This design comes from an exercise in tuning for small area on the open sky130 flow, not from production work. In this exercise RTL edits were held to simulation tests only and were not proved equivalent to the original. The series may have gaps, and a smaller design here may also do less where the tests do not look.

Figure 1. Selected gate families (run 1).
(2 px per um)
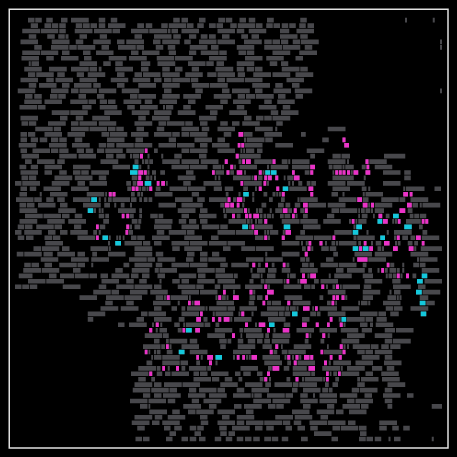
Figure 2. Flops by top-level scope (run 1).
(1.5 px per um) Other cells in gray.
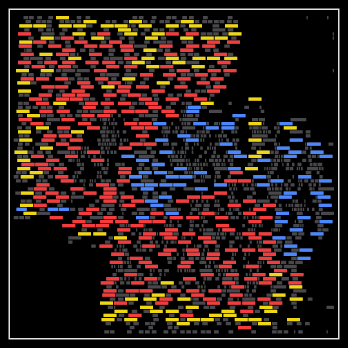
Figure 3. Zoomed window (run 1).
Region (97, 53) to (122, 78) um. Cells in gray, sequential cells in the stronger gray; small squares are vias.
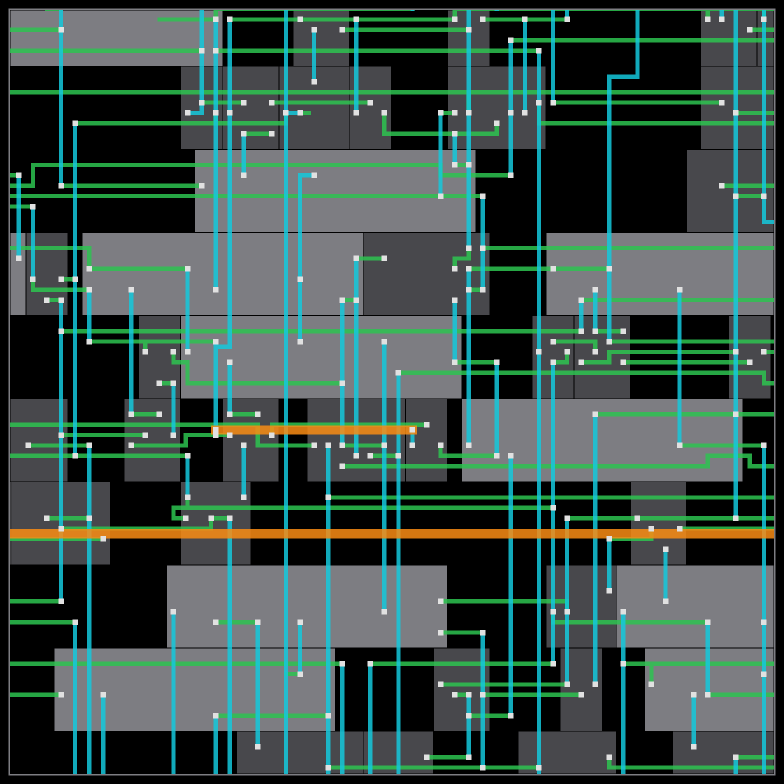
<file path="flow/constraint.sdc">
create_clock -name core_clock -period 20.0 [get_ports {clk}]
set_input_delay 4.0000 -clock core_clock [delete_from_list [all_inputs] [get_ports {clk}]]
set_output_delay 4.0000 -clock core_clock [all_outputs]
set_load 0.01 [all_outputs]
</file>
<file path="flow/run.sh">
#!/bin/bash
# synth_recipe.tcl (not shown) runs the flow's synth.tcl, then flattens the netlist and writes it again
# the make line also repeats each setting of config.mk as NAME=value (left out here)
make -C /OpenROAD-flow-scripts/flow DESIGN_CONFIG=/design/flow/config.mk WORK_HOME=/design/flow/orfs CLKGATE_MAP_FILE= SYNTH_SCRIPT=/design/flow/synth_recipe.tcl finish
</file>
<file path="flow/design.v">
module gwct_uart #(
    parameter CLK_HZ  = 50_000_000,
    parameter BAUD    = 115_200
)(
    input            clk,
    input            rstn,
    input            rx,
    output reg       tx,
    output reg [7:0] rx_data,
    output reg       rx_valid,
    input      [7:0] tx_data,
    input            tx_valid,
    output           tx_ready
);
    localparam integer DIVISOR = CLK_HZ / BAUD;           
    localparam integer HALF    = DIVISOR / 2;
    reg rx_s0, rx_s1, rx_s2;
    always @(posedge clk) begin
        rx_s0 <= rx;
        rx_s1 <= rx_s0;
        rx_s2 <= rx_s1;
    end
    wire rx_in = rx_s2;
    localparam RX_IDLE  = 2'd0,
               RX_START = 2'd1,
               RX_DATA  = 2'd2,
               RX_STOP  = 2'd3;
    reg [1:0]  rx_state;
    reg [15:0] rx_cnt;
    reg [2:0]  rx_bit;
    reg [7:0]  rx_shift;
    always @(posedge clk or negedge rstn) begin
        if (!rstn) begin
            rx_state <= RX_IDLE;
            rx_cnt   <= 0;
            rx_bit   <= 0;
            rx_shift <= 0;
            rx_data  <= 0;
            rx_valid <= 0;
        end else begin
            rx_valid <= 0;
            case (rx_state)
                RX_IDLE: begin
                    if (!rx_in) begin
                        rx_state <= RX_START;
                        rx_cnt   <= HALF;
                    end
                end
                RX_START: begin
                    if (rx_cnt == 0) begin
                        rx_cnt   <= DIVISOR - 1;
                        rx_state <= RX_DATA;
                        rx_bit   <= 0;
                    end else begin
                        rx_cnt <= rx_cnt - 1;
                    end
                end
                RX_DATA: begin
                    if (rx_cnt == 0) begin
                        rx_shift <= {rx_in, rx_shift[7:1]};
                        rx_cnt   <= DIVISOR - 1;
                        if (rx_bit == 7)
                            rx_state <= RX_STOP;
                        else
                            rx_bit <= rx_bit + 1;
                    end else begin
                        rx_cnt <= rx_cnt - 1;
                    end
                end
                RX_STOP: begin
                    if (rx_cnt == 0) begin
                        if (rx_in) begin
                            rx_data  <= rx_shift;
                            rx_valid <= 1;
                        end
                        rx_state <= RX_IDLE;
                    end else begin
                        rx_cnt <= rx_cnt - 1;
                    end
                end
            endcase
        end
    end
    localparam TX_IDLE  = 2'd0,
               TX_START = 2'd1,
               TX_DATA  = 2'd2,
               TX_STOP  = 2'd3;
    reg [1:0]  tx_state;
    reg [15:0] tx_cnt;
    reg [2:0]  tx_bit;
    reg [7:0]  tx_shift;
    assign tx_ready = (tx_state == TX_IDLE);
    always @(posedge clk or negedge rstn) begin
        if (!rstn) begin
            tx_state <= TX_IDLE;
            tx_cnt   <= 0;
            tx_bit   <= 0;
            tx_shift <= 0;
            tx       <= 1'b1;
        end else begin
            case (tx_state)
                TX_IDLE: begin
                    tx <= 1'b1;
                    if (tx_valid) begin
                        tx_shift <= tx_data;
                        tx_state <= TX_START;
                        tx_cnt   <= DIVISOR - 1;
                        tx       <= 1'b0;
                    end
                end
                TX_START: begin
                    if (tx_cnt == 0) begin
                        tx       <= tx_shift[0];
                        tx_shift <= {1'b1, tx_shift[7:1]};
                        tx_bit   <= 0;
                        tx_cnt   <= DIVISOR - 1;
                        tx_state <= TX_DATA;
                    end else begin
                        tx_cnt <= tx_cnt - 1;
                    end
                end
                TX_DATA: begin
                    if (tx_cnt == 0) begin
                        if (tx_bit == 7) begin
                            tx       <= 1'b1;
                            tx_state <= TX_STOP;
                            tx_cnt   <= DIVISOR - 1;
                        end else begin
                            tx_bit   <= tx_bit + 1;
                            tx       <= tx_shift[0];
                            tx_shift <= {1'b1, tx_shift[7:1]};
                            tx_cnt   <= DIVISOR - 1;
                        end
                    end else begin
                        tx_cnt <= tx_cnt - 1;
                    end
                end
                TX_STOP: begin
                    if (tx_cnt == 0)
                        tx_state <= TX_IDLE;
                    else
                        tx_cnt <= tx_cnt - 1;
                end
            endcase
        end
    end
endmodule
module gwct_packet (
    input            clk,
    input            rstn,
    input      [7:0] rx_data,
    input            rx_valid,
    output reg [7:0] tx_data,
    output reg       tx_valid,
    input            tx_ready,
    output reg [31:0] cmd_addr,
    output reg [31:0] cmd_wdata,
    output reg        cmd_write,
    output reg        cmd_valid,
    input             cmd_ready,
    input      [31:0] cmd_rdata,
    input             cmd_error
);
    localparam RX_MAGIC  = 4'd0,
               RX_CMD    = 4'd1,
               RX_ADDR0  = 4'd2,
               RX_ADDR1  = 4'd3,
               RX_ADDR2  = 4'd4,
               RX_ADDR3  = 4'd5,
               RX_DATA0  = 4'd6,
               RX_DATA1  = 4'd7,
               RX_DATA2  = 4'd8,
               RX_DATA3  = 4'd9,
               RX_CHK    = 4'd10,
               RX_WAIT   = 4'd11;
    reg [3:0]  rx_state;
    reg [7:0]  rx_cmd;
    reg [31:0] rx_addr;
    reg [31:0] rx_wdata;
    reg [7:0]  rx_chk_acc;
    always @(posedge clk or negedge rstn) begin
        if (!rstn) begin
            rx_state   <= RX_MAGIC;
            rx_cmd     <= 0;
            rx_addr    <= 0;
            rx_wdata   <= 0;
            rx_chk_acc <= 0;
            cmd_addr   <= 0;
            cmd_wdata  <= 0;
            cmd_write  <= 0;
            cmd_valid  <= 0;
        end else begin
            cmd_valid <= 0;
            if (rx_state == RX_WAIT) begin
                if (tx_done)
                    rx_state <= RX_MAGIC;
            end else if (rx_valid) begin
                case (rx_state)
                    RX_MAGIC: begin
                        if (rx_data == 8'h47) begin
                            rx_chk_acc <= 8'h47;
                            rx_state   <= RX_CMD;
                        end
                    end
                    RX_CMD: begin
                        rx_cmd     <= rx_data;
                        rx_chk_acc <= rx_chk_acc ^ rx_data;
                        if (rx_data == 8'h01 || rx_data == 8'h02)
                            rx_state <= RX_ADDR0;
                        else
                            rx_state <= RX_MAGIC;
                    end
                    RX_ADDR0: begin rx_addr[ 7: 0] <= rx_data; rx_chk_acc <= rx_chk_acc ^ rx_data; rx_state <= RX_ADDR1; end
                    RX_ADDR1: begin rx_addr[15: 8] <= rx_data; rx_chk_acc <= rx_chk_acc ^ rx_data; rx_state <= RX_ADDR2; end
                    RX_ADDR2: begin rx_addr[23:16] <= rx_data; rx_chk_acc <= rx_chk_acc ^ rx_data; rx_state <= RX_ADDR3; end
                    RX_ADDR3: begin rx_addr[31:24] <= rx_data; rx_chk_acc <= rx_chk_acc ^ rx_data; rx_state <= RX_DATA0; end
                    RX_DATA0: begin rx_wdata[ 7: 0] <= rx_data; rx_chk_acc <= rx_chk_acc ^ rx_data; rx_state <= RX_DATA1; end
                    RX_DATA1: begin rx_wdata[15: 8] <= rx_data; rx_chk_acc <= rx_chk_acc ^ rx_data; rx_state <= RX_DATA2; end
                    RX_DATA2: begin rx_wdata[23:16] <= rx_data; rx_chk_acc <= rx_chk_acc ^ rx_data; rx_state <= RX_DATA3; end
                    RX_DATA3: begin rx_wdata[31:24] <= rx_data; rx_chk_acc <= rx_chk_acc ^ rx_data; rx_state <= RX_CHK;   end
                    RX_CHK: begin
                        if ((rx_chk_acc ^ rx_data) == 8'h00) begin
                            cmd_addr  <= rx_addr;
                            cmd_wdata <= rx_wdata;
                            cmd_write <= (rx_cmd == 8'h02);
                            cmd_valid <= 1;
                            rx_state  <= RX_WAIT;
                        end else begin
                            rx_state <= RX_MAGIC;
                        end
                    end
                    default: rx_state <= RX_MAGIC;
                endcase
            end
        end
    end
    localparam TX_IDLE = 3'd0,
               TX_LOAD = 3'd1,
               TX_SEND = 3'd2,
               TX_WAIT = 3'd3,    
               TX_DONE = 3'd4;
    reg [2:0]  tx_state;
    reg [2:0]  tx_idx;
    reg        tx_done;
    reg [7:0]  tx_buf0, tx_buf1, tx_buf2, tx_buf3;
    reg [7:0]  tx_buf4, tx_buf5, tx_buf6;
    reg [31:0] tx_rdata;
    reg        tx_error;
    reg [7:0]  tx_cmd;
    always @(posedge clk or negedge rstn) begin
        if (!rstn) begin
            tx_state <= TX_IDLE;
            tx_valid <= 0;
            tx_data  <= 0;
            tx_idx   <= 0;
            tx_done  <= 0;
            tx_rdata <= 0;
            tx_error <= 0;
            tx_cmd   <= 0;
            tx_buf0  <= 0; tx_buf1 <= 0; tx_buf2 <= 0; tx_buf3 <= 0;
            tx_buf4  <= 0; tx_buf5 <= 0; tx_buf6 <= 0;
        end else begin
            tx_valid <= 0;
            tx_done  <= 0;
            case (tx_state)
                TX_IDLE: begin
                    if (cmd_ready) begin
                        tx_rdata <= cmd_rdata;
                        tx_error <= cmd_error;
                        tx_cmd   <= rx_cmd;
                        tx_state <= TX_LOAD;
                    end
                end
                TX_LOAD: begin
                    tx_buf0 <= 8'h47;
                    tx_buf1 <= tx_error ? 8'hFF : tx_cmd;
                    tx_buf2 <= tx_error ? 8'h00 : tx_rdata[ 7: 0];
                    tx_buf3 <= tx_error ? 8'h00 : tx_rdata[15: 8];
                    tx_buf4 <= tx_error ? 8'h00 : tx_rdata[23:16];
                    tx_buf5 <= tx_error ? 8'h00 : tx_rdata[31:24];
                    tx_buf6 <= 8'h47
                               ^ (tx_error ? 8'hFF : tx_cmd)
                               ^ (tx_error ? 8'h00 : tx_rdata[ 7: 0])
                               ^ (tx_error ? 8'h00 : tx_rdata[15: 8])
                               ^ (tx_error ? 8'h00 : tx_rdata[23:16])
                               ^ (tx_error ? 8'h00 : tx_rdata[31:24]);
                    tx_idx   <= 0;
                    tx_state <= TX_SEND;
                end
                TX_SEND: begin
                    if (tx_ready) begin
                        case (tx_idx)
                            3'd0: tx_data <= tx_buf0;
                            3'd1: tx_data <= tx_buf1;
                            3'd2: tx_data <= tx_buf2;
                            3'd3: tx_data <= tx_buf3;
                            3'd4: tx_data <= tx_buf4;
                            3'd5: tx_data <= tx_buf5;
                            3'd6: tx_data <= tx_buf6;
                            default: tx_data <= 8'h00;
                        endcase
                        tx_valid <= 1;
                        tx_state <= TX_WAIT;
                    end
                end
                TX_WAIT: begin
                    if (!tx_ready) begin
                        if (tx_idx == 3'd6)
                            tx_state <= TX_DONE;
                        else begin
                            tx_idx   <= tx_idx + 3'd1;
                            tx_state <= TX_SEND;
                        end
                    end
                end
                TX_DONE: begin
                    tx_done  <= 1;
                    tx_state <= TX_IDLE;
                end
            endcase
        end
    end
endmodule
module gwct_apb_master (
    input            clk,
    input            rstn,
    input  [31:0]    cmd_addr,
    input  [31:0]    cmd_wdata,
    input            cmd_write,
    input            cmd_valid,      
    output reg       cmd_ready,      
    output reg [31:0] cmd_rdata,     
    output reg       cmd_error,      
    output reg [31:0] PADDR,
    output reg        PSEL,
    output reg        PENABLE,
    output reg        PWRITE,
    output reg [31:0] PWDATA,
    output reg [3:0]  PSTRB,
    output reg [2:0]  PPROT,
    input  [31:0]    PRDATA,
    input            PREADY,
    input            PSLVERR
);
    localparam ST_IDLE   = 2'd0,
               ST_SETUP  = 2'd1,    
               ST_ACCESS = 2'd2,    
               ST_DONE   = 2'd3;    
    reg [1:0] state;
    always @(posedge clk or negedge rstn) begin
        if (!rstn) begin
            state      <= ST_IDLE;
            PADDR      <= 0;
            PSEL       <= 0;
            PENABLE    <= 0;
            PWRITE     <= 0;
            PWDATA     <= 0;
            PSTRB      <= 4'hF;      
            PPROT      <= 3'b000;    
            cmd_ready  <= 0;
            cmd_rdata  <= 0;
            cmd_error  <= 0;
        end else begin
            cmd_ready <= 0;
            case (state)
                ST_IDLE: begin
                    PSEL    <= 0;
                    PENABLE <= 0;
                    if (cmd_valid) begin
                        PADDR   <= cmd_addr;
                        PWRITE  <= cmd_write;
                        PWDATA  <= cmd_wdata;
                        PSTRB   <= 4'hF;
                        PSEL    <= 1;
                        PENABLE <= 0;
                        state   <= ST_SETUP;
                    end
                end
                ST_SETUP: begin
                    PENABLE <= 1;
                    state   <= ST_ACCESS;
                end
                ST_ACCESS: begin
                    if (PREADY) begin
                        cmd_rdata <= PRDATA;
                        cmd_error <= PSLVERR;
                        PSEL      <= 0;
                        PENABLE   <= 0;
                        state     <= ST_DONE;
                    end
                end
                ST_DONE: begin
                    cmd_ready <= 1;
                    state     <= ST_IDLE;
                end
            endcase
        end
    end
endmodule
module gwct_top #(
    parameter CLK_HZ = 50_000_000,
    parameter BAUD   = 115_200
)(
    input        clk,
    input        rstn,
    input        gwct_rx,
    output       gwct_tx,
    output [31:0] PADDR,
    output        PSEL,
    output        PENABLE,
    output        PWRITE,
    output [31:0] PWDATA,
    output [3:0]  PSTRB,
    output [2:0]  PPROT,
    input  [31:0] PRDATA,
    input         PREADY,
    input         PSLVERR
);
    wire [7:0] uart_rx_data;
    wire       uart_rx_valid;
    wire [7:0] uart_tx_data;
    wire       uart_tx_valid;
    wire       uart_tx_ready;
    wire [31:0] cmd_addr;
    wire [31:0] cmd_wdata;
    wire        cmd_write;
    wire        cmd_valid;
    wire        cmd_ready;
    wire [31:0] cmd_rdata;
    wire        cmd_error;
    gwct_uart #(
        .CLK_HZ (CLK_HZ),
        .BAUD   (BAUD)
    ) u_uart (
        .clk      (clk),
        .rstn     (rstn),
        .rx       (gwct_rx),
        .tx       (gwct_tx),
        .rx_data  (uart_rx_data),
        .rx_valid (uart_rx_valid),
        .tx_data  (uart_tx_data),
        .tx_valid (uart_tx_valid),
        .tx_ready (uart_tx_ready)
    );
    gwct_packet u_packet (
        .clk       (clk),
        .rstn      (rstn),
        .rx_data   (uart_rx_data),
        .rx_valid  (uart_rx_valid),
        .tx_data   (uart_tx_data),
        .tx_valid  (uart_tx_valid),
        .tx_ready  (uart_tx_ready),
        .cmd_addr  (cmd_addr),
        .cmd_wdata (cmd_wdata),
        .cmd_write (cmd_write),
        .cmd_valid (cmd_valid),
        .cmd_ready (cmd_ready),
        .cmd_rdata (cmd_rdata),
        .cmd_error (cmd_error)
    );
    gwct_apb_master u_apb (
        .clk       (clk),
        .rstn      (rstn),
        .cmd_addr  (cmd_addr),
        .cmd_wdata (cmd_wdata),
        .cmd_write (cmd_write),
        .cmd_valid (cmd_valid),
        .cmd_ready (cmd_ready),
        .cmd_rdata (cmd_rdata),
        .cmd_error (cmd_error),
        .PADDR     (PADDR),
        .PSEL      (PSEL),
        .PENABLE   (PENABLE),
        .PWRITE    (PWRITE),
        .PWDATA    (PWDATA),
        .PSTRB     (PSTRB),
        .PPROT     (PPROT),
        .PRDATA    (PRDATA),
        .PREADY    (PREADY),
        .PSLVERR   (PSLVERR)
    );
endmodule
</file>
<file path="flow/config.mk">
export PLATFORM = sky130hd
export DESIGN_NAME = gwct_top
export DESIGN_NICKNAME = gwct_top
export VERILOG_FILES = /design/flow/design.v
export SDC_FILE = /design/flow/constraint.sdc
export NUM_CORES = 4
export LEC_CHECK = 0
export CAP_MARGIN = 20
export CORE_MARGIN = 2
export CORE_UTILIZATION = 40
export SLEW_MARGIN = 20
</file>
==> impl_metrics.yaml, run 1 <==
status:
  outcome: "no timing/DRC/antenna violations"
logic_synthesis:
  netlist_instances: 1442
  yosys.area_share.simple_pct: 7.872
  synth_compound_area_share_pct: 7.621
  ys_ff_latch: 430
  synth-xor-area-share_pct: 2.377
  async_flop_share_pct: 99.30
  synth_cell_types: 66
  synth_edf_count: 0
  yosysSeqAreaShare_pct: 58.34
  synth_top_family_by_area: "multiplexers"
  syn_area_um2: 18420
  synthMuxAreaShare_pct: 19.66
  syn_area_per_cell_um2: 12.77
  ys.flop_type: "dfrtp_1"
  synth_fa_ha_area_share_pct: 1.630
  ys_warn_count: 3
clocking:
  root_buffer: "clkbuf_16"
  insertion_delay_ps: 590
  cts_hold_buffers: 0
  cts_setup_buffers: 0
  cts_buffer_depth: 3
  numCtsBuffers: 46
  post_cts_resized: 0
  cts.sinks: 430
  htree_levels: 2
  cts_tree: "built"
  clkTransAtPathRegs_ps: 60
floorplan:
  start_util_pct: 40.59
  tapCellCount: 600
  fp.coreArea_um2: 45380
  dieWidth_um: 218.6
  row_count: 78
  io-pin-count: 112
worst_setup_path:
  cp-startpoint: "rstn"
  path_class: "in -> async"
  critPathMaxStageDelay_ps: 880
  crit_chain: "buf_8, buf_12, buf_4"
  crit-reg2reg-launch: "u_uart.tx_cnt[0]"
  r2r_setup_slack_ps: 16730
  cp-end-kind: "asynchronous set/reset pin"
  cp_max_fo: 169
  crit_end: "u_packet.rx_addr[8]"
  slowest_stage: "buf_4"
  critPathArrivalTime_ps: 6360
  cp-start-kind: "primary input"
  ff2ff_path_depth: 7
  required_ps: 20560
  r2r_end: "u_uart.tx_shift[5]"
grt:
  top_usage_layer: "met2"
  grt_util_all_layers_pct: 16.80
  grt_pass1_wl_mm: 63.77
  grt_overflow_total: 0
  use_met2_pct: 27.05
  globalRouteMet3Util_pct: 2.965
  grt_use_met1_pct: 23.12
  antenna_found_initial: 0
  first_global_vias: 11630
  grt_start_max_net_pins: 170
cells_and_area:
  design_area_um2: 21560
  clk_share_pct: 7.305
  multi_input_area_um2: 7256
  clock_buffers: 67
  fillers: 4052
  buffers: 115
  flops_and_latches: 430
  finalNetCount: 1587
  inverters: 25
  regArea_um2: 10750
  antenna_cells: 0
  multi_input_gates: 908
  drive_above_1_share_pct: 26.44
  top_area_cell_class: "registers"
  syn_to_final_growth_pct: 17.06
  bufAreaShareNonClock_pct: 5.292
  seqAreaFraction_pct: 49.84
drt:
  num_vias: 11310
  top_layer: "met4"
  met1_length_mm: 18.07
  drt_pre_antenna_iters: 7
  viasPerCell: 5.233
  drc: 0
  wirelength_mm: 38.95
  wire_per_inst_um: 18.02
  drt-initial-drc-count: 609
  met3_length_mm: 1.538
  route.met2.wl_mm: 18.51
  drtAntennaViolNets: 0
sta:
  setup_viol: 0
  skew_ps: 17.00
  worst_pin_slew_ps: 974.5
  hold_violations: 0
  fin_crit_sh_pct: 28.99
  fin_crit_ps: 5799
  slew_headroom_pct: 35.04
  hold_slack_ps: 322.4
  clock.fmax_ghz: 0.1724
  setup_tns_ps: 0
  slew_viol_final: 0
  rsz0062_at_grt: "no"
place:
  port_buffers: 104
  dpl.hpwl_mm: 24.58
  placed_area_um2: 19990
  gp_congestion: 0.8142
worst_hold_path:
  hold_path.startpoint: "u_uart.rx_s1"
  holdPathEnd: "u_uart.rx_s2"
  hold_path_class: "reg -> reg"
  hold_depth: 0
run:
  max-cap-violations: 0
Back to the opening pictures, Figure 1:
- magenta: aoi and oai cells (cells 191)
- cyan: non-inverting ao/oa cells (cells 32)
final cell count without fillers: 2162
multi-input combinational area share: 33.65%
most common cell after layout, fill and taps aside: dfrtp_1

Back to the opening pictures, Figure 2:
- blue: `u_uart` (placed flops 71)
- red: `u_packet` (placed flops 256)
- yellow: `u_apb` (placed flops 103; where widely spread)
Die Area: 47790 um^2
Finished Core Util: 47.52%

Back to the opening pictures, Figure 3:
- cyan: metal 2
- orange: metal 3
- green: metal 1
- cells with their middle in the window: 40
- most frequent: dfrtp_1 (9), o21ai_0 (8), nand2_1 (6)
- sequential cells in the window: 9
- netlist names of flops here include: `u_packet.tx_buf3` (3), `u_packet.tx_buf1` (2)

[run 1: placed cells by master, fill, tap and decap left out, types with 9 or more instances in the layout]
cell type | synthesis | routed
dfrtp_1 | 426 | 426
mux2_2 | 307 | 307
clkdlybuf4s50_1 | 0 | 103
o21ai_0 | 94 | 94
nand2_1 | 82 | 81
nor2_1 | 67 | 66
nand2b_1 | 46 | 46
a21oi_1 | 46 | 46
clkbuf_16 | 0 | 46
xnor2_1 | 33 | 33
inv_1 | 25 | 25
ha_1 | 24 | 24
xor2_1 | 17 | 17
nor3_1 | 12 | 11
a22o_1 | 11 | 11
or4_1 | 11 | 11
clkbuf_8 | 0 | 11
nand3_1 | 10 | 10
o22a_1 | 10 | 10
or3_1 | 10 | 10
clkbuf_1 | 64 | 10
buf_4 | 8 | 10
nor2b_1 | 9 | 9
[run 1: cell usage after synthesis (all sizes together) (9+ instances only)]
library cell | instances | area share (%)
dfrtp | 426 | 58
mux2 | 314 | 19
o21ai | 94 | 2.6
nand2 | 82 | 1.7
nor2 | 67 | 1.4
clkbuf | 64 | 1.3
a21oi | 46 | 1.2
nand2b | 46 | 1.6
xnor2 | 33 | 1.6
inv | 25 | 0.51
ha | 24 | 1.6
buf | 20 | 0.65
xor2 | 17 | 0.81
nor3 | 12 | 0.33
a22o | 11 | 0.52
or4 | 11 | 0.45
nand3 | 10 | 0.27
o22a | 10 | 0.48
or3 | 10 | 0.34
nor2b | 9 | 0.31
nor4 | 9 | 0.39
[run 1: flip-flops by register name, summed over array words and instances (netlist names), 16 cells and up]
| name | count |
|---|---|
| u_packet.rx_addr | 32 |
| u_uart.rx_cnt | 16 |
| u_packet.cmd_addr | 32 |
| u_uart.tx_cnt | 16 |
| u_packet.tx_rdata | 32 |
| u_apb.PWDATA | 32 |
| u_packet.cmd_wdata | 32 |
| u_packet.rx_wdata | 32 |
| u_apb.cmd_rdata | 32 |
| u_apb.PADDR | 32 |
[run 1: critical path: cells and delay by family]
family,cells,cell delay (ps)
buffers and inverters,3,2120
[run 1: stage by stage]
stage	worst slack, ps	std cells
3_3_place_gp	13480	2078
5_1_grt	13760	2162
6_report	14200	2162
2_1_floorplan	15020	1447
4_1_cts	14070	2162
3_5_place_dp	13430	2078
Figure 4. The whole layout, all layers (run 1).
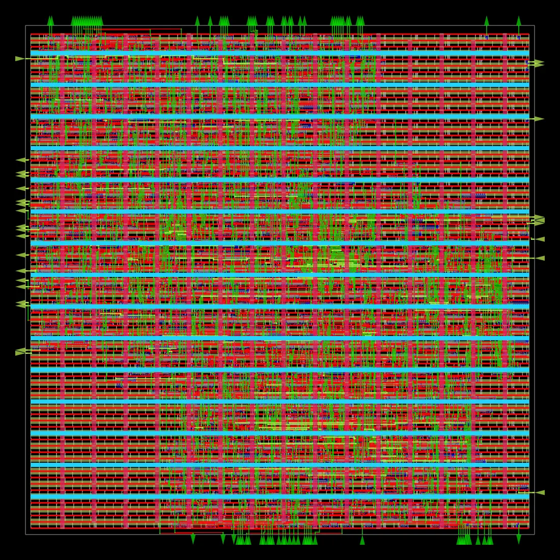

--- run 2 (changed files replaced; the others as in run 1) ---
==> flow/design.v <==
module gwct_top #(
    parameter CLK_HZ = 50_000_000,
    parameter BAUD   = 115_200
)(
    input         clk,
    input         rstn,
    input         gwct_rx,
    output        gwct_tx,
    output [31:0] PADDR,
    output        PSEL,
    output        PENABLE,
    output        PWRITE,
    output [31:0] PWDATA,
    output [3:0]  PSTRB,
    output [2:0]  PPROT,
    input  [31:0] PRDATA,
    input         PREADY,
    input         PSLVERR
);
    localparam integer DIV  = CLK_HZ / BAUD;
    localparam integer HALF = DIV / 2;
    reg s0, s1, s2;
    always @(posedge clk) begin
        s0 <= gwct_rx; s1 <= s0; s2 <= s1;
    end
    wire rxi = s2;
    reg [1:0] rst;             
    reg [8:0] rcnt;
    reg [2:0] rbit;
    reg [7:0] rsh;
    wire rz = (rcnt == 9'd0);
    wire byte_ok = (rst == 2'd3) & rz & rxi;
    always @(posedge clk or negedge rstn)
        if (!rstn) rst <= 2'd0;
        else case (rst)
            2'd0: if (!rxi) rst <= 2'd1;
            2'd1: if (rz) rst <= 2'd2;
            2'd2: if (rz && rbit == 3'd7) rst <= 2'd3;
            2'd3: if (rz) rst <= 2'd0;
        endcase
    always @(posedge clk) begin
        if (rst == 2'd0)   rcnt <= HALF;
        else if (rz)       rcnt <= DIV - 1;
        else               rcnt <= rcnt - 9'd1;
        if (rst == 2'd1)   rbit <= 3'd0;
        else if (rst == 2'd2 && rz) rbit <= rbit + 3'd1;
        if (rst == 2'd2 && rz) rsh <= {rxi, rsh[7:1]};
    end
    localparam M0 = 4'd0, M1 = 4'd1, M9 = 4'd9, M10 = 4'd10,
               V1 = 4'd11, V2 = 4'd12, SETUP = 4'd13, ACCESS = 4'd14, WAIT = 4'd15;
    reg [3:0] ms;
    reg [31:0] A, D;
    reg [7:0] acc;
    reg wr, err;
    localparam T_START = 4'd8, T_STOP = 4'd9;    
    reg [3:0] tph;
    reg [2:0] tby;
    reg [8:0] tcnt;
    wire tz = (tcnt == 9'd0);
    wire t_idle = (tph == T_STOP) && (tby == 3'd6);
    wire t_exit = (tby == 3'd6) && (tph == T_START) && (tcnt == DIV - 2);
    wire done_apb = (ms == ACCESS) && PREADY;
    wire t_shift = tz && (tph == 4'd7) && (tby >= 3'd2) && (tby <= 3'd5);
    always @(posedge clk or negedge rstn)
        if (!rstn) ms <= M0;
        else case (ms)
            M0:     if (byte_ok && rsh == 8'h47) ms <= M1;
            M1:     if (byte_ok) ms <= (rsh == 8'h01 || rsh == 8'h02) ? 4'd2 : M0;
            M10:    if (byte_ok) ms <= (acc == rsh) ? V1 : M0;
            V1:     ms <= V2;
            V2:     ms <= SETUP;
            SETUP:  ms <= ACCESS;
            ACCESS: if (PREADY) ms <= WAIT;
            WAIT:   if (t_exit) ms <= M0;
            default: if (byte_ok) ms <= ms + 4'd1;
        endcase
    wire store = byte_ok && ms >= 4'd2 && ms <= M9;
    always @(posedge clk) begin
        if (store || t_shift) begin
            A <= {D[7:0], A[31:8]};
            D <= {rsh, D[31:8]};
        end else if (done_apb)
            D <= PRDATA;
        if (done_apb) err <= PSLVERR;
        if (byte_ok && ms == M1) wr <= rsh[1];
        if (byte_ok && ms == M1)
            acc <= 8'h47 ^ rsh;
        else if (store)
            acc <= acc ^ rsh;
        else if (done_apb)
            acc <= wr ? 8'h45 : 8'h46;
        else if (t_shift)
            acc <= acc ^ D[7:0];
    end
    always @(posedge clk or negedge rstn)
        if (!rstn) begin
            tph <= T_STOP;
            tby <= 3'd6;
        end else if (done_apb) begin
            tph <= T_STOP;
            tby <= 3'd7;
        end else if (tz && !t_idle) begin
            if (tph == T_STOP) begin
                tph <= T_START;
                tby <= tby + 3'd1;
            end else if (tph == T_START)
                tph <= 4'd0;
            else if (tph == 4'd7)
                tph <= T_STOP;
            else
                tph <= tph + 4'd1;
        end
    always @(posedge clk)
        if (done_apb)
            tcnt <= 9'd4;
        else if (tz)
            tcnt <= (tph == 4'd7) ? DIV + 1 : DIV - 1;
        else
            tcnt <= tcnt - 9'd1;
    reg [7:0] tv;
    always @(*) begin
        case (tby)
            3'd0: tv = 8'h47;
            3'd1: tv = err ? 8'hFF : (wr ? 8'h02 : 8'h01);
            3'd6: tv = err ? 8'hB8 : acc;
            default: tv = err ? 8'h00 : D[7:0];
        endcase
    end
    assign gwct_tx = (tph == T_START) ? 1'b0 : (tph == T_STOP) ? 1'b1 : tv[tph[2:0]];
    assign PADDR   = A;
    assign PWDATA  = D;
    assign PWRITE  = wr;
    assign PSEL    = (ms == SETUP) || (ms == ACCESS);
    assign PENABLE = (ms == ACCESS);
    assign PSTRB   = 4'hF;
    assign PPROT   = 3'b000;
endmodule
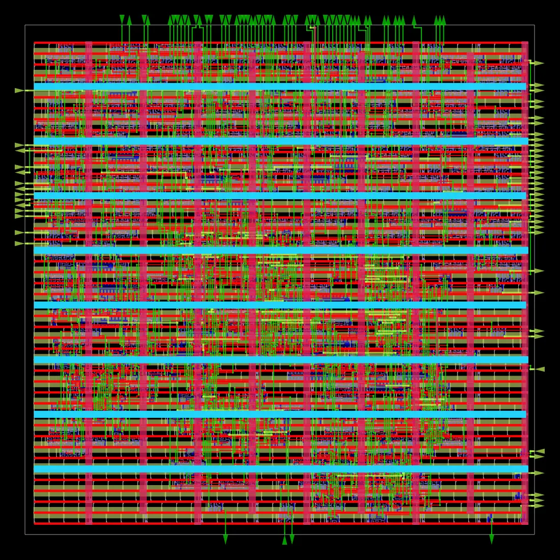
Figure 5: run 2, the whole layout, all layers.
Die H: 126.8 um
final instance area: 7789 um^2
Ports: 112
Die X: 126.8 um

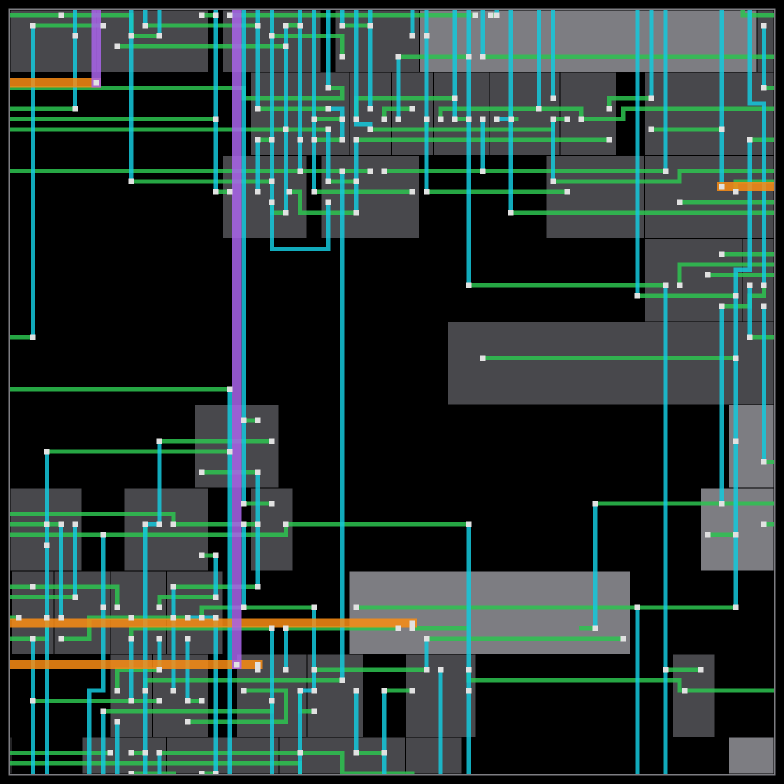
Figure 6: run 2, zoomed window.
Region (51, 26) to (76, 51) um. Cells in gray, sequential cells in the stronger gray; small squares are vias.
- purple: metal 4
- cyan: metal 2
- green: metal 1
- orange: metal 3
- cells with their middle in the window: 33
- sequential cells in the window: 2
- most frequent: nand2_1 (5), o21ai_0 (3)
- netlist names of flops here include: `acc` (1), `ms` (1)

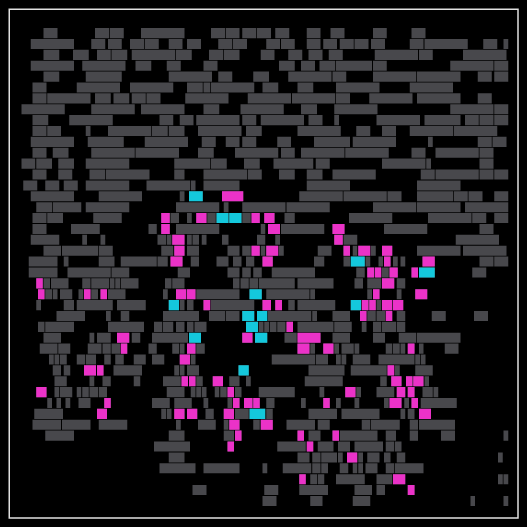
Figure 7: run 2, selected gate families.
(4 px per um)
- cyan: non-inverting ao/oa cells (cells 15; where center)
- magenta: aoi and oai cells (cells 89)
most common cell after layout, fill and taps aside: clkdlybuf4s50_1
final cell count without fillers: 821
multi-input combinational area share: 32.24%

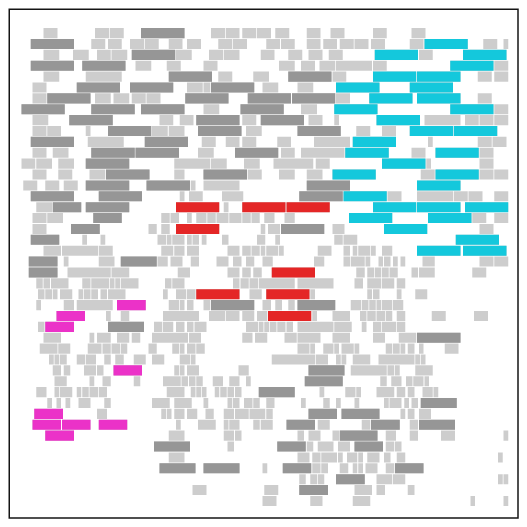
Figure 8: run 2, where the registers sit.
(4 px per um) Other sequential cells in the stronger gray, the rest of the logic in the fainter gray.
- magenta: `rcnt` (placed flops 9; where south-west)
- red: `acc` (placed flops 8; where center)
- cyan: `A` (placed flops 32)
Seq area share: 42.02%
Finished Core Util: 53.19%
Sequential Area: 3273 um^2

==> impl_metrics.yaml, run 2 <==
logic_synthesis:
  synth_fa_ha_area_share_pct: 4.562
  synth_cell_types: 66
  synthMuxAreaShare_pct: 7.881
  netlist_top_cells_area: "edfxtp_1 41%, dfxtp_1 8.0%, mux2_2 6.3%"
  synth_compound_area_share_pct: 12.03
  ys_warn_count: 1
  ys.flop_type: "edfxtp_1"
  yosysMostFrequentCell: "edfxtp_1"
  yosysSeqAreaShare_pct: 54.25
  synth_edf_count: 82
  synth_top_family_by_area: "simple AND/OR/NAND/NOR gates"
  synth_top_area_share_pct: 40.81
  async_flop_share_pct: 10.92
  syn_area_per_cell_um2: 11.56
  synth_area_leader_cell: "edfxtp_1"
  synth_common_cells: "82 x edfxtp_1, 34 x mux2_2, 32 x nor2_1"
  netlist_instances: 522
  synth-xor-area-share_pct: 2.903
  ys_ff_latch: 119
  syn_area_um2: 6033
  yosys.area_share.simple_pct: 13.75
sta:
  hold_slack_ps: 322.8
  hold_violations: 0
  fin_ws_ps: 12700
  setup_tns_ps: 0
  skew_ps: 10.74
  slew_headroom_pct: 39.48
  fin_crit_ps: 7300
  rsz0062_at_grt: "no"
  fin_crit_sh_pct: 36.50
  slew_viol_final: 0
  setup_viol: 0
  clock.fmax_ghz: 0.1370
  worst_pin_slew_ps: 902.9
place:
  dp_cells: 788
  gp_congestion: 0.8501
  port_buffers: 104
  dpl_worst_slack_ps: 13150
  placed_area_um2: 7172
  dpl.hpwl_mm: 10.18
grt:
  grt_pass1_wl_mm: 22.83
  grt_start_max_net_pins: 35
  grt_overflow_total: 0
  antenna_found_initial: 0
  grt_util_all_layers_pct: 18.17
  first_global_vias: 4393
clocking:
  cts_hold_buffers: 0
  insertion_delay_ps: 420
  cts_buffer_depth: 2
  cts_setup_buffers: 0
  numCtsBuffers: 17
  clkTransAtPathRegs_ps: 50
  cts.sinks: 119
  cts_tree: "built"
  htree_levels: 4
  root_buffer: "clkbuf_16"
  post_cts_resized: 0
worst_setup_path:
  cp-end-kind: "output pin"
  ff2ff_path_depth: 8
  critPathArrivalTime_ps: 3300
  crit-reg2reg-launch: "ms[0]"
  cp-start-kind: "register"
  required_ps: 16000
  cp_max_fo: 6
  r2r_setup_slack_ps: 16290
  path_class: "reg -> out"
  r2r_end: "D[26]"
  slowest_stage: "dfstp_2"
  crit_chain: "inv_1, ha_1, or3_1, a21oi_1, a221oi_1, o311ai_0, o221a_2, clkdlybuf4s50_1"
  critPathMaxStageDelay_ps: 560
run:
  max-cap-violations: 0
cells_and_area:
  antenna_cells: 0
  syn_to_final_growth_pct: 29.10
  reg.largest.list: "A (32), D (32)"
  drive_above_1_share_pct: 13.81
  layout_common_cells: "104 x clkdlybuf4s50_1, 82 x edfxtp_1, 34 x mux2_2"
  fillers: 1258
  finalNetCount: 683
drt:
  wirelength_mm: 14.39
  drt_pre_antenna_iters: 4
  wire_per_inst_um: 17.52
  drt-initial-drc-count: 316
  viasPerCell: 5.480
  num_vias: 4499
  drc: 0
  drtAntennaViolNets: 0
worst_hold_path:
  holdPathEnd: "s2"
  hold_depth: 0
  hold_path_class: "reg -> reg"
  hold_path.startpoint: "s1"
floorplan:
  row_count: 44
  start_util_pct: 41.20
  die_area_um2: 16080
  fp.coreArea_um2: 14640
status:
  outcome: "no timing/DRC/antenna violations"
-- run 2: changes by cell type in the layout (fill, tap and decap cells not counted), moves of 29 or more --
cell and change:
o21ai_0 -82, mux2_2 -273, clkbuf_16 -29, nand2b_1 -35, dfrtp_1 -417, edfxtp_1 +82
nand2_1 -53, nor2_1 -34
-- run 2: per-layer routing --
layer	vias up	part of all wire [%]	track usage (%)
li1	2144	-	-
met1	2168	44	22.65
met2	162	49	30.08
met3	25	5.3	4.597
met4	0	2.0	7.757
met5	-	0	0
-- run 2: worst max-delay path by stage --
stage	startpoint	endpoint	slack, ps	cells past startpoint
floorplan	tby[1]	gwct_tx	13840	7
finish	tby[1]	gwct_tx	12700	8
global placement	tby[1]	gwct_tx	13190	8
CTS	tby[1]	gwct_tx	12690	8
global route	tby[1]	gwct_tx	12470	8
detailed placement	tby[1]	gwct_tx	13150	8
-- run 2: cell families after synthesis --
family,count (synthesis)
AOI/OAI and AO/OA,104
xor gates and xnor gates,20
DFF,119
adders and majority gates,22
other,2
muxes,43
buffers and inverters,55
and+or+nand+nor,157
-- run 2: worst max-delay path: cells and delay by family, from the launching register on --
family	cells	cell delay, ps
and+or+nand+nor	1	360
buffers and inverters	2	610
DFF	1	560
adders and majority gates	1	250
AOI/OAI and AO/OA	4	1120
-- run 2: layout make-up --
class	instances	area (um^2)	share of cell area [%]
repair buffers	108	1091	14.01
multi-input cells	353	2511	32.24
well taps	184	230.2	2.956
clock buffers	19	432.9	5.558
clock inverters	13	156.4	2.008
inverters	25	93.84	1.205
flip-flops and latches	119	3273	42.02
Figure 9. Signal wires on met1 (run 2).
(6 px per um)
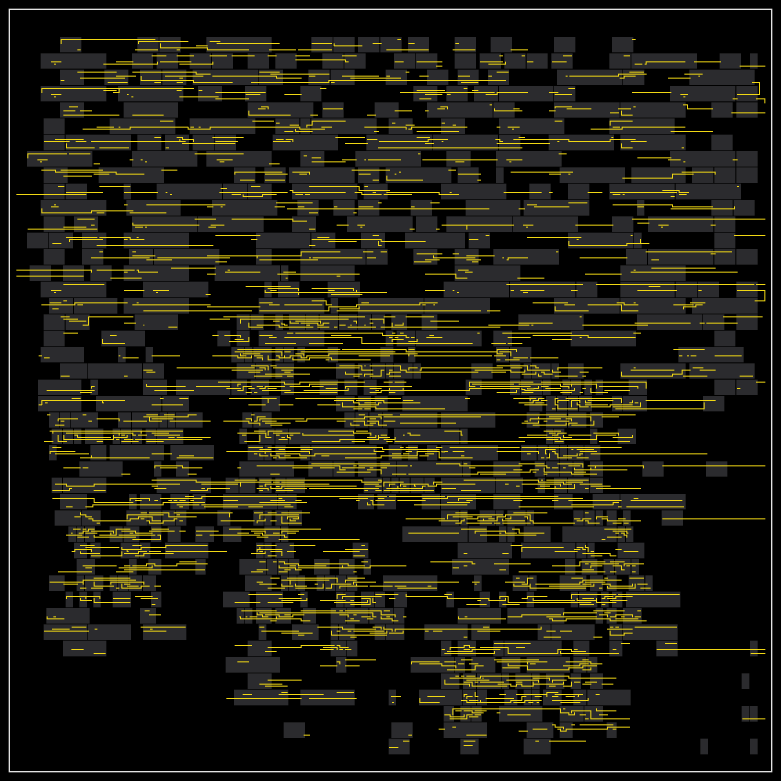

## Run 3: files that changed since run 2, shown whole
removed: flow/run.sh
==> flow/design.v <==
module gwct_top #(
    parameter CLK_HZ = 50_000_000,
    parameter BAUD   = 115_200
)(
    input         clk,
    input         rstn,
    input         gwct_rx,
    output        gwct_tx,
    output [31:0] PADDR,
    output        PSEL,
    output        PENABLE,
    output        PWRITE,
    output [31:0] PWDATA,
    output [3:0]  PSTRB,
    output [2:0]  PPROT,
    input  [31:0] PRDATA,
    input         PREADY,
    input         PSLVERR
);
    localparam integer DIV  = CLK_HZ / BAUD;
    localparam integer HALF = DIV / 2;
    function [8:0] lstep(input [8:0] c);
        lstep = {c[7:0], ~(c[8] ^ c[4])};
    endfunction
    function [8:0] LB(input integer n);
        integer i;
        reg [8:0] s;
        begin
            s = 9'd0;
            for (i = 0; i < n; i = i + 1)
                s = {~s[0] ^ s[5], s[8:1]};
            LB = s;
        end
    endfunction
    reg s0, s1, s2;
    always @(posedge clk) begin
        s0 <= gwct_rx; s1 <= s0; s2 <= s1;
    end
    wire rxi = s2;
    reg [3:0] rph;
    reg [8:0] rcnt;
    wire rz = (rcnt == 9'd0);
    wire sample = rph[3] & rz;
    wire [2:0] k = rph[2:0];
    wire byte_ok = (rph == 4'd2) & rz & rxi;
    always @(posedge clk or negedge rstn)
        if (!rstn) rph <= 4'd0;
        else if (rph == 4'd0) begin
            if (!rxi) rph <= 4'd1;
        end else if (rz) begin
            if (rph == 4'd1)       rph <= 4'd8;
            else if (rph == 4'd15) rph <= 4'd2;
            else if (rph == 4'd2)  rph <= 4'd0;
            else                   rph <= rph + 4'd1;
        end
    always @(posedge clk) begin
        if (rph == 4'd0)   rcnt <= LB(HALF);
        else if (rz)       rcnt <= LB(DIV - 1);
        else               rcnt <= lstep(rcnt);
    end
    localparam M0 = 4'd0, M1 = 4'd1, M9 = 4'd9, M10 = 4'd10,
               V1 = 4'd11, V2 = 4'd12, SETUP = 4'd13, ACCESS = 4'd14, WAIT = 4'd15;
    reg [3:0] ms;
    reg [31:0] A, D;
    reg [7:0] acc;
    reg wr, err, ok;
    reg [3:0] tph;
    reg [2:0] tb;
    reg [8:0] tcnt;
    wire tz = (tcnt == 9'd0);
    wire t_idle = (tph == 4'd0) && (tb == 3'd0);
    wire t_exit = (tb == 3'd0) && (tph == 4'd1) && (tcnt == LB(DIV - 2));
    wire done_apb = (ms == ACCESS) && PREADY;
    wire t_shift = tz && (tph == 4'd15) && (tb >= 3'd1) && (tb <= 3'd4);
    wire [7:0] magic = 8'h47;
    reg m;
    always @(*) begin
        if (ms == M1)
            m = (k == 3'd0) ? 1'b1 : (k == 3'd1) ? (rxi != wr) : !rxi;
        else if (ms == M10)
            m = (rxi == acc[k]);
        else
            m = (rxi == magic[k]);
    end
    always @(posedge clk or negedge rstn)
        if (!rstn) ms <= M0;
        else case (ms)
            M0:     if (byte_ok && ok) ms <= M1;
            M1:     if (byte_ok) ms <= ok ? 4'd2 : M0;
            M10:    if (byte_ok) ms <= ok ? V1 : M0;
            V1:     ms <= V2;
            V2:     ms <= SETUP;
            SETUP:  ms <= ACCESS;
            ACCESS: if (PREADY) ms <= WAIT;
            WAIT:   if (t_exit) ms <= M0;
            default: if (byte_ok) ms <= ms + 4'd1;
        endcase
    wire stor = (ms >= 4'd2) && (ms <= M9);
    always @(posedge clk) begin
        if (sample) ok <= (k == 3'd0 ? 1'b1 : ok) & m;
        if (sample && ms == M1 && k <= 3'd1) wr <= rxi;
        if ((byte_ok && stor && ms != M9) || t_shift) begin
            A <= {D[7:0], A[31:8]};
            D[23:0] <= D[31:8];
        end else if (done_apb)
            D[23:0] <= PRDATA[23:0];
        if (sample && stor)
            D[31:24] <= {rxi, D[31:25]};
        else if (done_apb)
            D[31:24] <= PRDATA[31:24];
        if (done_apb) err <= PSLVERR;
        if ((byte_ok && ms == M1) || done_apb)
            acc <= wr ? 8'h45 : 8'h46;
        else if (byte_ok && stor)
            acc <= acc ^ D[31:24];
        else if (t_shift)
            acc <= acc ^ D[7:0];
    end
    always @(posedge clk or negedge rstn)
        if (!rstn) begin
            tph <= 4'd0;
            tb  <= 3'd0;
        end else if (done_apb) begin
            tph <= 4'd0;
            tb  <= 3'd7;
        end else if (tz && !t_idle) begin
            if (tph == 4'd1) tph <= 4'd8;
            else             tph <= tph + 4'd1;
            if (tph == 4'd0) tb <= tb - 3'd1;
        end
    always @(posedge clk)
        if (done_apb)
            tcnt <= LB(4);
        else if (tz)
            tcnt <= (tph == 4'd15) ? LB(DIV + 1) : LB(DIV - 1);
        else
            tcnt <= lstep(tcnt);
    reg [7:0] tv;
    always @(*) begin
        case (tb)
            3'd6: tv = 8'h47;
            3'd5: tv = err ? 8'hFF : (wr ? 8'h02 : 8'h01);
            3'd0: tv = err ? 8'hB8 : acc;
            default: tv = err ? 8'h00 : D[7:0];
        endcase
    end
    assign gwct_tx = tph[3] ? tv[tph[2:0]] : ~tph[0];
    assign PADDR   = A;
    assign PWDATA  = D;
    assign PWRITE  = wr;
    assign PSEL    = (ms == SETUP) || (ms == ACCESS);
    assign PENABLE = (ms == ACCESS);
    assign PSTRB   = 4'hF;
    assign PPROT   = 3'b000;
endmodule
==> flow/flow/run.sh <==
#!/bin/bash
# Layout flow: the standard ORFS flow (standard.sh), with two changes to how
# the layout is built:
#  - port buffers use sky130_fd_sc_hd__buf_1 (every input and output port still
#    gets its own buffer, as in the standard flow);
#  - clock tree synthesis uses clkbuf_8 buffers, larger sink clusters and no
#    dummy load cells.
# The full output of the make run goes to flow_make.log in this folder; ORFS
# keeps each tool's own log under orfs/logs/.
set -euo pipefail
export BUFFER_PORTS_ARGS="-buffer_cell sky130_fd_sc_hd__buf_1"
export CTS_ARGS="-sink_clustering_enable -repair_clock_nets -dont_use_dummy_load -buf_list sky130_fd_sc_hd__clkbuf_8 -sink_clustering_size 60 -sink_clustering_max_diameter 200"
bash standard.sh > flow_make.log 2>&1
==> flow/standard.sh <==
#!/bin/bash
# synth_recipe.tcl (not shown) runs the flow's synth.tcl, then flattens the netlist and writes it again
# the make line also repeats each setting of config.mk as NAME=value (left out here)
make -C /OpenROAD-flow-scripts/flow DESIGN_CONFIG=/design/flow/config.mk WORK_HOME=/design/flow/orfs CLKGATE_MAP_FILE= SYNTH_SCRIPT=/design/flow/synth_recipe.tcl "${@:-finish}"
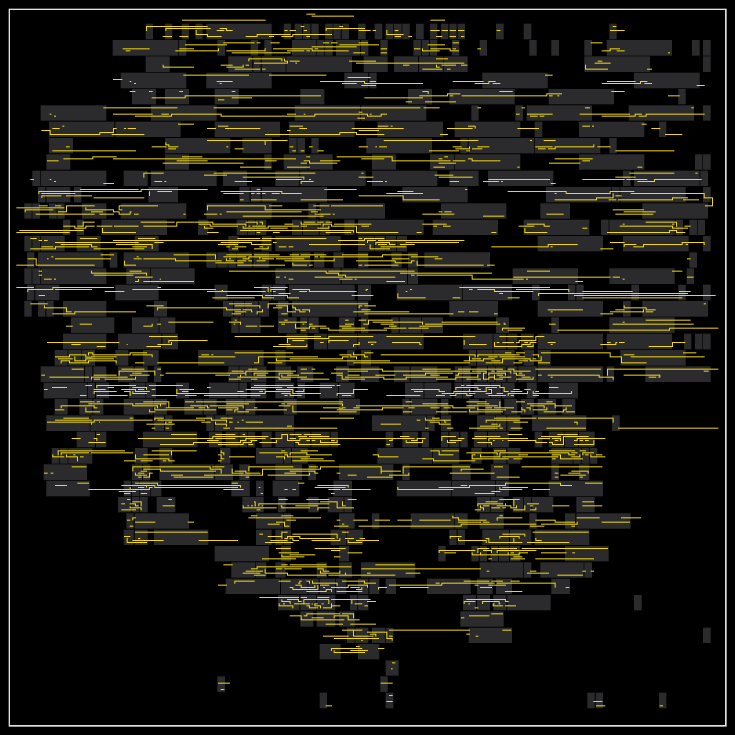
Figure 10: run 3, signal wires on met1.
(6 px per um)
- wire length on this layer: 5270 um
- share of all routed wire: 44%
- main direction: horizontal
- nets with wire on the layer: 521
- longest straight run: 34.3 um
met1 GRT Util: 22.65%
vias post-DR: 3918
Total Routed Length: 11.97 mm

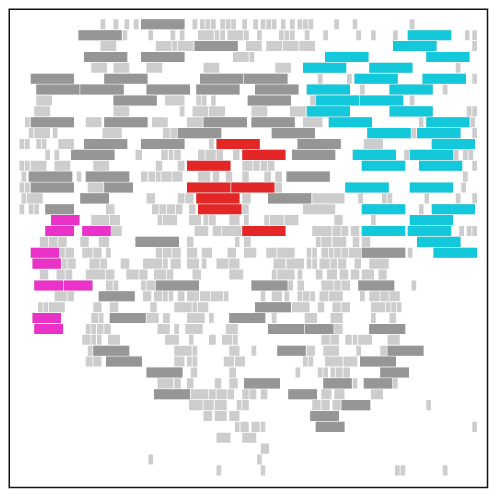
Figure 11: run 3, where the registers sit.
(4 px per um) Other sequential cells in the stronger gray, the rest of the logic in the fainter gray.
- magenta: `rcnt` (placed flops 9; where west)
- red: `acc` (placed flops 8)
- cyan: `A` (placed flops 32)
Seq area share: 51.37%
Finished Core Util: 45.34%
Sequential Area: 3048 um^2

==> impl_metrics.yaml, run 3 <==
logic_synthesis:
  synth-xor-area-share_pct: 1.155
  synthMuxAreaShare_pct: 8.984
  netlist_instances: 455
  yosysSeqAreaShare_pct: 57.44
  synth_compound_area_share_pct: 10.02
  netlist_top_cells_area: "edfxtp_1 42%, dfxtp_1 7.9%, dfrtp_1 7.1%"
  yosys.area_share.simple_pct: 15.87
  syn_area_per_cell_um2: 11.66
  ys_warn_count: 1
  synth_common_cells: "75 x edfxtp_1, 30 x mux2_2, 28 x nor2_1"
  ys_ff_latch: 111
  synth_fa_ha_area_share_pct: 2.122
  synth_cell_types: 67
  synth_top_area_share_pct: 42.44
  yosysMostFrequentCell: "edfxtp_1"
  synth_edf_count: 75
  ys.flop_type: "edfxtp_1"
  synth_top_family_by_area: "simple AND/OR/NAND/NOR gates"
  syn_area_um2: 5306
  async_flop_share_pct: 13.51
  synth_area_leader_cell: "edfxtp_1"
floorplan:
  start_util_pct: 40.55
  io-pin-count: 112
  fp.coreArea_um2: 13090
grt:
  grt_start_max_net_pins: 33
  use_met2_pct: 28.27
  globalRouteMet3Util_pct: 3.784
  grt_util_all_layers_pct: 17.01
  top_usage_layer: "met2"
  first_global_vias: 3729
  grt_pass1_wl_mm: 19.13
  antenna_found_initial: 0
  grt_overflow_total: 0
status:
  outcome: "no timing/DRC/antenna violations"
sta:
  worst_pin_slew_ps: 1094
  setup_tns_ps: 0
  skew_ps: 29.81
  fin_crit_sh_pct: 32.36
  slew_viol_final: 0
  fin_crit_ps: 6473
  setup_viol: 0
  hold_slack_ps: 320.7
  hold_violations: 0
  slew_headroom_pct: 27.06
  rsz0062_at_grt: "no"
  clock.fmax_ghz: 0.1545
worst_setup_path:
  required_ps: 16000
  cp-end-kind: "output pin"
  crit_chain: "mux4_2, and4b_1, a2111oi_0, o221ai_1, buf_1"
  r2r_end: "D[16]"
  cp-start-kind: "register"
  r2r_setup_slack_ps: 15820
  slowest_stage: "dfrtp_1"
  critPathMaxStageDelay_ps: 640
  path_class: "reg -> out"
  ff2ff_path_depth: 7
  cp_max_fo: 16
  crit-reg2reg-launch: "ms[0]"
  critPathArrivalTime_ps: 2470
worst_hold_path:
  hold_path_class: "reg -> reg"
  holdPathEnd: "s2"
  hold_path.startpoint: "s1"
  hold_depth: 0
clocking:
  cts_buffer_depth: 2
  cts_setup_buffers: 0
  clkTransAtPathRegs_ps: 90
  insertion_delay_ps: 370
  cts_tree: "built"
  cts_hold_buffers: 0
  root_buffer: "clkbuf_8"
  htree_levels: 3
  cts.sinks: 111
  numCtsBuffers: 9
  post_cts_resized: 0
cells_and_area:
  multi_input_area_um2: 2059
  final_common_cell: "buf_1"
  reg.largest.list: "A (32), D (32)"
  syn_to_final_growth_pct: 11.81
  antenna_cells: 0
  drive_above_1_share_pct: 10.68
  fillers: 1215
  layout_common_cells: "104 x buf_1, 75 x edfxtp_1, 30 x mux2_2"
  finalNetCount: 591
drt:
  drc: 0
  drtAntennaViolNets: 0
  drt-initial-drc-count: 442
  viasPerCell: 5.449
  drt_pre_antenna_iters: 5
  wire_per_inst_um: 16.65
place:
  dp_cells: 710
  placed_area_um2: 5804
  port_buffers: 104
  gp_congestion: 0.8452
  dpl.hpwl_mm: 8.772
run:
  max-cap-violations: 0
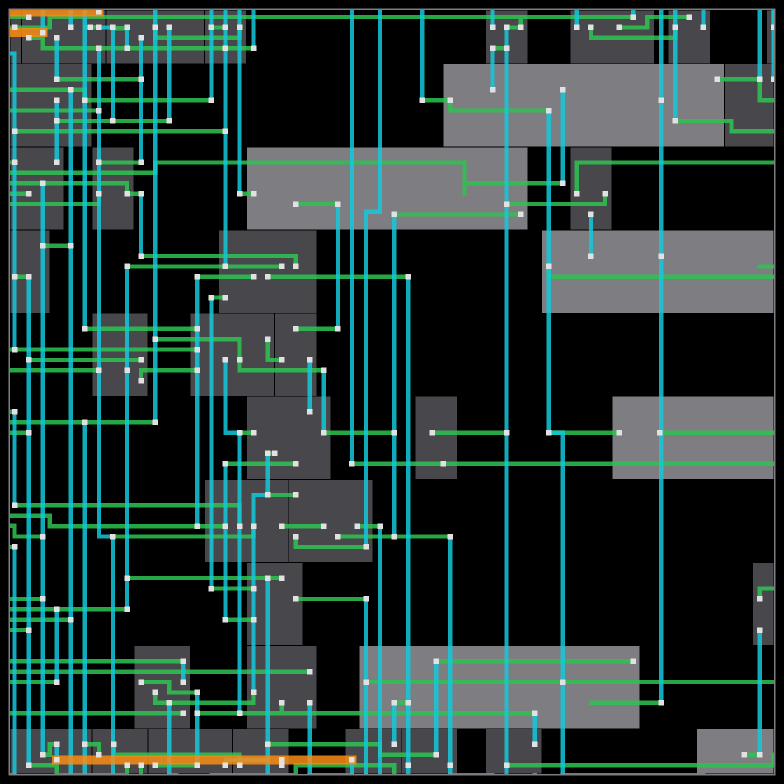
Figure 12: run 3, zoomed window.
Region (47, 23) to (72, 48) um. Cells in gray, sequential cells in the stronger gray; small squares are vias.
- green: metal 1
- cyan: metal 2
- orange: metal 3
- most frequent: nand2_1 (4), dfrtp_1 (4)
- netlist names of flops here include: `ms` (2), `tb` (2)
- cells with their middle in the window: 33
- sequential cells in the window: 5

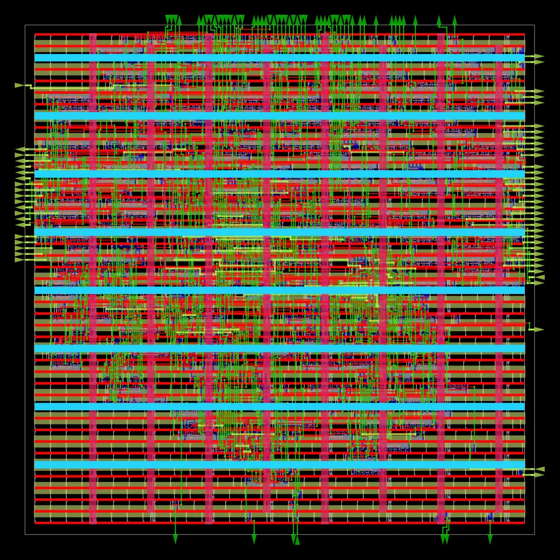
Figure 13: run 3, the whole layout, all layers.
floorplan row count: 42
final instance area: 5933 um^2
Die X: 119.2 um
final cell count without fillers: 719
Die Area: 14200 um^2

==> run 3: kinds of logic after synthesis <==
logic type / after synthesis
AO/OA/AOI/OAI: 83
adder cells (fa/ha/maj): 9
flip-flops: 111
XOR/XNOR: 7
buffers and inverters: 51
AND/OR/NAND/NOR: 151
other: 2
multiplexers: 41
==> run 3: worst max path at each step <==
stage                      start  endpoint  slack (ps)
after floorplan           tph[1]   gwct_tx       14300
after global placement    tph[1]   gwct_tx       13910
after detailed placement  tph[1]   gwct_tx       13950
after CTS                 tph[1]   gwct_tx       13540
after global routing      tph[1]   gwct_tx       13390
final                     tph[1]   gwct_tx       13530
==> run 3: cell type report <==
| class | count | area share [%] |
|---|---|---|
| clock buffer | 9 | 2.088 |
| sequential | 111 | 51.37 |
| inverter | 17 | 1.075 |
| timing repair buffer | 108 | 7.043 |
| tap | 176 | 3.712 |
| multi-input combinational | 298 | 34.71 |
==> run 3: per-stage QoR <==
step | setup slack (ps) | util, %
3_3_place_gp | 13910 | 44.32
4_1_cts | 13540 | 45.31
5_1_grt | 13390 | 45.34
2_1_floorplan | 14300 | -
6_report | 13530 | 45.34
3_5_place_dp | 13950 | 44.36
==> run 3: metal layers <==
metal	routed length, um	share of wire [%]
met2	5855	49
met1	5272	44
met5	0	0
met3	725	6.1
met4	116	0.97
==> run 3: critical path: cells and delay by family, from the launching register on <==
family	cells	cell delay (ps)
AO/OA/AOI/OAI	2	540
flip-flops	1	640
AND/OR/NAND/NOR	1	190
multiplexers	1	560
buffers and inverters	1	170
Figure 14. Selected gate families (run 3).
(4 px per um)
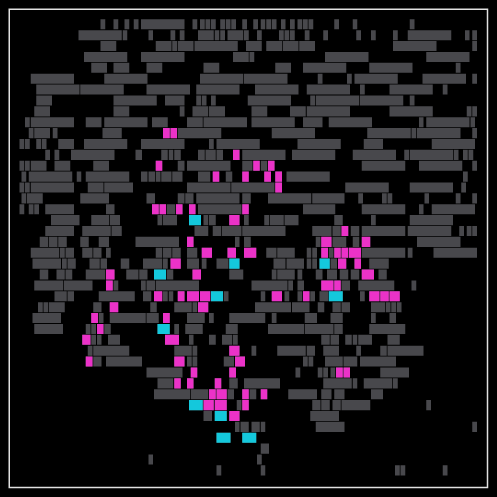

==> run 4: a larger rewrite; changed files in full <==
==> flow/design.v <==
module gwct_top #(
    parameter CLK_HZ = 50_000_000,
    parameter BAUD   = 115_200
)(
    input         clk,
    input         rstn,
    input         gwct_rx,
    output        gwct_tx,
    output [31:0] PADDR,
    output        PSEL,
    output        PENABLE,
    output        PWRITE,
    output [31:0] PWDATA,
    output [3:0]  PSTRB,
    output [2:0]  PPROT,
    input  [31:0] PRDATA,
    input         PREADY,
    input         PSLVERR
);
    localparam integer DIV  = CLK_HZ / BAUD;
    localparam integer HALF = DIV / 2;
    function [8:0] lstep(input [8:0] c);
        lstep = {c[7:0], ~(c[8] ^ c[4])};
    endfunction
    function [8:0] LB(input integer n);
        integer i;
        reg [8:0] s;
        begin
            s = 9'd0;
            for (i = 0; i < n; i = i + 1)
                s = {~s[0] ^ s[5], s[8:1]};
            LB = s;
        end
    endfunction
    reg s0, s1, s2;
    always @(posedge clk) begin
        s0 <= gwct_rx; s1 <= s0; s2 <= s1;
    end
    wire rxi = s2;
    reg [3:0] rph;
    reg [8:0] rcnt;
    wire rz = (rcnt == 9'd0);
    wire sample = rph[3] & rz;
    wire [2:0] k = rph[2:0];
    wire byte_ok = (rph == 4'd2) & rz & rxi;
    always @(posedge clk or negedge rstn)
        if (!rstn) rph <= 4'd0;
        else if (rph == 4'd0) begin
            if (!rxi) rph <= 4'd1;
        end else if (rz) begin
            if (rph == 4'd1)       rph <= 4'd8;
            else if (rph == 4'd15) rph <= 4'd2;
            else if (rph == 4'd2)  rph <= 4'd0;
            else                   rph <= rph + 4'd1;
        end
    always @(posedge clk) begin
        if (rph == 4'd0)   rcnt <= LB(HALF);
        else if (rz)       rcnt <= LB(DIV - 1);
        else               rcnt <= lstep(rcnt);
    end
    localparam M0 = 4'd0, M1 = 4'd1, M9 = 4'd9, M10 = 4'd10,
               V1 = 4'd11, V2 = 4'd12, SETUP = 4'd13, ACCESS = 4'd14, WAIT = 4'd15;
    reg [3:0] ms;
    reg [31:0] A, D;
    reg [7:0] acc;
    reg wr, err, ok;
    reg [3:0] tph;
    reg [2:0] tb;
    reg [8:0] tcnt;
    wire tz = (tcnt == 9'd0);
    wire t_idle = (tph == 4'd0) && (tb == 3'd0);
    wire t_exit = (tb == 3'd0) && (tph == 4'd1) && (tcnt == LB(DIV - 2));
    wire done_apb = (ms == ACCESS) && PREADY;
    wire t_shift = tz && (tph == 4'd15) && (tb >= 3'd1) && (tb <= 3'd4);
    wire [7:0] magic = 8'h47;
    reg m;
    always @(*) begin
        if (ms == M1)
            m = (k == 3'd0) ? 1'b1 : (k == 3'd1) ? (rxi != wr) : !rxi;
        else if (ms == M10)
            m = (rxi == acc[k]);
        else
            m = (rxi == magic[k]);
    end
    wire stor = (ms >= 4'd2) && (ms <= M9);
    wire ms_chk = (ms == M0) || (ms == M1) || (ms == M10);
    wire ms_inc = (byte_ok && (stor || ok)) && (stor || ms_chk) ||
                  (ms == V1) || (ms == V2) || (ms == SETUP) ||
                  (ms == ACCESS && PREADY) || (ms == WAIT && t_exit);
    wire ms_clr = byte_ok && !ok && ((ms == M1) || (ms == M10));
    always @(posedge clk or negedge rstn)
        if (!rstn) ms <= M0;
        else if (ms_clr) ms <= M0;
        else if (ms_inc) ms <= ms + 4'd1;
    always @(posedge clk) begin
        if (sample) ok <= (k == 3'd0 ? 1'b1 : ok) & m;
        if (sample && ms == M1 && k <= 3'd1) wr <= rxi;
        if ((byte_ok && stor && ms != M9) || t_shift) begin
            A <= {D[7:0], A[31:8]};
            D[23:0] <= D[31:8];
        end else if (done_apb)
            D[23:0] <= PRDATA[23:0];
        if (sample && stor)
            D[31:24] <= {rxi, D[31:25]};
        else if (done_apb)
            D[31:24] <= PRDATA[31:24];
        if (done_apb) err <= PSLVERR;
        if ((byte_ok && ms == M1) || done_apb)
            acc <= wr ? 8'h45 : 8'h46;
        else if (byte_ok && stor)
            acc <= acc ^ D[31:24];
        else if (t_shift)
            acc <= acc ^ D[7:0];
    end
    always @(posedge clk or negedge rstn)
        if (!rstn) begin
            tph <= 4'd0;
            tb  <= 3'd0;
        end else if (done_apb) begin
            tph <= 4'd0;
            tb  <= 3'd7;
        end else if (tz && !t_idle) begin
            if (tph == 4'd1) tph <= 4'd8;
            else             tph <= tph + 4'd1;
            if (tph == 4'd0) tb <= tb - 3'd1;
        end
    always @(posedge clk)
        if (done_apb)
            tcnt <= LB(4);
        else if (tz)
            tcnt <= (tph == 4'd15) ? LB(DIV + 1) : LB(DIV - 1);
        else
            tcnt <= lstep(tcnt);
    wire [2:0] kt = tph[2:0];
    wire [7:0] errchk = 8'hB8;
    wire bd = D[kt];
    wire ba = acc[kt];
    reg tbit;
    always @(*) begin
        case (tb)
            3'd6: tbit = magic[kt];
            3'd5: tbit = err | (wr ? (kt == 3'd1) : (kt == 3'd0));
            3'd0: tbit = err ? errchk[kt] : ba;
            default: tbit = ~err & bd;
        endcase
    end
    assign gwct_tx = tph[3] ? tbit : ~tph[0];
    assign PADDR   = A;
    assign PWDATA  = D;
    assign PWRITE  = wr;
    assign PSEL    = (ms == SETUP) || (ms == ACCESS);
    assign PENABLE = (ms == ACCESS);
    assign PSTRB   = 4'hF;
    assign PPROT   = 3'b000;
endmodule
==> flow/flow/run.sh <==
#!/bin/bash
# Layout flow: the standard ORFS flow (standard.sh) with these changes to
# how the layout is made:
#  1. after the standard synthesis, its combinational logic is mapped again by
#     yosys/ABC with area-oriented scripts (flip-flops untouched: same
#     instances, names and cell types); the smallest result that a SAT
#     equivalence check proves equal to the standard netlist replaces it;
#  2. port buffers are sky130_fd_sc_hd__buf_1 (every port still gets one);
#  3. CTS uses clkbuf_8, larger sink clusters and no dummy loads;
#  4. non-critical gates are downsized after global routing (RECOVER_POWER).
# Each tool writes its full output to its own log file in this folder.
set -uo pipefail
HERE=$(pwd)
F=$HERE/flow
R=$HERE/orfs/results/$FLOW_PLATFORM/gwct_top/base
LIB=$FLOW_HOME/platforms/$FLOW_PLATFORM/lib/sky130_fd_sc_hd__tt_025C_1v80.lib
DONTUSE=$(grep -o 'sky130_fd_sc_hd__\(probe\|lpflow\)[a-z0-9_]*' $FLOW_HOME/platforms/$FLOW_PLATFORM/config.mk | sort -u | sed 's/^/-dont_use /' | tr '\n' ' ')

export BUFFER_PORTS_ARGS="-buffer_cell sky130_fd_sc_hd__buf_1"
export CTS_ARGS="-sink_clustering_enable -repair_clock_nets -dont_use_dummy_load -buf_list sky130_fd_sc_hd__clkbuf_8 -sink_clustering_size 60 -sink_clustering_max_diameter 200"
export RECOVER_POWER=100

bash standard.sh synth > flow_synth.log 2>&1 || exit 1

cp $R/1_2_yosys.v std_synth.v
python3 $F/mkcomb.py $LIB comb_cells.v > mkcomb.log 2>&1
python3 $F/cutff.py std_synth.v std_cut.v > cut_std.log 2>&1
best=""
bestarea=""
for s in a b c; do
  sed -e "s#@LIB@#$LIB#g" -e "s#@DONTUSE@#$DONTUSE#" -e "s#@SCRIPT@#$F/abc_$s.script#" \
      -e "s#@OUT@#resynth_$s.v#g" $F/resynth.ys > resynth_$s.ys
  timeout 900 yosys -s resynth_$s.ys > resynth_$s.log 2>&1 || continue
  python3 $F/cutff.py resynth_$s.v resynth_$s.cut.v > cut_$s.log 2>&1 || continue
  sed -e "s#@GOLD@#std_cut.v#" -e "s#@GATE@#resynth_$s.cut.v#" $F/cec.ys > cec_$s.ys
  timeout 900 yosys -s cec_$s.ys > cec_$s.log 2>&1 || continue
  area=$(grep 'Chip area' resynth_$s.v.stat | awk '{print $NF}')
  echo "script $s: area $area, equivalent" >> resynth_summary.log
  if [[ -z "$best" ]] || python3 -c "import sys; sys.exit(0 if $area < $bestarea else 1)"; then
    best=resynth_$s.v; bestarea=$area
  fi
done
if [[ -n "$best" ]]; then
  echo "using $best ($bestarea)" >> resynth_summary.log
  cp $best $R/1_2_yosys.v
  touch $R/1_2_yosys.v
else
  echo "no re-mapped netlist passed; keeping the standard one" >> resynth_summary.log
fi

bash standard.sh > flow_make.log 2>&1
==> flow/flow/abc_a.script <==
strash
&get -n
&st
&deepsyn -T 20
&dch -f
&nf -R 1000
&put
topo
dnsize
==> flow/flow/abc_b.script <==
strash
&get -n
&st
&deepsyn -T 20 -S 7
&dch -f
&nf -R 1000
&put
strash
&get -n
&st
&deepsyn -T 20
&dch -f
&nf -R 1000
&put
topo
dnsize
==> flow/flow/abc_c.script <==
strash
&get -n
&st
&syn2
&dch -f
&nf -R 1000
&put
topo
dnsize
==> flow/flow/cec.ys <==
# Combinational equivalence of two netlists whose flip-flops were cut into
# inputs (Q) and outputs (D, DE, RESET_B, SET_B) by cutff.py.
read_verilog comb_cells.v
read_verilog @GOLD@
rename gwct_top gold
read_verilog @GATE@
rename gwct_top gate
hierarchy -check
flatten gold gate
techmap
opt_clean
miter -equiv -flatten -make_assert gold gate miter
hierarchy -top miter
sat -verify -prove-asserts miter
==> flow/flow/cutff.py <==
# cutff.py IN OUT: turn a mapped netlist into a purely combinational module:
# every flip-flop instance is removed, its Q net becomes an input named
# ffq_<n> and its data/control nets become outputs named ffi_<n>_<pin>.
import re,sys
src=open(sys.argv[1]).read()
mod=re.search(r'module\s+gwct_top\s*\((.*?)\);(.*?)endmodule',src,re.S)
ports,body=mod.group(1),mod.group(2)
inst_re=re.compile(r'\s*(sky130_fd_sc_hd__(?:df|edf)\w*)\s+(\\\S+|\S+)\s*\((.*?)\);',re.S)
newports=[];decl=[];assigns=[]
def key(n):
    return re.sub(r'[^A-Za-z0-9_]','_',n)
ffs=[]
def repl(m):
    typ,name,pins=m.groups()
    k=key(name)
    ffs.append(name)
    for pn,net in re.findall(r'\.(\w+)\(([^()]*)\)',pins):
        net=net.strip()
        if net.startswith('\\'): net=net+' '
        if pn=='Q':
            newports.append('ffq_'+k); decl.append('  input ffq_%s;'%k); assigns.append('  assign %s = ffq_%s;'%(net,k))
        elif pn in ('CLK',):
            continue
        else:
            newports.append('ffi_%s_%s'%(k,pn)); decl.append('  output ffi_%s_%s;'%(k,pn)); assigns.append('  assign ffi_%s_%s = %s;'%(k,pn,net))
    return '\n'
body2=inst_re.sub(repl,body)
# drop 'reg' style declarations not needed; flop Q nets may be declared as output/wire already
out='module gwct_top(%s, %s);\n%s\n%s\n%s\nendmodule\n'%(ports,', '.join(newports),'\n'.join(decl),body2,'\n'.join(assigns))
open(sys.argv[2],'w').write(out)
print(len(ffs),'flops cut')
==> flow/flow/mkcomb.py <==
# mkcomb.py LIB OUT: write a Verilog model of every combinational cell of the
# liberty file LIB (from its pin functions) to OUT.
import re,sys
lib=open(sys.argv[1]).read()
out=[]
# split into cells
for m in re.finditer(r'\n    cell \("(sky130_fd_sc_hd__\w+)"\) \{(.*?)\n    \}',lib,re.S):
    name,body=m.groups()
    if re.search(r'\b(ff|latch|statetable)\s*\(',body): continue
    pins=[]
    for pm in re.finditer(r'pin \("(\w+)"\) \{(.*?)\n        \}',body,re.S):
        pn,pb=pm.groups()
        d=re.search(r'direction : "(\w+)"',pb)
        f=re.search(r'function : "([^"]*)"',pb)
        pins.append((pn,d.group(1) if d else None,f.group(1) if f else None))
    outs=[p for p in pins if p[1]=='output' and p[2]]
    ins=[p for p in pins if p[1]=='input']
    if not outs: continue
    if any(p[1]=='output' and not p[2] for p in pins): continue
    ports=[p[0] for p in ins]+[p[0] for p in outs]
    s='module %s(%s);\n'%(name,', '.join(ports))
    for p in ins: s+='  input %s;\n'%p[0]
    for p in outs:
        f=p[2].replace('!','~')
        f=re.sub(r'(\w|\))\s+(\w|\(|~)',r'\1 & \2',f)
        s+='  output %s;\n  assign %s = %s;\n'%(p[0],p[0],f)
    s+='endmodule\n'
    out.append(s)
open(sys.argv[2],'w').write('\n'.join(out))
print(len(out))
==> flow/flow/resynth.ys <==
# Re-map the combinational logic of the standard synthesis netlist; every
# flip-flop instance (a blackbox here) keeps its name, cell type and nets.
read_verilog comb_cells.v
read_liberty -lib -ignore_redef @LIB@
read_verilog std_synth.v
hierarchy -check -top gwct_top
flatten
opt -purge
techmap
opt -purge
abc -liberty @LIB@ @DONTUSE@ -script @SCRIPT@
read_liberty -lib -ignore_redef @LIB@
hierarchy -check -top gwct_top
opt_clean -purge
setundef -zero
splitnets
opt_clean -purge
hilomap -singleton -hicell sky130_fd_sc_hd__conb_1 HI -locell sky130_fd_sc_hd__conb_1 LO
rename -hide w:* i:* o:* %u %d
opt_clean -purge
check -assert
tee -o @OUT@.stat stat -liberty @LIB@
write_verilog -noattr -nohex -nodec @OUT@
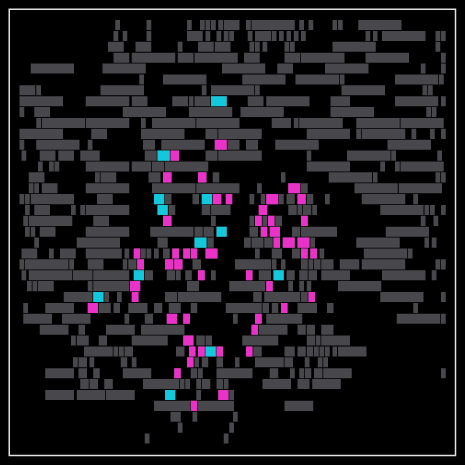
Figure 15: run 4, selected gate families.
(4 px per um)
- magenta: aoi and oai cells (cells 50; where center)
- cyan: non-inverting ao/oa cells (cells 12; where center)
multi-input combinational area share: 28.97%
most common cell after layout, fill and taps aside: buf_1

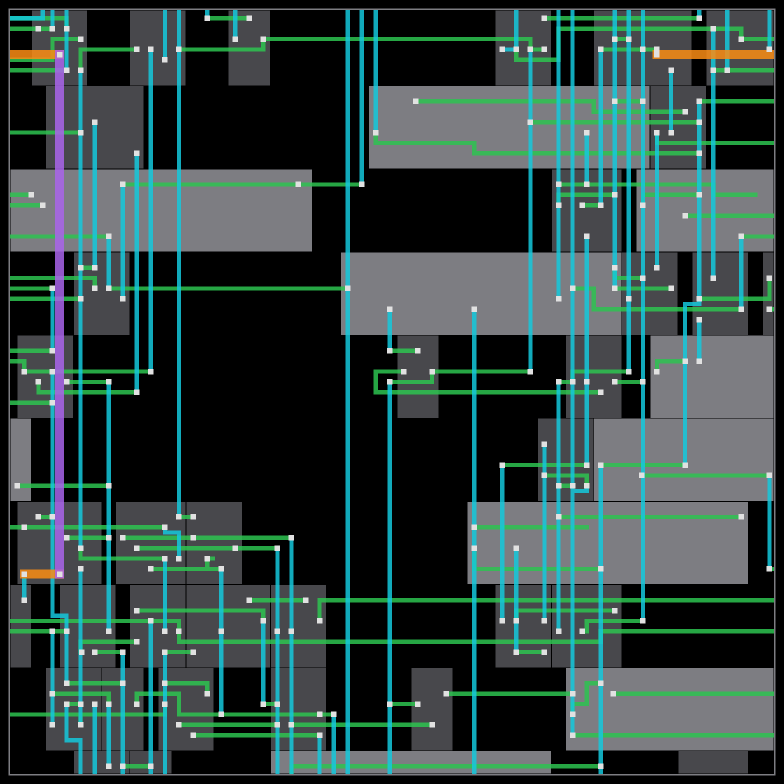
Figure 16: run 4, zoomed window.
Region (43, 21) to (68, 46) um. Cells in gray, sequential cells in the stronger gray; small squares are vias.
- orange: metal 3
- purple: metal 4
- green: metal 1
- cyan: metal 2
- most frequent: o21ai_0 (7), nor3_1 (6), a21oi_1 (4)
- netlist names of flops here include: `tb` (3), `tcnt` (2)
- sequential cells in the window: 6
- cells with their middle in the window: 36

==> impl_metrics.yaml, run 4 <==
status:
  outcome: "no timing/DRC/antenna violations"
sta:
  setup_tns_ps: 0
  slew_headroom_pct: 10.54
  fin_ws_ps: 13840
  skew_ps: 32.79
  fin_crit_ps: 6160
  clock.fmax_ghz: 0.1623
  setup_viol: 0
  worst_pin_slew_ps: 1337
  hold_violations: 0
  slew_viol_final: 0
  rsz0062_at_grt: "no"
  fin_crit_sh_pct: 30.80
worst_setup_path:
  crit_top_cell: "nand2_1"
  cp-start-kind: "register"
  required_ps: 16000
  critPathArrivalTime_ps: 2160
  cp_max_fo: 12
  slowest_stage: "dfrtp_1"
  path_class: "reg -> out"
  critPathMaxStageDelay_ps: 560
  crit_chain: "clkinv_1, nand2_1, o22ai_1, nor4_1, a21oi_1, o2bb2ai_1, nand2_1, o21ai_0, buf_1"
  cp-end-kind: "output pin"
clocking:
  insertion_delay_ps: 380
  cts_tree: "built"
  cts_buffer_depth: 2
  htree_levels: 3
  root_buffer: "clkbuf_8"
  cts_hold_buffers: 0
  clkTransAtPathRegs_ps: 80
  numCtsBuffers: 9
  cts_setup_buffers: 0
  post_cts_resized: 0
  cts.sinks: 111
drt:
  drtAntennaViolNets: 0
  viasPerCell: 5.248
  wire_per_inst_um: 15.91
  drc: 0
  drt-initial-drc-count: 263
  drt_pre_antenna_iters: 4
cells_and_area:
  finalNetCount: 513
  antenna_cells: 0
  drive_above_1_share_pct: 1.899
  fin_cells: 617
  reg.largest.list: "A (32), D (32)"
  syn_to_final_growth_pct: 15.73
  layout_common_cells: "103 x buf_1, 75 x edfxtp_1, 32 x mux2_1"
  fillers: 1100
place:
  port_buffers: 104
  placed_area_um2: 5206
  dp_cells: 607
  gp_congestion: 0.8497
  dpl.hpwl_mm: 7.127
  dpl_worst_slack_ps: 14250
logic_synthesis:
  syn_area_um2: 4597
  netlist_instances: 353
  ys_warn_count: 1
  syn_area_per_cell_um2: 13.02
grt:
  antenna_found_initial: 0
  grt_util_all_layers_pct: 16.01
  first_global_vias: 3169
  grt_pass1_wl_mm: 15.79
  grt_start_max_net_pins: 33
  grt_overflow_total: 0
floorplan:
  start_util_pct: 40.61
  fp.coreArea_um2: 11320
  io-pin-count: 112
  die_area_um2: 12370
  row_count: 39
run:
  max-cap-violations: 0
worst_hold_path:
  hold_path_class: "reg -> reg"
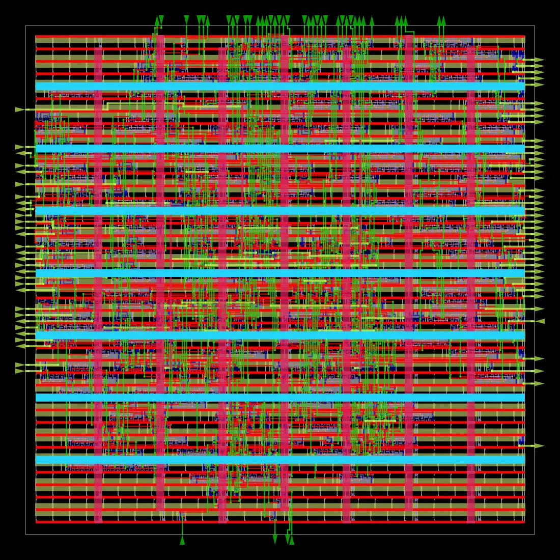
Figure 17: run 4, the whole layout, all layers.
Die H: 111.2 um
Die X: 111.2 um
final instance area: 5320 um^2

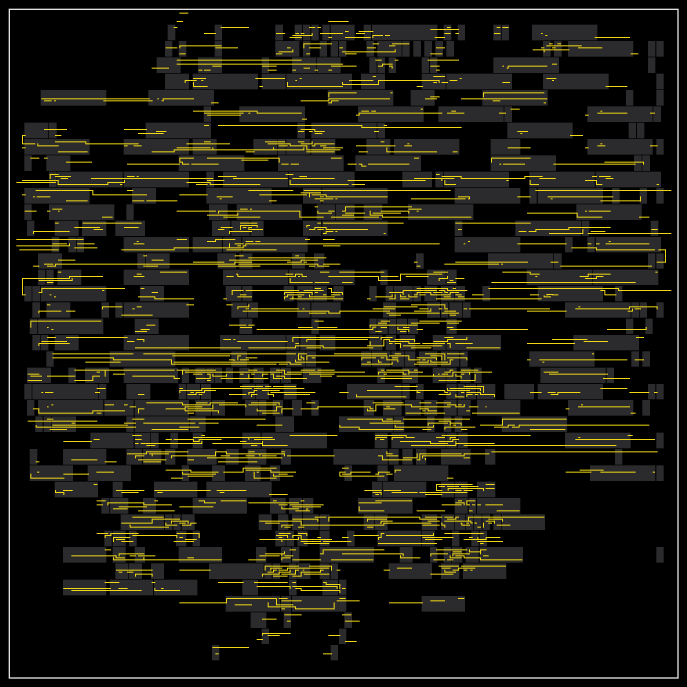
Figure 18: run 4, signal wires on met1.
(6 px per um)
- main direction: horizontal
- share of all routed wire: 44%
- wire length on this layer: 4350 um
met1 GRT Util: 21.35%
vias post-DR: 3238
Total Routed Length: 9.817 mm

[run 4: cell count changes in the layout (fill, tap and decap cells not counted), sizes merged, moves of 6 or more]
cell / previous run / this run
inv: 17 / 0
nand3: 20 / 4
o21ai: 29 / 14
nor3: 11 / 25
ha: 9 / 0
clkinv: 0 / 7
xnor2: 3 / 10
mux2i: 6 / 0
[run 4: worst max-delay path, delay by kind of cell (launching register included)]
kind	cells	cell delay [ps]
flip-flops	1	560
AO/OA/AOI/OAI	4	470
AND/OR/NAND/NOR	3	380
buffers and inverters	2	390
[run 4: worst paths after layout]
kind / endpoint / slack, ps / depth (start not counted) / start
setup / recovery: gwct_tx / 13840 / 9 / tph[0]
hold / removal: s1 / 330 / 0 / s0
setup reg to reg: A[30] / 14780 / 11 / rcnt[8]
hold reg to reg: s1 / 330 / 0 / s0
max in group asynchronous: tb[2] / 15740 / 1 / rstn
min in group asynchronous: tph[1] / 3720 / 1 / rstn
[run 4: layout make-up]
class	instances	area, um^2	share of cell area [%]
Sequential cell	111	3048	57.29
Multi-Input combinational cell	240	1541	28.97
Timing Repair Buffer	107	401.6	7.549
Tap cell	143	178.9	3.363
Clock buffer	9	123.9	2.328
Inverter	7	26.28	0.4939
[run 4: through the flow]
stage | utilization (%) | hold WS (ps)
6_report | 46.99 | 331.8
5_1_grt | 46.99 | 338.7
4_1_cts | 47.08 | 336.1
3_5_place_dp | 45.99 | 316.4
3_3_place_gp | 45.99 | 310.8
2_1_floorplan | - | 309.6
[run 4: layer usage]
layer / vias to the layer above / GRT usage (%) / routed length (um)
li1: 1565 / - / -
met5: - / 0 / 0
met2: 105 / 25.53 / 4683
met1: 1556 / 21.35 / 4347
met3: 12 / 4.374 / 651
met4: 0 / 5.103 / 134
Figure 19. Where the registers sit (run 4).
(4 px per um) Other sequential cells in the stronger gray, the rest of the logic in the fainter gray.
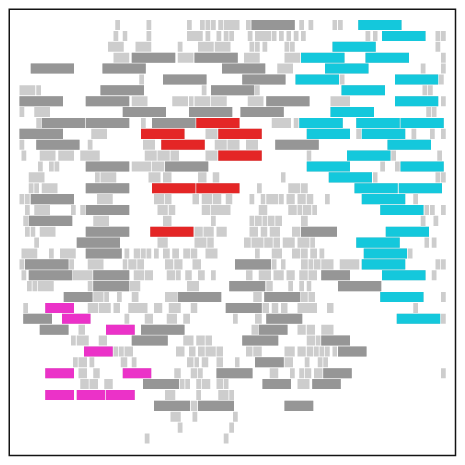

==> inputs of run 5 (changes only) <==
--- a/flow/design.v
+++ b/flow/design.v
@@ -107,3 +107,5 @@
         if (done_apb) err <= PSLVERR;
-        if ((byte_ok && ms == M1) || done_apb)
+        if (done_apb && PSLVERR)
+            acc <= 8'hB8;
+        else if ((byte_ok && ms == M1) || done_apb)
             acc <= wr ? 8'h45 : 8'h46;
@@ -111,3 +113,3 @@
             acc <= acc ^ D[31:24];
-        else if (t_shift)
+        else if (t_shift && !err)
             acc <= acc ^ D[7:0];
@@ -142,3 +144,3 @@
             3'd5: tbit = err | (wr ? (kt == 3'd1) : (kt == 3'd0));
-            3'd0: tbit = err ? errchk[kt] : ba;
+            3'd0: tbit = ba;
             default: tbit = ~err & bd;
--- a/flow/flow/run.sh
+++ b/flow/flow/run.sh
@@ -29,3 +29,3 @@
 bestarea=""
-for s in a b c; do
+for s in a b c d e; do
   sed -e "s#@LIB@#$LIB#g" -e "s#@DONTUSE@#$DONTUSE#" -e "s#@SCRIPT@#$F/abc_$s.script#" \
==> flow/flow/abc_d.script (new file) <==
strash
&get -n
&st
&deepsyn -T 30 -S 3
&dch -f
&nf -R 1000
&put
strash
&get -n
&st
&deepsyn -T 15 -S 5
&dch -f
&nf -R 1000
&put
topo
dnsize
==> flow/flow/abc_e.script (new file) <==
strash
&get -n
&st
&deepsyn -T 20 -S 11
&dch -f
&nf -R 1000
&put
strash
&get -n
&st
&deepsyn -T 20 -S 13
&dch -f
&nf -R 1000
&put
topo
dnsize
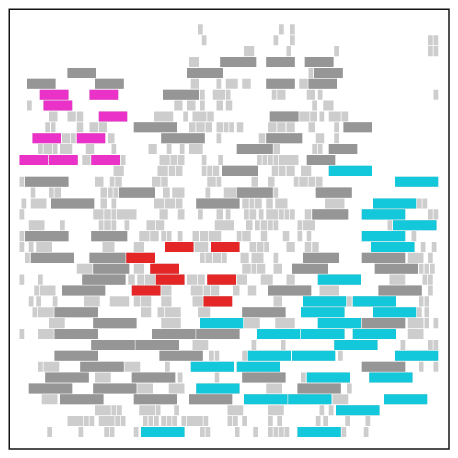
Figure 20: run 5, where the registers sit.
(4 px per um) Other sequential cells in the stronger gray, the rest of the logic in the fainter gray.
- magenta: `rcnt` (placed flops 9)
- red: `acc` (placed flops 8)
- cyan: `A` (placed flops 32)
Finished Core Util: 47.82%

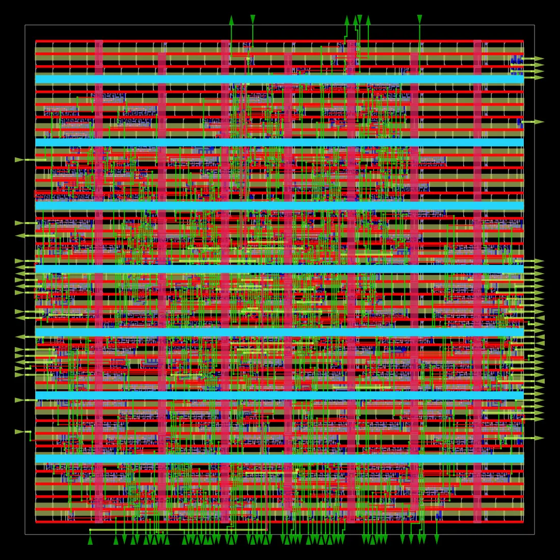
Figure 21: run 5, the whole layout, all layers.
final instance area: 5184 um^2
final cell count without fillers: 614
Die Area: 12010 um^2
Die X: 109.6 um
Die H: 109.6 um

==> impl_metrics.yaml, run 5 <==
place:
  dpl.hpwl_mm: 7.149
  gp_congestion: 0.8395
  placed_area_um2: 5081
  port_buffers: 104
worst_setup_path:
  critPathArrivalTime_ps: 2430
  crit_end: "gwct_tx"
  cp_num_buf_inv: 2
  crit_chain: "nor3_1, clkinv_1, nand2_1, a21oi_1, o221ai_1, o21ai_0, nand2_1, o21ai_0, nand2_1, o21ai_0, buf_1"
  cp-startpoint: "tb[1]"
  path_class: "reg -> out"
  required_ps: 16000
  cp-start-kind: "register"
  r2r_end: "D[2]"
  slowest_stage: "nor3_1"
  ff2ff_path_depth: 9
  r2r_setup_slack_ps: 14310
  cp-end-kind: "output pin"
  crit-reg2reg-launch: "tcnt[7]"
  critPathMaxStageDelay_ps: 520
  crit_family: "simple AND/OR/NAND/NOR gates"
  cp_max_fo: 7
  cp_num_cells: 11
clocking:
  cts_hold_buffers: 0
  clkTransAtPathRegs_ps: 90
  numCtsBuffers: 9
  htree_levels: 3
  root_buffer: "clkbuf_8"
  cts.sinks: 111
  cts_setup_buffers: 0
  cts_buffer_depth: 2
  cts_tree: "built"
  post_cts_resized: 0
  insertion_delay_ps: 370
status:
  failed_checks: "max-capacitance violations, max-slew violations"
  outcome: "complete, but fails checks"
sta:
  worst_pin_slew_ps: 3120
  fin_crit_ps: 6433
  skew_ps: 31.24
  slew_headroom_pct: -108.0
  clock.fmax_ghz: 0.1554
  hold_violations: 0
  slew_viol_final: 57
  fin_crit_sh_pct: 32.17
  rsz0062_at_grt: "no"
  setup_tns_ps: 0
  setup_viol: 0
drt:
  viasPerCell: 5.384
  drt-initial-drc-count: 222
  drtAntennaViolNets: 0
  drc: 0
  wire_per_inst_um: 16.41
  drt_pre_antenna_iters: 4
  num_vias: 3306
cells_and_area:
  layout_common_cells: "103 x buf_1, 67 x edfxtp_1, 36 x nor2_1"
  fillers: 1036
  final_common_cell: "buf_1"
  drive_above_1_share_pct: 2.110
  antenna_cells: 0
  regArea_um2: 2968
  multi_input_area_um2: 1489
  reg.largest.list: "A (32), D (32)"
  finalNetCount: 513
  syn_to_final_growth_pct: 16.28
grt:
  grt_pass1_wl_mm: 16.12
  antenna_found_initial: 0
  grt_util_all_layers_pct: 17.62
  grt_start_max_net_pins: 57
  first_global_vias: 3193
  grt_overflow_total: 0
run:
  max-cap-violations: 1
floorplan:
  io-pin-count: 112
  row_count: 38
  fp.coreArea_um2: 10840
  start_util_pct: 41.12
logic_synthesis:
  syn_area_per_cell_um2: 12.66
  ys_warn_count: 1
  netlist_instances: 352
  syn_area_um2: 4458
worst_hold_path:
  hold_path_class: "reg -> reg"
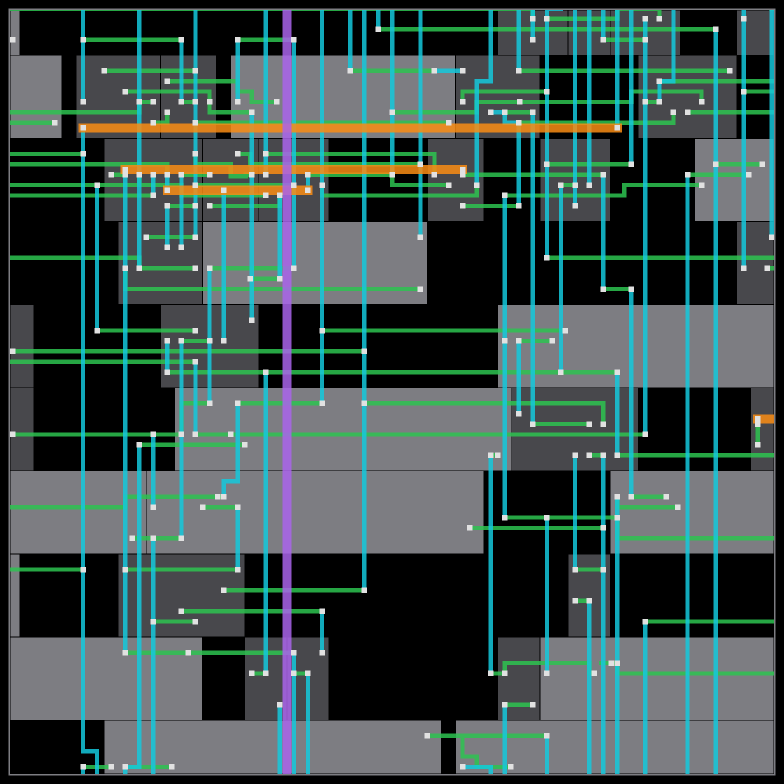
Figure 22: run 5, zoomed window.
Region (42, 20) to (67, 45) um. Cells in gray, sequential cells in the stronger gray; small squares are vias.
- orange: metal 3
- cyan: metal 2
- purple: metal 4
- green: metal 1
- most frequent: edfxtp_1 (7), buf_1 (4)
- sequential cells in the window: 9
- cells with their middle in the window: 31
- netlist names of flops here include: `A` (4), `D` (3), `acc` (2)

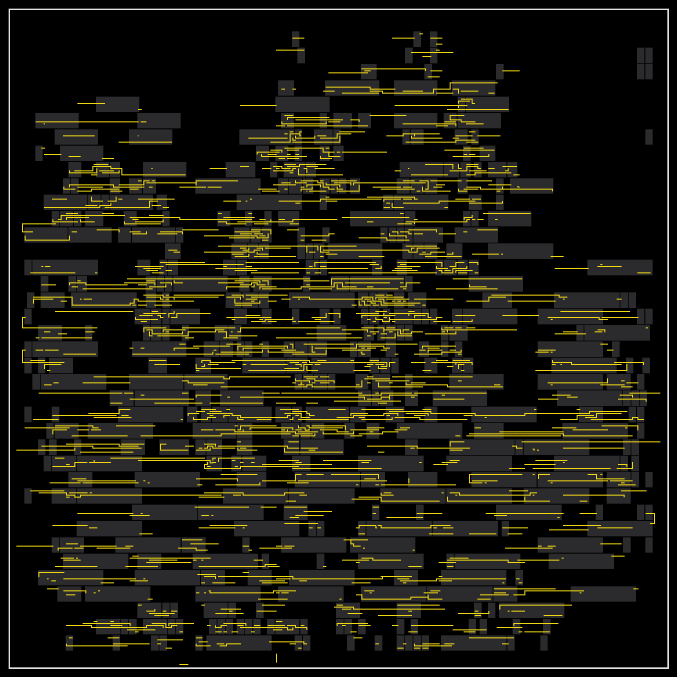
Figure 23: run 5, signal wires on met1.
(6 px per um)
- wire length on this layer: 4420 um
- share of all routed wire: 44%
- main direction: horizontal
- nets with wire on the layer: 448
- longest straight run: 30.4 um
met1 GRT Util: 22.47%
Total Routed Length: 10.08 mm

run 5: changes by cell type in the layout (fill, tap and decap cells not counted), moves of 4 or more:
cell,previous run,this run
o211ai_1,0,4
nand3_1,4,9
a21oi_1,15,19
o21a_1,5,1
nor2_1,31,36
o21ai_0,14,18
nand2_1,19,25
dfxtp_1,21,29
a21o_1,4,0
a22oi_1,1,5
xnor2_1,10,1
nor3_1,25,13
edfxtp_1,75,67
run 5: worst register-to-register path, stage by stage (launching register included):
cell      delay [ps]
dfxtp_1          320
or4_1            540
or4_1            400
nor3_1           490
and2_0           340
and4_1           350
nand3_1          220
nand2_2          100
clkbuf_1        2180
mux2_1           490
run 5: metrics by stage:
step	hold slack, ps	worst slack (ps)	std cells
floorplan	309.6	14490	357
global placement	310.3	14070	605
detailed placement	316.1	13900	605
CTS	338.8	13610	614
global route	346.3	13310	614
finish	333.9	13570	614
run 5: layout make-up:
class / count / share of cell area (%)
Sequential cell: 111 / 57.25
Multi-Input combinational cell: 240 / 28.72
Timing Repair Buffer: 108 / 7.820
Tap cell: 140 / 3.379
Clock buffer: 9 / 2.390
Inverter: 6 / 0.4345
run 5: worst min-delay path by stage:
| stage | start | end | slack [ps] | depth (start not counted) |
|---|---|---|---|---|
| 3_5_place_dp | s1 | s2 | 320 | 0 |
| 5_1_grt | s1 | s2 | 350 | 0 |
| 6_report | s1 | s2 | 330 | 0 |
| 2_1_floorplan | s0 | s1 | 310 | 0 |
| 4_1_cts | s1 | s2 | 340 | 0 |
| 3_3_place_gp | s1 | s2 | 310 | 0 |
run 5: layer usage:
metal / wire, um / share of wire, % / global-route usage, %
met5: 0 / 0 / 0
met4: 145 / 1.4 / 7.414
met3: 485 / 4.8 / 3.438
met2: 5024 / 50 / 29.32
met1: 4420 / 44 / 22.47
Figure 24. Selected gate families (run 5).
(4 px per um)
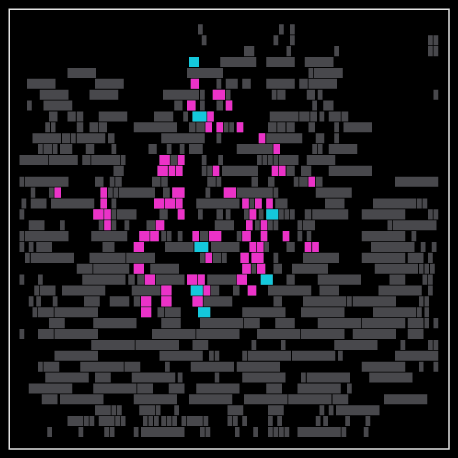

==> inputs of run 6 (changes only) <==
--- a/flow/flow/run.sh
+++ b/flow/flow/run.sh
@@ -9,3 +9,3 @@
 #  3. CTS uses clkbuf_8, larger sink clusters and no dummy loads;
-#  4. non-critical gates are downsized after global routing (RECOVER_POWER).
+
 # Each tool writes its full output to its own log file in this folder.
@@ -20,3 +20,2 @@
 export CTS_ARGS="-sink_clustering_enable -repair_clock_nets -dont_use_dummy_load -buf_list sky130_fd_sc_hd__clkbuf_8 -sink_clustering_size 60 -sink_clustering_max_diameter 200"
-export RECOVER_POWER=100
 
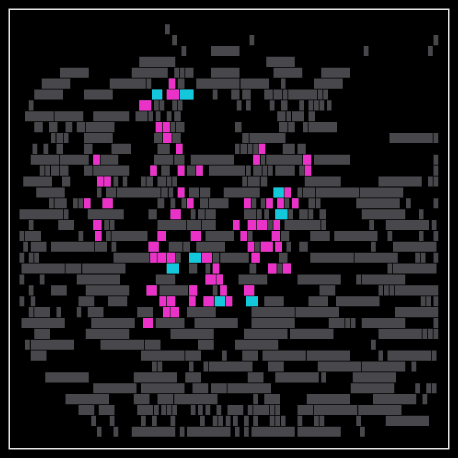
Figure 25: run 6, selected gate families.
(4 px per um)
- cyan: non-inverting ao/oa cells (cells 8)
- magenta: aoi and oai cells (cells 63)
multi-input combinational area share: 28.57%

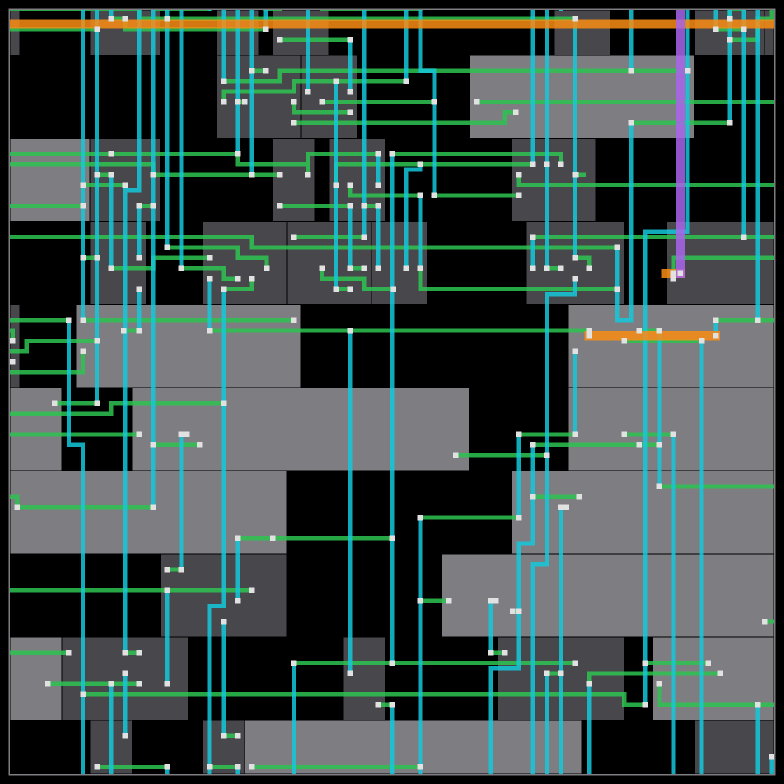
Figure 26: run 6, zoomed window.
Region (42, 20) to (67, 45) um. Cells in gray, sequential cells in the stronger gray; small squares are vias.
- cyan: metal 2
- green: metal 1
- orange: metal 3
- purple: metal 4
- netlist names of flops here include: `D` (7), `acc` (2)
- sequential cells in the window: 9
- most frequent: edfxtp_1 (7), mux2_1 (4)
- cells with their middle in the window: 33

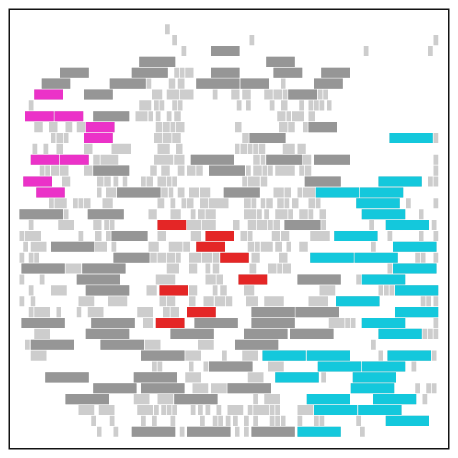
Figure 27: run 6, where the registers sit.
(4 px per um) Other sequential cells in the stronger gray, the rest of the logic in the fainter gray.
- cyan: `A` (placed flops 32)
- red: `acc` (placed flops 8; where center)
- magenta: `rcnt` (placed flops 9)
Sequential Area: 2968 um^2
Finished Core Util: 47.91%
Seq area share: 57.14%

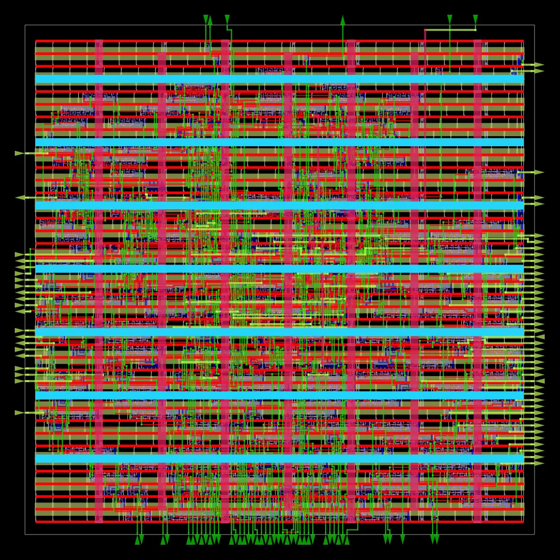
Figure 28: run 6, the whole layout, all layers.
Die Area: 12000 um^2
final instance area: 5194 um^2
Die H: 109.5 um

==> impl_metrics.yaml, run 6 <==
status:
  outcome: "no timing/DRC/antenna violations"
cells_and_area:
  drive_above_1_share_pct: 2.954
  layout_common_cells: "104 x buf_1, 67 x edfxtp_1, 44 x nor2_1"
  final_common_cell: "buf_1"
  fillers: 1034
  antenna_cells: 0
  finalNetCount: 513
  multi_input_area_um2: 1484
  fin_cells: 614
  reg.largest.list: "A (32), D (32)"
  syn_to_final_growth_pct: 16.60
worst_setup_path:
  cp_max_fo: 7
  cp-start-kind: "register"
  cp-end-kind: "output pin"
  critPathArrivalTime_ps: 2180
  ff2ff_path_depth: 10
  crit_chain: "nor3_1, nor2_1, a21oi_1, nor2_1, o221ai_1, o21ai_0, a22o_1, nand2_1, o21ai_0, buf_1"
  r2r_setup_slack_ps: 15660
  critPathMaxStageDelay_ps: 450
  path_class: "reg -> out"
floorplan:
  fp.coreArea_um2: 10840
  dieWidth_um: 109.5
  io-pin-count: 112
  row_count: 38
clocking:
  clkTransAtPathRegs_ps: 100
  cts_buffer_depth: 2
  cts_tree: "built"
  insertion_delay_ps: 370
  numCtsBuffers: 9
  post_cts_resized: 0
  root_buffer: "clkbuf_8"
  cts_hold_buffers: 0
drt:
  wire_per_inst_um: 15.76
  viasPerCell: 5.362
  drtAntennaViolNets: 0
  num_vias: 3292
  drt_pre_antenna_iters: 4
  wirelength_mm: 9.679
  drc: 0
sta:
  hold_violations: 0
  rsz0062_at_grt: "no"
  setup_tns_ps: 0
  fin_crit_sh_pct: 30.90
  skew_ps: 27.95
  fin_crit_ps: 6180
  setup_viol: 0
  worst_pin_slew_ps: 930.9
  slew_viol_final: 0
place:
  gp_congestion: 0.8625
  dp_cells: 605
  dpl.hpwl_mm: 7.009
  port_buffers: 104
logic_synthesis:
  ys_warn_count: 1
  syn_area_um2: 4454
  netlist_instances: 353
grt:
  grt_start_max_net_pins: 57
  antenna_found_initial: 0
  grt_overflow_total: 0
  grt_pass1_wl_mm: 15.82
  first_global_vias: 3278
worst_hold_path:
  hold_depth: 0
  hold_path_class: "reg -> reg"
run 6: cell types whose count changed in the layout (fill, tap and decap cells not counted), moves of 3 or more:
cell,before,now
a21oi_1,19,12
a31oi_1,2,7
buf_4,0,3
clkbuf_1,5,0
mux2i_1,0,3
nand2_1,25,20
nand3_1,9,5
nor2_1,36,44
nor3_1,13,16
o211ai_1,4,0
o21ai_0,18,23
run 6: path summary, 6_finish.rpt:
path | from | to
worst max-delay path | tb[1] | gwct_tx
min in group asynchronous | rstn | rph[3]
worst max register to register | rcnt[8] | D[20]
worst min register to register | s0 | s1
max in group asynchronous | rstn | tb[0]
worst min-delay path | s0 | s1
run 6: cell type report:
type	instances	share of cell area (%)
Clock buffer	9	2.385
Tap cell	140	3.373
Timing Repair Buffer	107	7.950
Inverter	8	0.5782
Multi-Input combinational cell	239	28.57
Sequential cell	111	57.14
run 6: critical path: cells and delay by family (launching register included):
| family | cells | cell delay (ps) |
|---|---|---|
| AND/OR/NAND/NOR | 4 | 670 |
| AO/OA/AOI/OAI | 5 | 550 |
| flip-flops | 1 | 450 |
| buffers and inverters | 1 | 160 |
run 6: metrics by stage:
stage               hold WS (ps)  worst slack [ps]  utilization [%]  instance area, um^2
global route               349.4             13610            47.91                 5194
detailed placement         315.7             13940            46.77                 5070
global placement           311.4             14100            46.71                 5064
finish                     337.7             13820            47.91                 5194
floorplan                  309.6             14510                -                 4473
CTS                        339.9             13790            47.91                 5194
run 6: routing by layer:
metal	GRT usage (%)	wire (um)	up-vias
met4	4.973	134	0
met3	4.268	782	10
li1	-	-	1568
met1	21.12	4000	1600
met2	29.41	4760	114
met5	0	0	-
Figure 29. Signal wires on met1 (run 6).
(6 px per um)
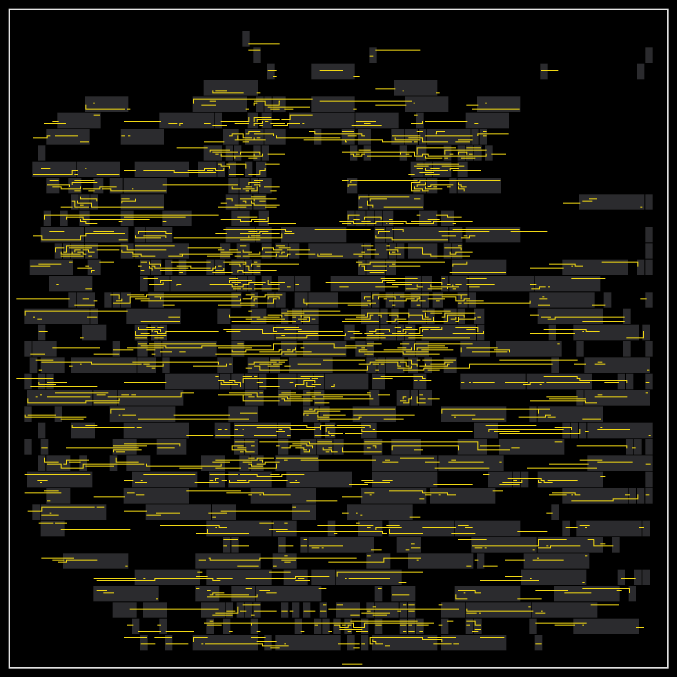

==> inputs of run 7 (changes only) <==
--- a/flow/flow/run.sh
+++ b/flow/flow/run.sh
@@ -9,2 +9,4 @@
 #  3. CTS uses clkbuf_8, larger sink clusters and no dummy loads;
+#  4. the constant outputs (PSTRB, PPROT) share one tie cell (conb_1 has a
+#     HI and a LO pin) instead of one tie cell per port.
 
@@ -19,2 +21,3 @@
 export BUFFER_PORTS_ARGS="-buffer_cell sky130_fd_sc_hd__buf_1"
+export SKIP_REPAIR_TIE_FANOUT=1
 export CTS_ARGS="-sink_clustering_enable -repair_clock_nets -dont_use_dummy_load -buf_list sky130_fd_sc_hd__clkbuf_8 -sink_clustering_size 60 -sink_clustering_max_diameter 200"
@@ -43,2 +46,3 @@
   echo "using $best ($bestarea)" >> resynth_summary.log
+  python3 $F/mergetie.py $best > mergetie.log 2>&1
   cp $best $R/1_2_yosys.v
==> flow/flow/mergetie.py (new file) <==
# mergetie.py FILE: if the netlist has one conb_1 used only for HI and one
# used only for LO, drive both nets from a single conb_1 (it has both pins).
import re,sys
s=open(sys.argv[1]).read()
ties=list(re.finditer(r'  sky130_fd_sc_hd__conb_1 (\S+) \(\s*\.(HI|LO)\(([^()]*)\)\s*\);\n',s))
his=[m for m in ties if m.group(2)=='HI']; los=[m for m in ties if m.group(2)=='LO']
if len(ties)==2 and len(his)==1 and len(los)==1:
    h,l=his[0],los[0]
    merged='  sky130_fd_sc_hd__conb_1 %s (\n    .HI(%s),\n    .LO(%s)\n  );\n'%(h.group(1),h.group(3),l.group(3))
    s=s.replace(l.group(0),'').replace(h.group(0),merged)
    open(sys.argv[1],'w').write(s)
    print('merged')
else:
    print('left as is: %d tie cells'%len(ties))
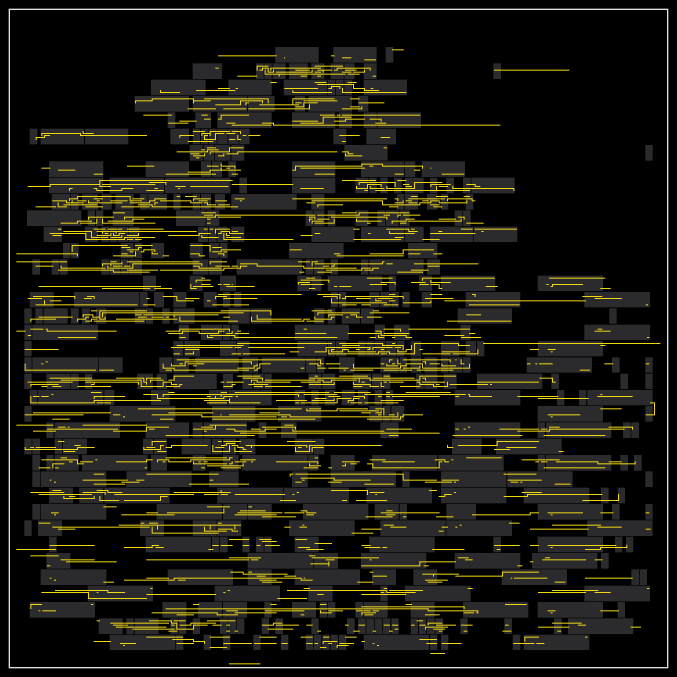
Figure 30: run 7, signal wires on met1.
(6 px per um)
- nets with wire on the layer: 446
- main direction: horizontal
- longest straight run: 43.7 um
- share of all routed wire: 47%
met1 GRT Util: 23.32%
vias post-DR: 3172
Total Routed Length: 9.553 mm

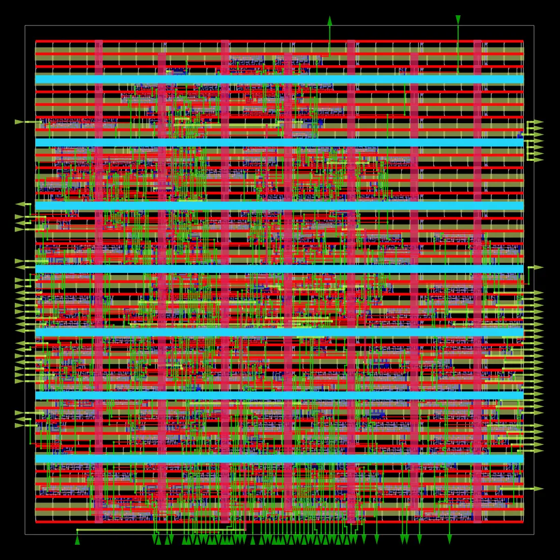
Figure 31: run 7, the whole layout, all layers.
final instance area: 5166 um^2
floorplan row count: 38
Die H: 109.5 um
Die X: 109.5 um
Finished Core Util: 47.66%

==> impl_metrics.yaml, run 7 <==
status:
  outcome: "no timing/DRC/antenna violations"
sta:
  worst_pin_slew_ps: 949.9
  fin_crit_ps: 6235
  hold_violations: 0
  setup_tns_ps: 0
  setup_viol: 0
  rsz0062_at_grt: "no"
  slew_headroom_pct: 36.09
  fin_ws_ps: 13770
  skew_ps: 33.73
  clock.fmax_ghz: 0.1604
  slew_viol_final: 0
place:
  placed_area_um2: 5037
  port_buffers: 104
  dpl.hpwl_mm: 6.951
  dp_cells: 598
  gp_congestion: 0.8272
  dpl_worst_slack_ps: 13950
floorplan:
  die_area_um2: 11990
  fp.coreArea_um2: 10840
  start_util_pct: 41.05
  io-pin-count: 112
grt:
  grt_util_all_layers_pct: 16.51
  first_global_vias: 3016
  antenna_found_initial: 0
  grt_pass1_wl_mm: 15.10
  grt_start_max_net_pins: 57
worst_setup_path:
  ff2ff_path_depth: 10
  critPathArrivalTime_ps: 2230
  r2r_end: "D[12]"
  r2r_setup_slack_ps: 15730
  crit-reg2reg-launch: "rcnt[5]"
  required_ps: 16000
  cp_max_fo: 7
clocking:
  insertion_delay_ps: 390
  cts_tree: "built"
  cts_hold_buffers: 0
  numCtsBuffers: 9
  cts_buffer_depth: 2
  cts.sinks: 111
  clkTransAtPathRegs_ps: 90
  post_cts_resized: 0
  cts_setup_buffers: 0
  htree_levels: 3
logic_synthesis:
  syn_area_um2: 4451
  ys_warn_count: 1
  netlist_instances: 352
cells_and_area:
  drive_above_1_share_pct: 2.998
  reg.largest.list: "A (32), D (32)"
  finalNetCount: 507
  antenna_cells: 0
  final_common_cell: "buf_1"
worst_hold_path:
  holdPathEnd: "s1"
  hold_path_class: "reg -> reg"
  hold_path.startpoint: "s0"
  hold_depth: 0
run:
  max-cap-violations: 0
drt:
  drt_pre_antenna_iters: 4
  viasPerCell: 5.226
  drc: 0
  drtAntennaViolNets: 0
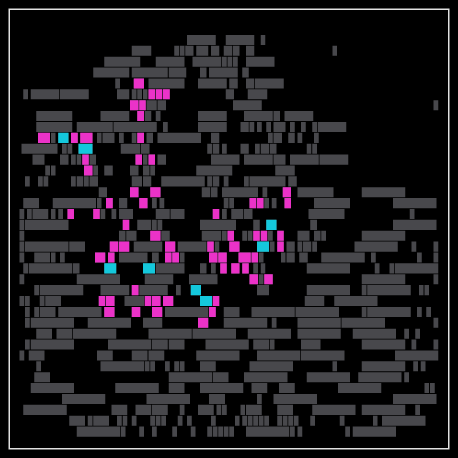
Figure 32: run 7, selected gate families.
(4 px per um)
- cyan: non-inverting ao/oa cells (cells 8)
- magenta: aoi and oai cells (cells 63)
final cell count without fillers: 607
multi-input combinational area share: 28.38%

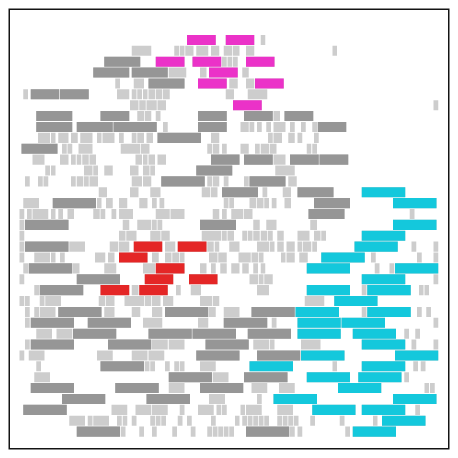
Figure 33: run 7, where the registers sit.
(4 px per um) Other sequential cells in the stronger gray, the rest of the logic in the fainter gray.
- magenta: `rcnt` (placed flops 9; where north)
- cyan: `A` (placed flops 32)
- red: `acc` (placed flops 8)
- not colored: 62
Seq area share: 57.45%

[run 7: worst max-delay path by stage]
stage	startpoint	end	slack, ps	depth (start not counted)
global placement	PREADY	acc[2]	14110	7
detailed placement	PREADY	acc[2]	13950	7
floorplan	tb[1]	gwct_tx	14510	9
global route	tb[1]	gwct_tx	13610	10
finish	tb[1]	gwct_tx	13770	10
CTS	tb[1]	gwct_tx	13770	10
[run 7: final cells by class]
class / instances / area, um^2
clock buffers: 9 / 123.9
fillers: 1021 / 5674
inverters: 8 / 30.03
multi-input cells: 233 / 1466
flip-flops and latches: 111 / 2968
well taps: 140 / 175.2
repair buffers: 106 / 402.9
[run 7: critical path: stages (launching register included)]
cell and delay [ps]:
dfrtp_1 450, nor3_1 410, nor2_1 110, a21oi_1 140
nor2_1 70, o221ai_1 70, o21ai_0 120, a22o_1 190
nand2_1 50, o21ai_0 90, buf_1 170
[run 7: layer usage]
metal / global-route usage, % / part of all wire (%)
met1: 23.32 / 47
met3: 3.023 / 5.4
met4: 6.239 / 1.8
met5: 0 / 0
met2: 25.35 / 46
[run 7: per-stage QoR]
stage	hold WS [ps]	util, %
floorplan	309.6	-
global placement	311.3	46.36
detailed placement	312.1	46.47
CTS	331.2	47.61
global route	352.8	47.66
finish	330.9	47.66
Figure 34. Zoomed window (run 7).
Region (42, 20) to (67, 45) um. Cells in gray, sequential cells in the stronger gray; small squares are vias.
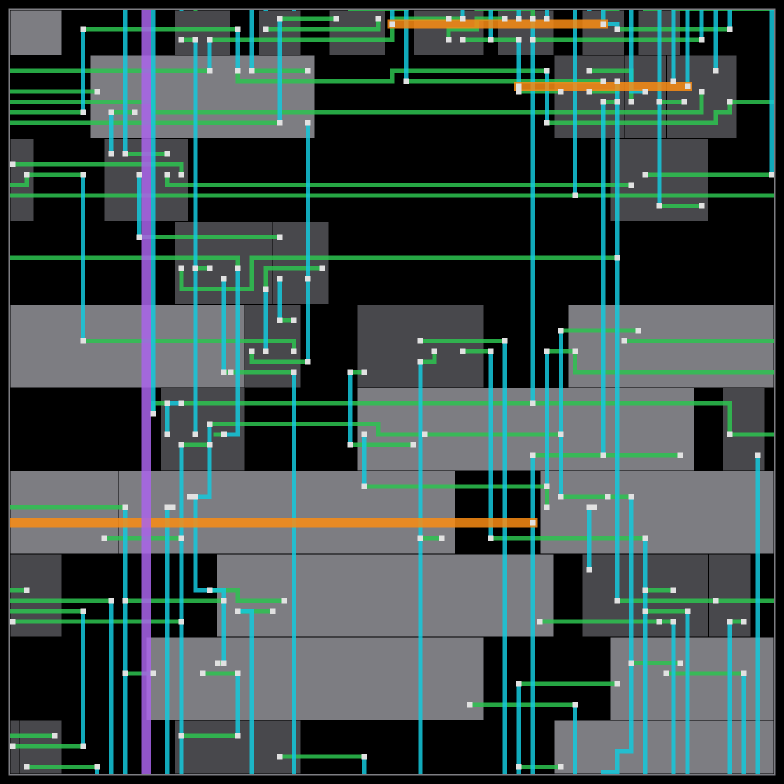

==> inputs of run 8 (changes only) <==
--- a/flow/flow/run.sh
+++ b/flow/flow/run.sh
@@ -31,3 +31,3 @@
 bestarea=""
-for s in a b c d e; do
+for s in a b c d e f g h i j; do
   sed -e "s#@LIB@#$LIB#g" -e "s#@DONTUSE@#$DONTUSE#" -e "s#@SCRIPT@#$F/abc_$s.script#" \
==> flow/flow/abc_f.script (new file) <==
strash
&get -n
&st
&deepsyn -T 20 -S 4
&dch -f
&nf -R 1000
&put
topo
dnsize
==> flow/flow/abc_g.script (new file) <==
strash
&get -n
&st
&deepsyn -T 20 -S 8
&dch -f
&nf -R 1000
&put
topo
dnsize
==> flow/flow/abc_h.script (new file) <==
strash
&get -n
&st
&deepsyn -T 20 -S 21
&dch -f
&nf -R 1000
&put
topo
dnsize
==> flow/flow/abc_i.script (new file) <==
strash
&get -n
&st
&deepsyn -T 20 -S 33
&dch -f
&nf -R 1000
&put
topo
dnsize
==> flow/flow/abc_j.script (new file) <==
strash
&get -n
&st
&deepsyn -T 20 -S 4
&dch -f
&nf -R 1000
&put
strash
&get -n
&st
&deepsyn -T 20 -S 17
&dch -f
&nf -R 1000
&put
topo
dnsize
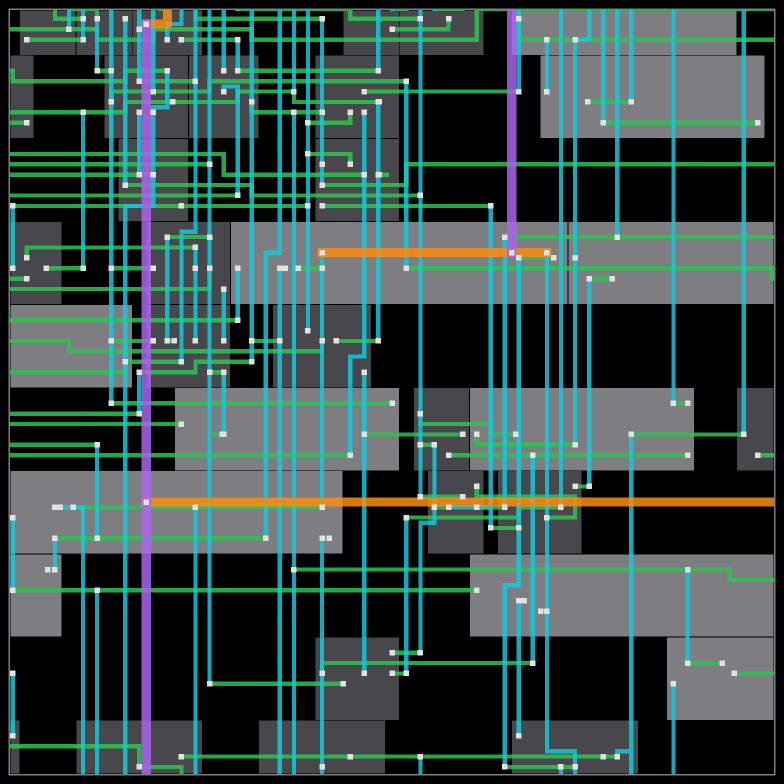
Figure 35: run 8, zoomed window.
Region (42, 20) to (67, 45) um. Cells in gray, sequential cells in the stronger gray; small squares are vias.
- purple: metal 4
- orange: metal 3
- cyan: metal 2
- green: metal 1
- most frequent: dfxtp_1 (6), a22oi_1 (4)
- cells with their middle in the window: 31
- netlist names of flops here include: `acc` (6), `D` (3)
- sequential cells in the window: 9

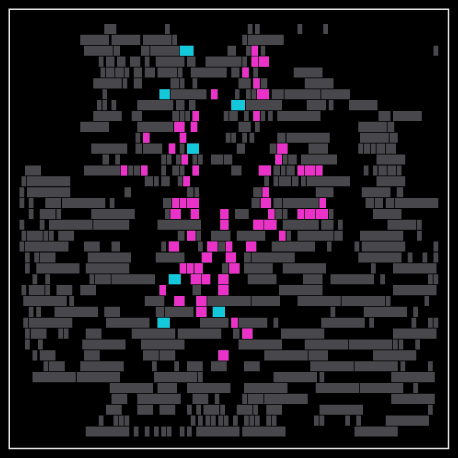
Figure 36: run 8, selected gate families.
(4 px per um)
- magenta: aoi and oai cells (cells 64)
- cyan: non-inverting ao/oa cells (cells 7)
multi-input combinational area share: 28.46%
final cell count without fillers: 602

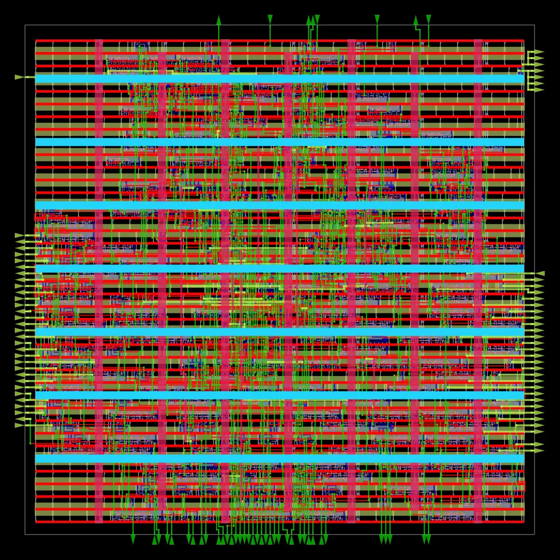
Figure 37: run 8, the whole layout, all layers.
Die X: 109.5 um
Die H: 109.5 um

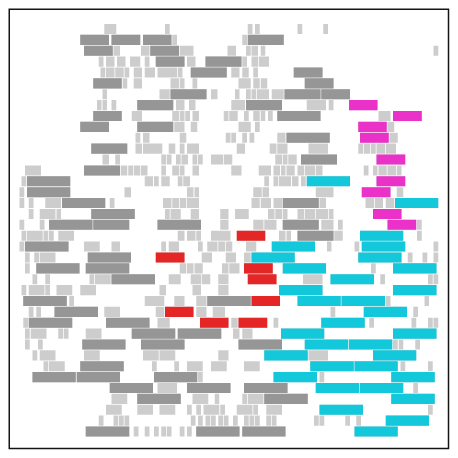
Figure 38: run 8, where the registers sit.
(4 px per um) Other sequential cells in the stronger gray, the rest of the logic in the fainter gray.
- cyan: `A` (placed flops 32)
- magenta: `rcnt` (placed flops 9)
- red: `acc` (placed flops 8)
- not colored: 62
Finished Core Util: 47.69%
Seq area share: 57.41%

==> impl_metrics.yaml, run 8 <==
cells_and_area:
  reg.largest.list: "A (32), D (32)"
  final_common_cell: "buf_1"
  finalNetCount: 502
  fillers: 1044
  syn_to_final_growth_pct: 16.20
  drive_above_1_share_pct: 3.247
  antenna_cells: 0
sta:
  setup_viol: 0
  slew_viol_final: 0
  setup_tns_ps: 0
  slew_headroom_pct: 40.32
  hold_violations: 0
  rsz0062_at_grt: "no"
  skew_ps: 38.47
  fin_crit_ps: 6283
  hold_slack_ps: 332.8
clocking:
  htree_levels: 3
  cts_setup_buffers: 0
  cts_buffer_depth: 2
  cts.sinks: 111
  post_cts_resized: 0
  cts_hold_buffers: 0
  insertion_delay_ps: 380
  clkTransAtPathRegs_ps: 80
worst_hold_path:
  hold_path_class: "reg -> reg"
  holdPathEnd: "s2"
  hold_depth: 0
  hold_path.startpoint: "s1"
status:
  outcome: "no timing/DRC/antenna violations"
logic_synthesis:
  syn_area_um2: 4449
  ys_warn_count: 1
  netlist_instances: 346
place:
  dpl.hpwl_mm: 7.279
  dpl_worst_slack_ps: 13730
  gp_congestion: 0.9004
floorplan:
  io-pin-count: 112
  die_area_um2: 11980
  fp.coreArea_um2: 10840
  start_util_pct: 41.04
  row_count: 38
drt:
  viasPerCell: 5.389
  num_vias: 3244
  drtAntennaViolNets: 0
  drt_pre_antenna_iters: 4
  wire_per_inst_um: 16.56
worst_setup_path:
  ff2ff_path_depth: 14
  critPathArrivalTime_ps: 2280
  crit-reg2reg-launch: "rcnt[5]"
  required_ps: 16000
  cp-start-kind: "register"
  cp-end-kind: "output pin"
  path_class: "reg -> out"
  r2r_end: "A[17]"
  cp_max_fo: 6
grt:
  grt_start_max_net_pins: 33
  grt_util_all_layers_pct: 17.41
  first_global_vias: 3208
  grt_pass1_wl_mm: 15.75
run:
  max-cap-violations: 0
## run 8: area by class of cell
class,instances,area [um^2],share of cell area [%]
clock buffers,9,123.9,2.396
well taps,140,175.2,3.388
inverters,5,18.77,0.3630
flip-flops and latches,111,2968,57.41
repair buffers,107,412.9,7.986
multi-input cells,230,1471,28.46
## run 8: metal layers
| metal | vias up | global-route usage [%] | part of all wire (%) |
|---|---|---|---|
| met4 | 0 | 9.222 | 2.5 |
| li1 | 1549 | - | - |
| met2 | 109 | 28.17 | 48 |
| met5 | - | 0 | 0 |
| met1 | 1565 | 21.73 | 43 |
| met3 | 21 | 3.912 | 6.6 |
## run 8: how the worst max path moves through the flow
stage                     slack (ps)    from       to
after CTS                      13670   tb[1]  gwct_tx
after floorplan                14430  PREADY   acc[2]
after global placement         13950  PREADY   acc[5]
after detailed placement       13730  PREADY   acc[5]
after global routing           13360   tb[1]  gwct_tx
final                          13720   tb[1]  gwct_tx
## run 8: metrics by stage
step           cells  cell area (um^2)
5_1_grt          602              5170
2_1_floorplan    346              4449
3_5_place_dp     593              5044
6_report         602              5170
3_3_place_gp     593              5037
4_1_cts          602              5167
## run 8: worst max-delay path: stages, from the launching register on
cell and delay [ps]:
dfrtp_1 440, nor3_1 430, clkinv_1 200, nand2_1 100, a21oi_1 70, o221ai_1 70, nor2_1 60, o21ai_0 130
o21ai_0 100, nand2_1 70, o21ai_0 100, buf_1 150

==> what the ideal ports hide <==
No port has a modelled driver above. Below, the same layouts with a new extraction and two added sets of constraints.
Step 1 assumes that a clkbuf_16 drives the clock port and a buf_2 every other input.
Step 2 moves the port delays by t, midway between the first and last clock arrival at a register: inputs arrive t later, outputs are due t later. That takes back most of the time a late clock gives input paths.
Three values: no drivers, after step 1, after step 2; two values: the first two.
| run | t, ns | setup slack, ns | hold slack, ns | pins driven straight from the clock port |
|---|---|---|---|---|
| run 1 | 0.633 | 14.201 / 14.207 / 13.574 | 0.322 / 0.322 / 0.322 | 1 |
| run 2 | 0.455 | 12.700 / 12.656 / 13.111 | 0.323 / 0.323 / 0.323 | 1 |
| run 3 | 0.394 | 13.527 / 13.493 / 13.887 | 0.321 / 0.321 / 0.321 | 1 |
| run 4 | 0.400 | 13.840 / 13.808 / 14.209 | 0.332 / 0.332 / 0.332 | 1 |
| run 5 | 0.383 | 13.567 / 13.534 / 13.887 | 0.334 / 0.334 / 0.334 | 1 |
| run 6 | 0.386 | 13.820 / 13.786 / 13.940 | 0.338 / 0.338 / 0.338 | 1 |
| run 7 | 0.403 | 13.765 / 13.733 / 13.943 | 0.331 / 0.331 / 0.331 | 1 |
| run 8 | 0.392 | 13.717 / 13.684 / 13.736 | 0.333 / 0.333 / 0.333 | 1 |
The setup slack of run 1, which loses most, moves by +0.006 ns with the drivers and by -0.627 ns with both steps. The worst setup slack also covers recovery checks on asynchronous resets.
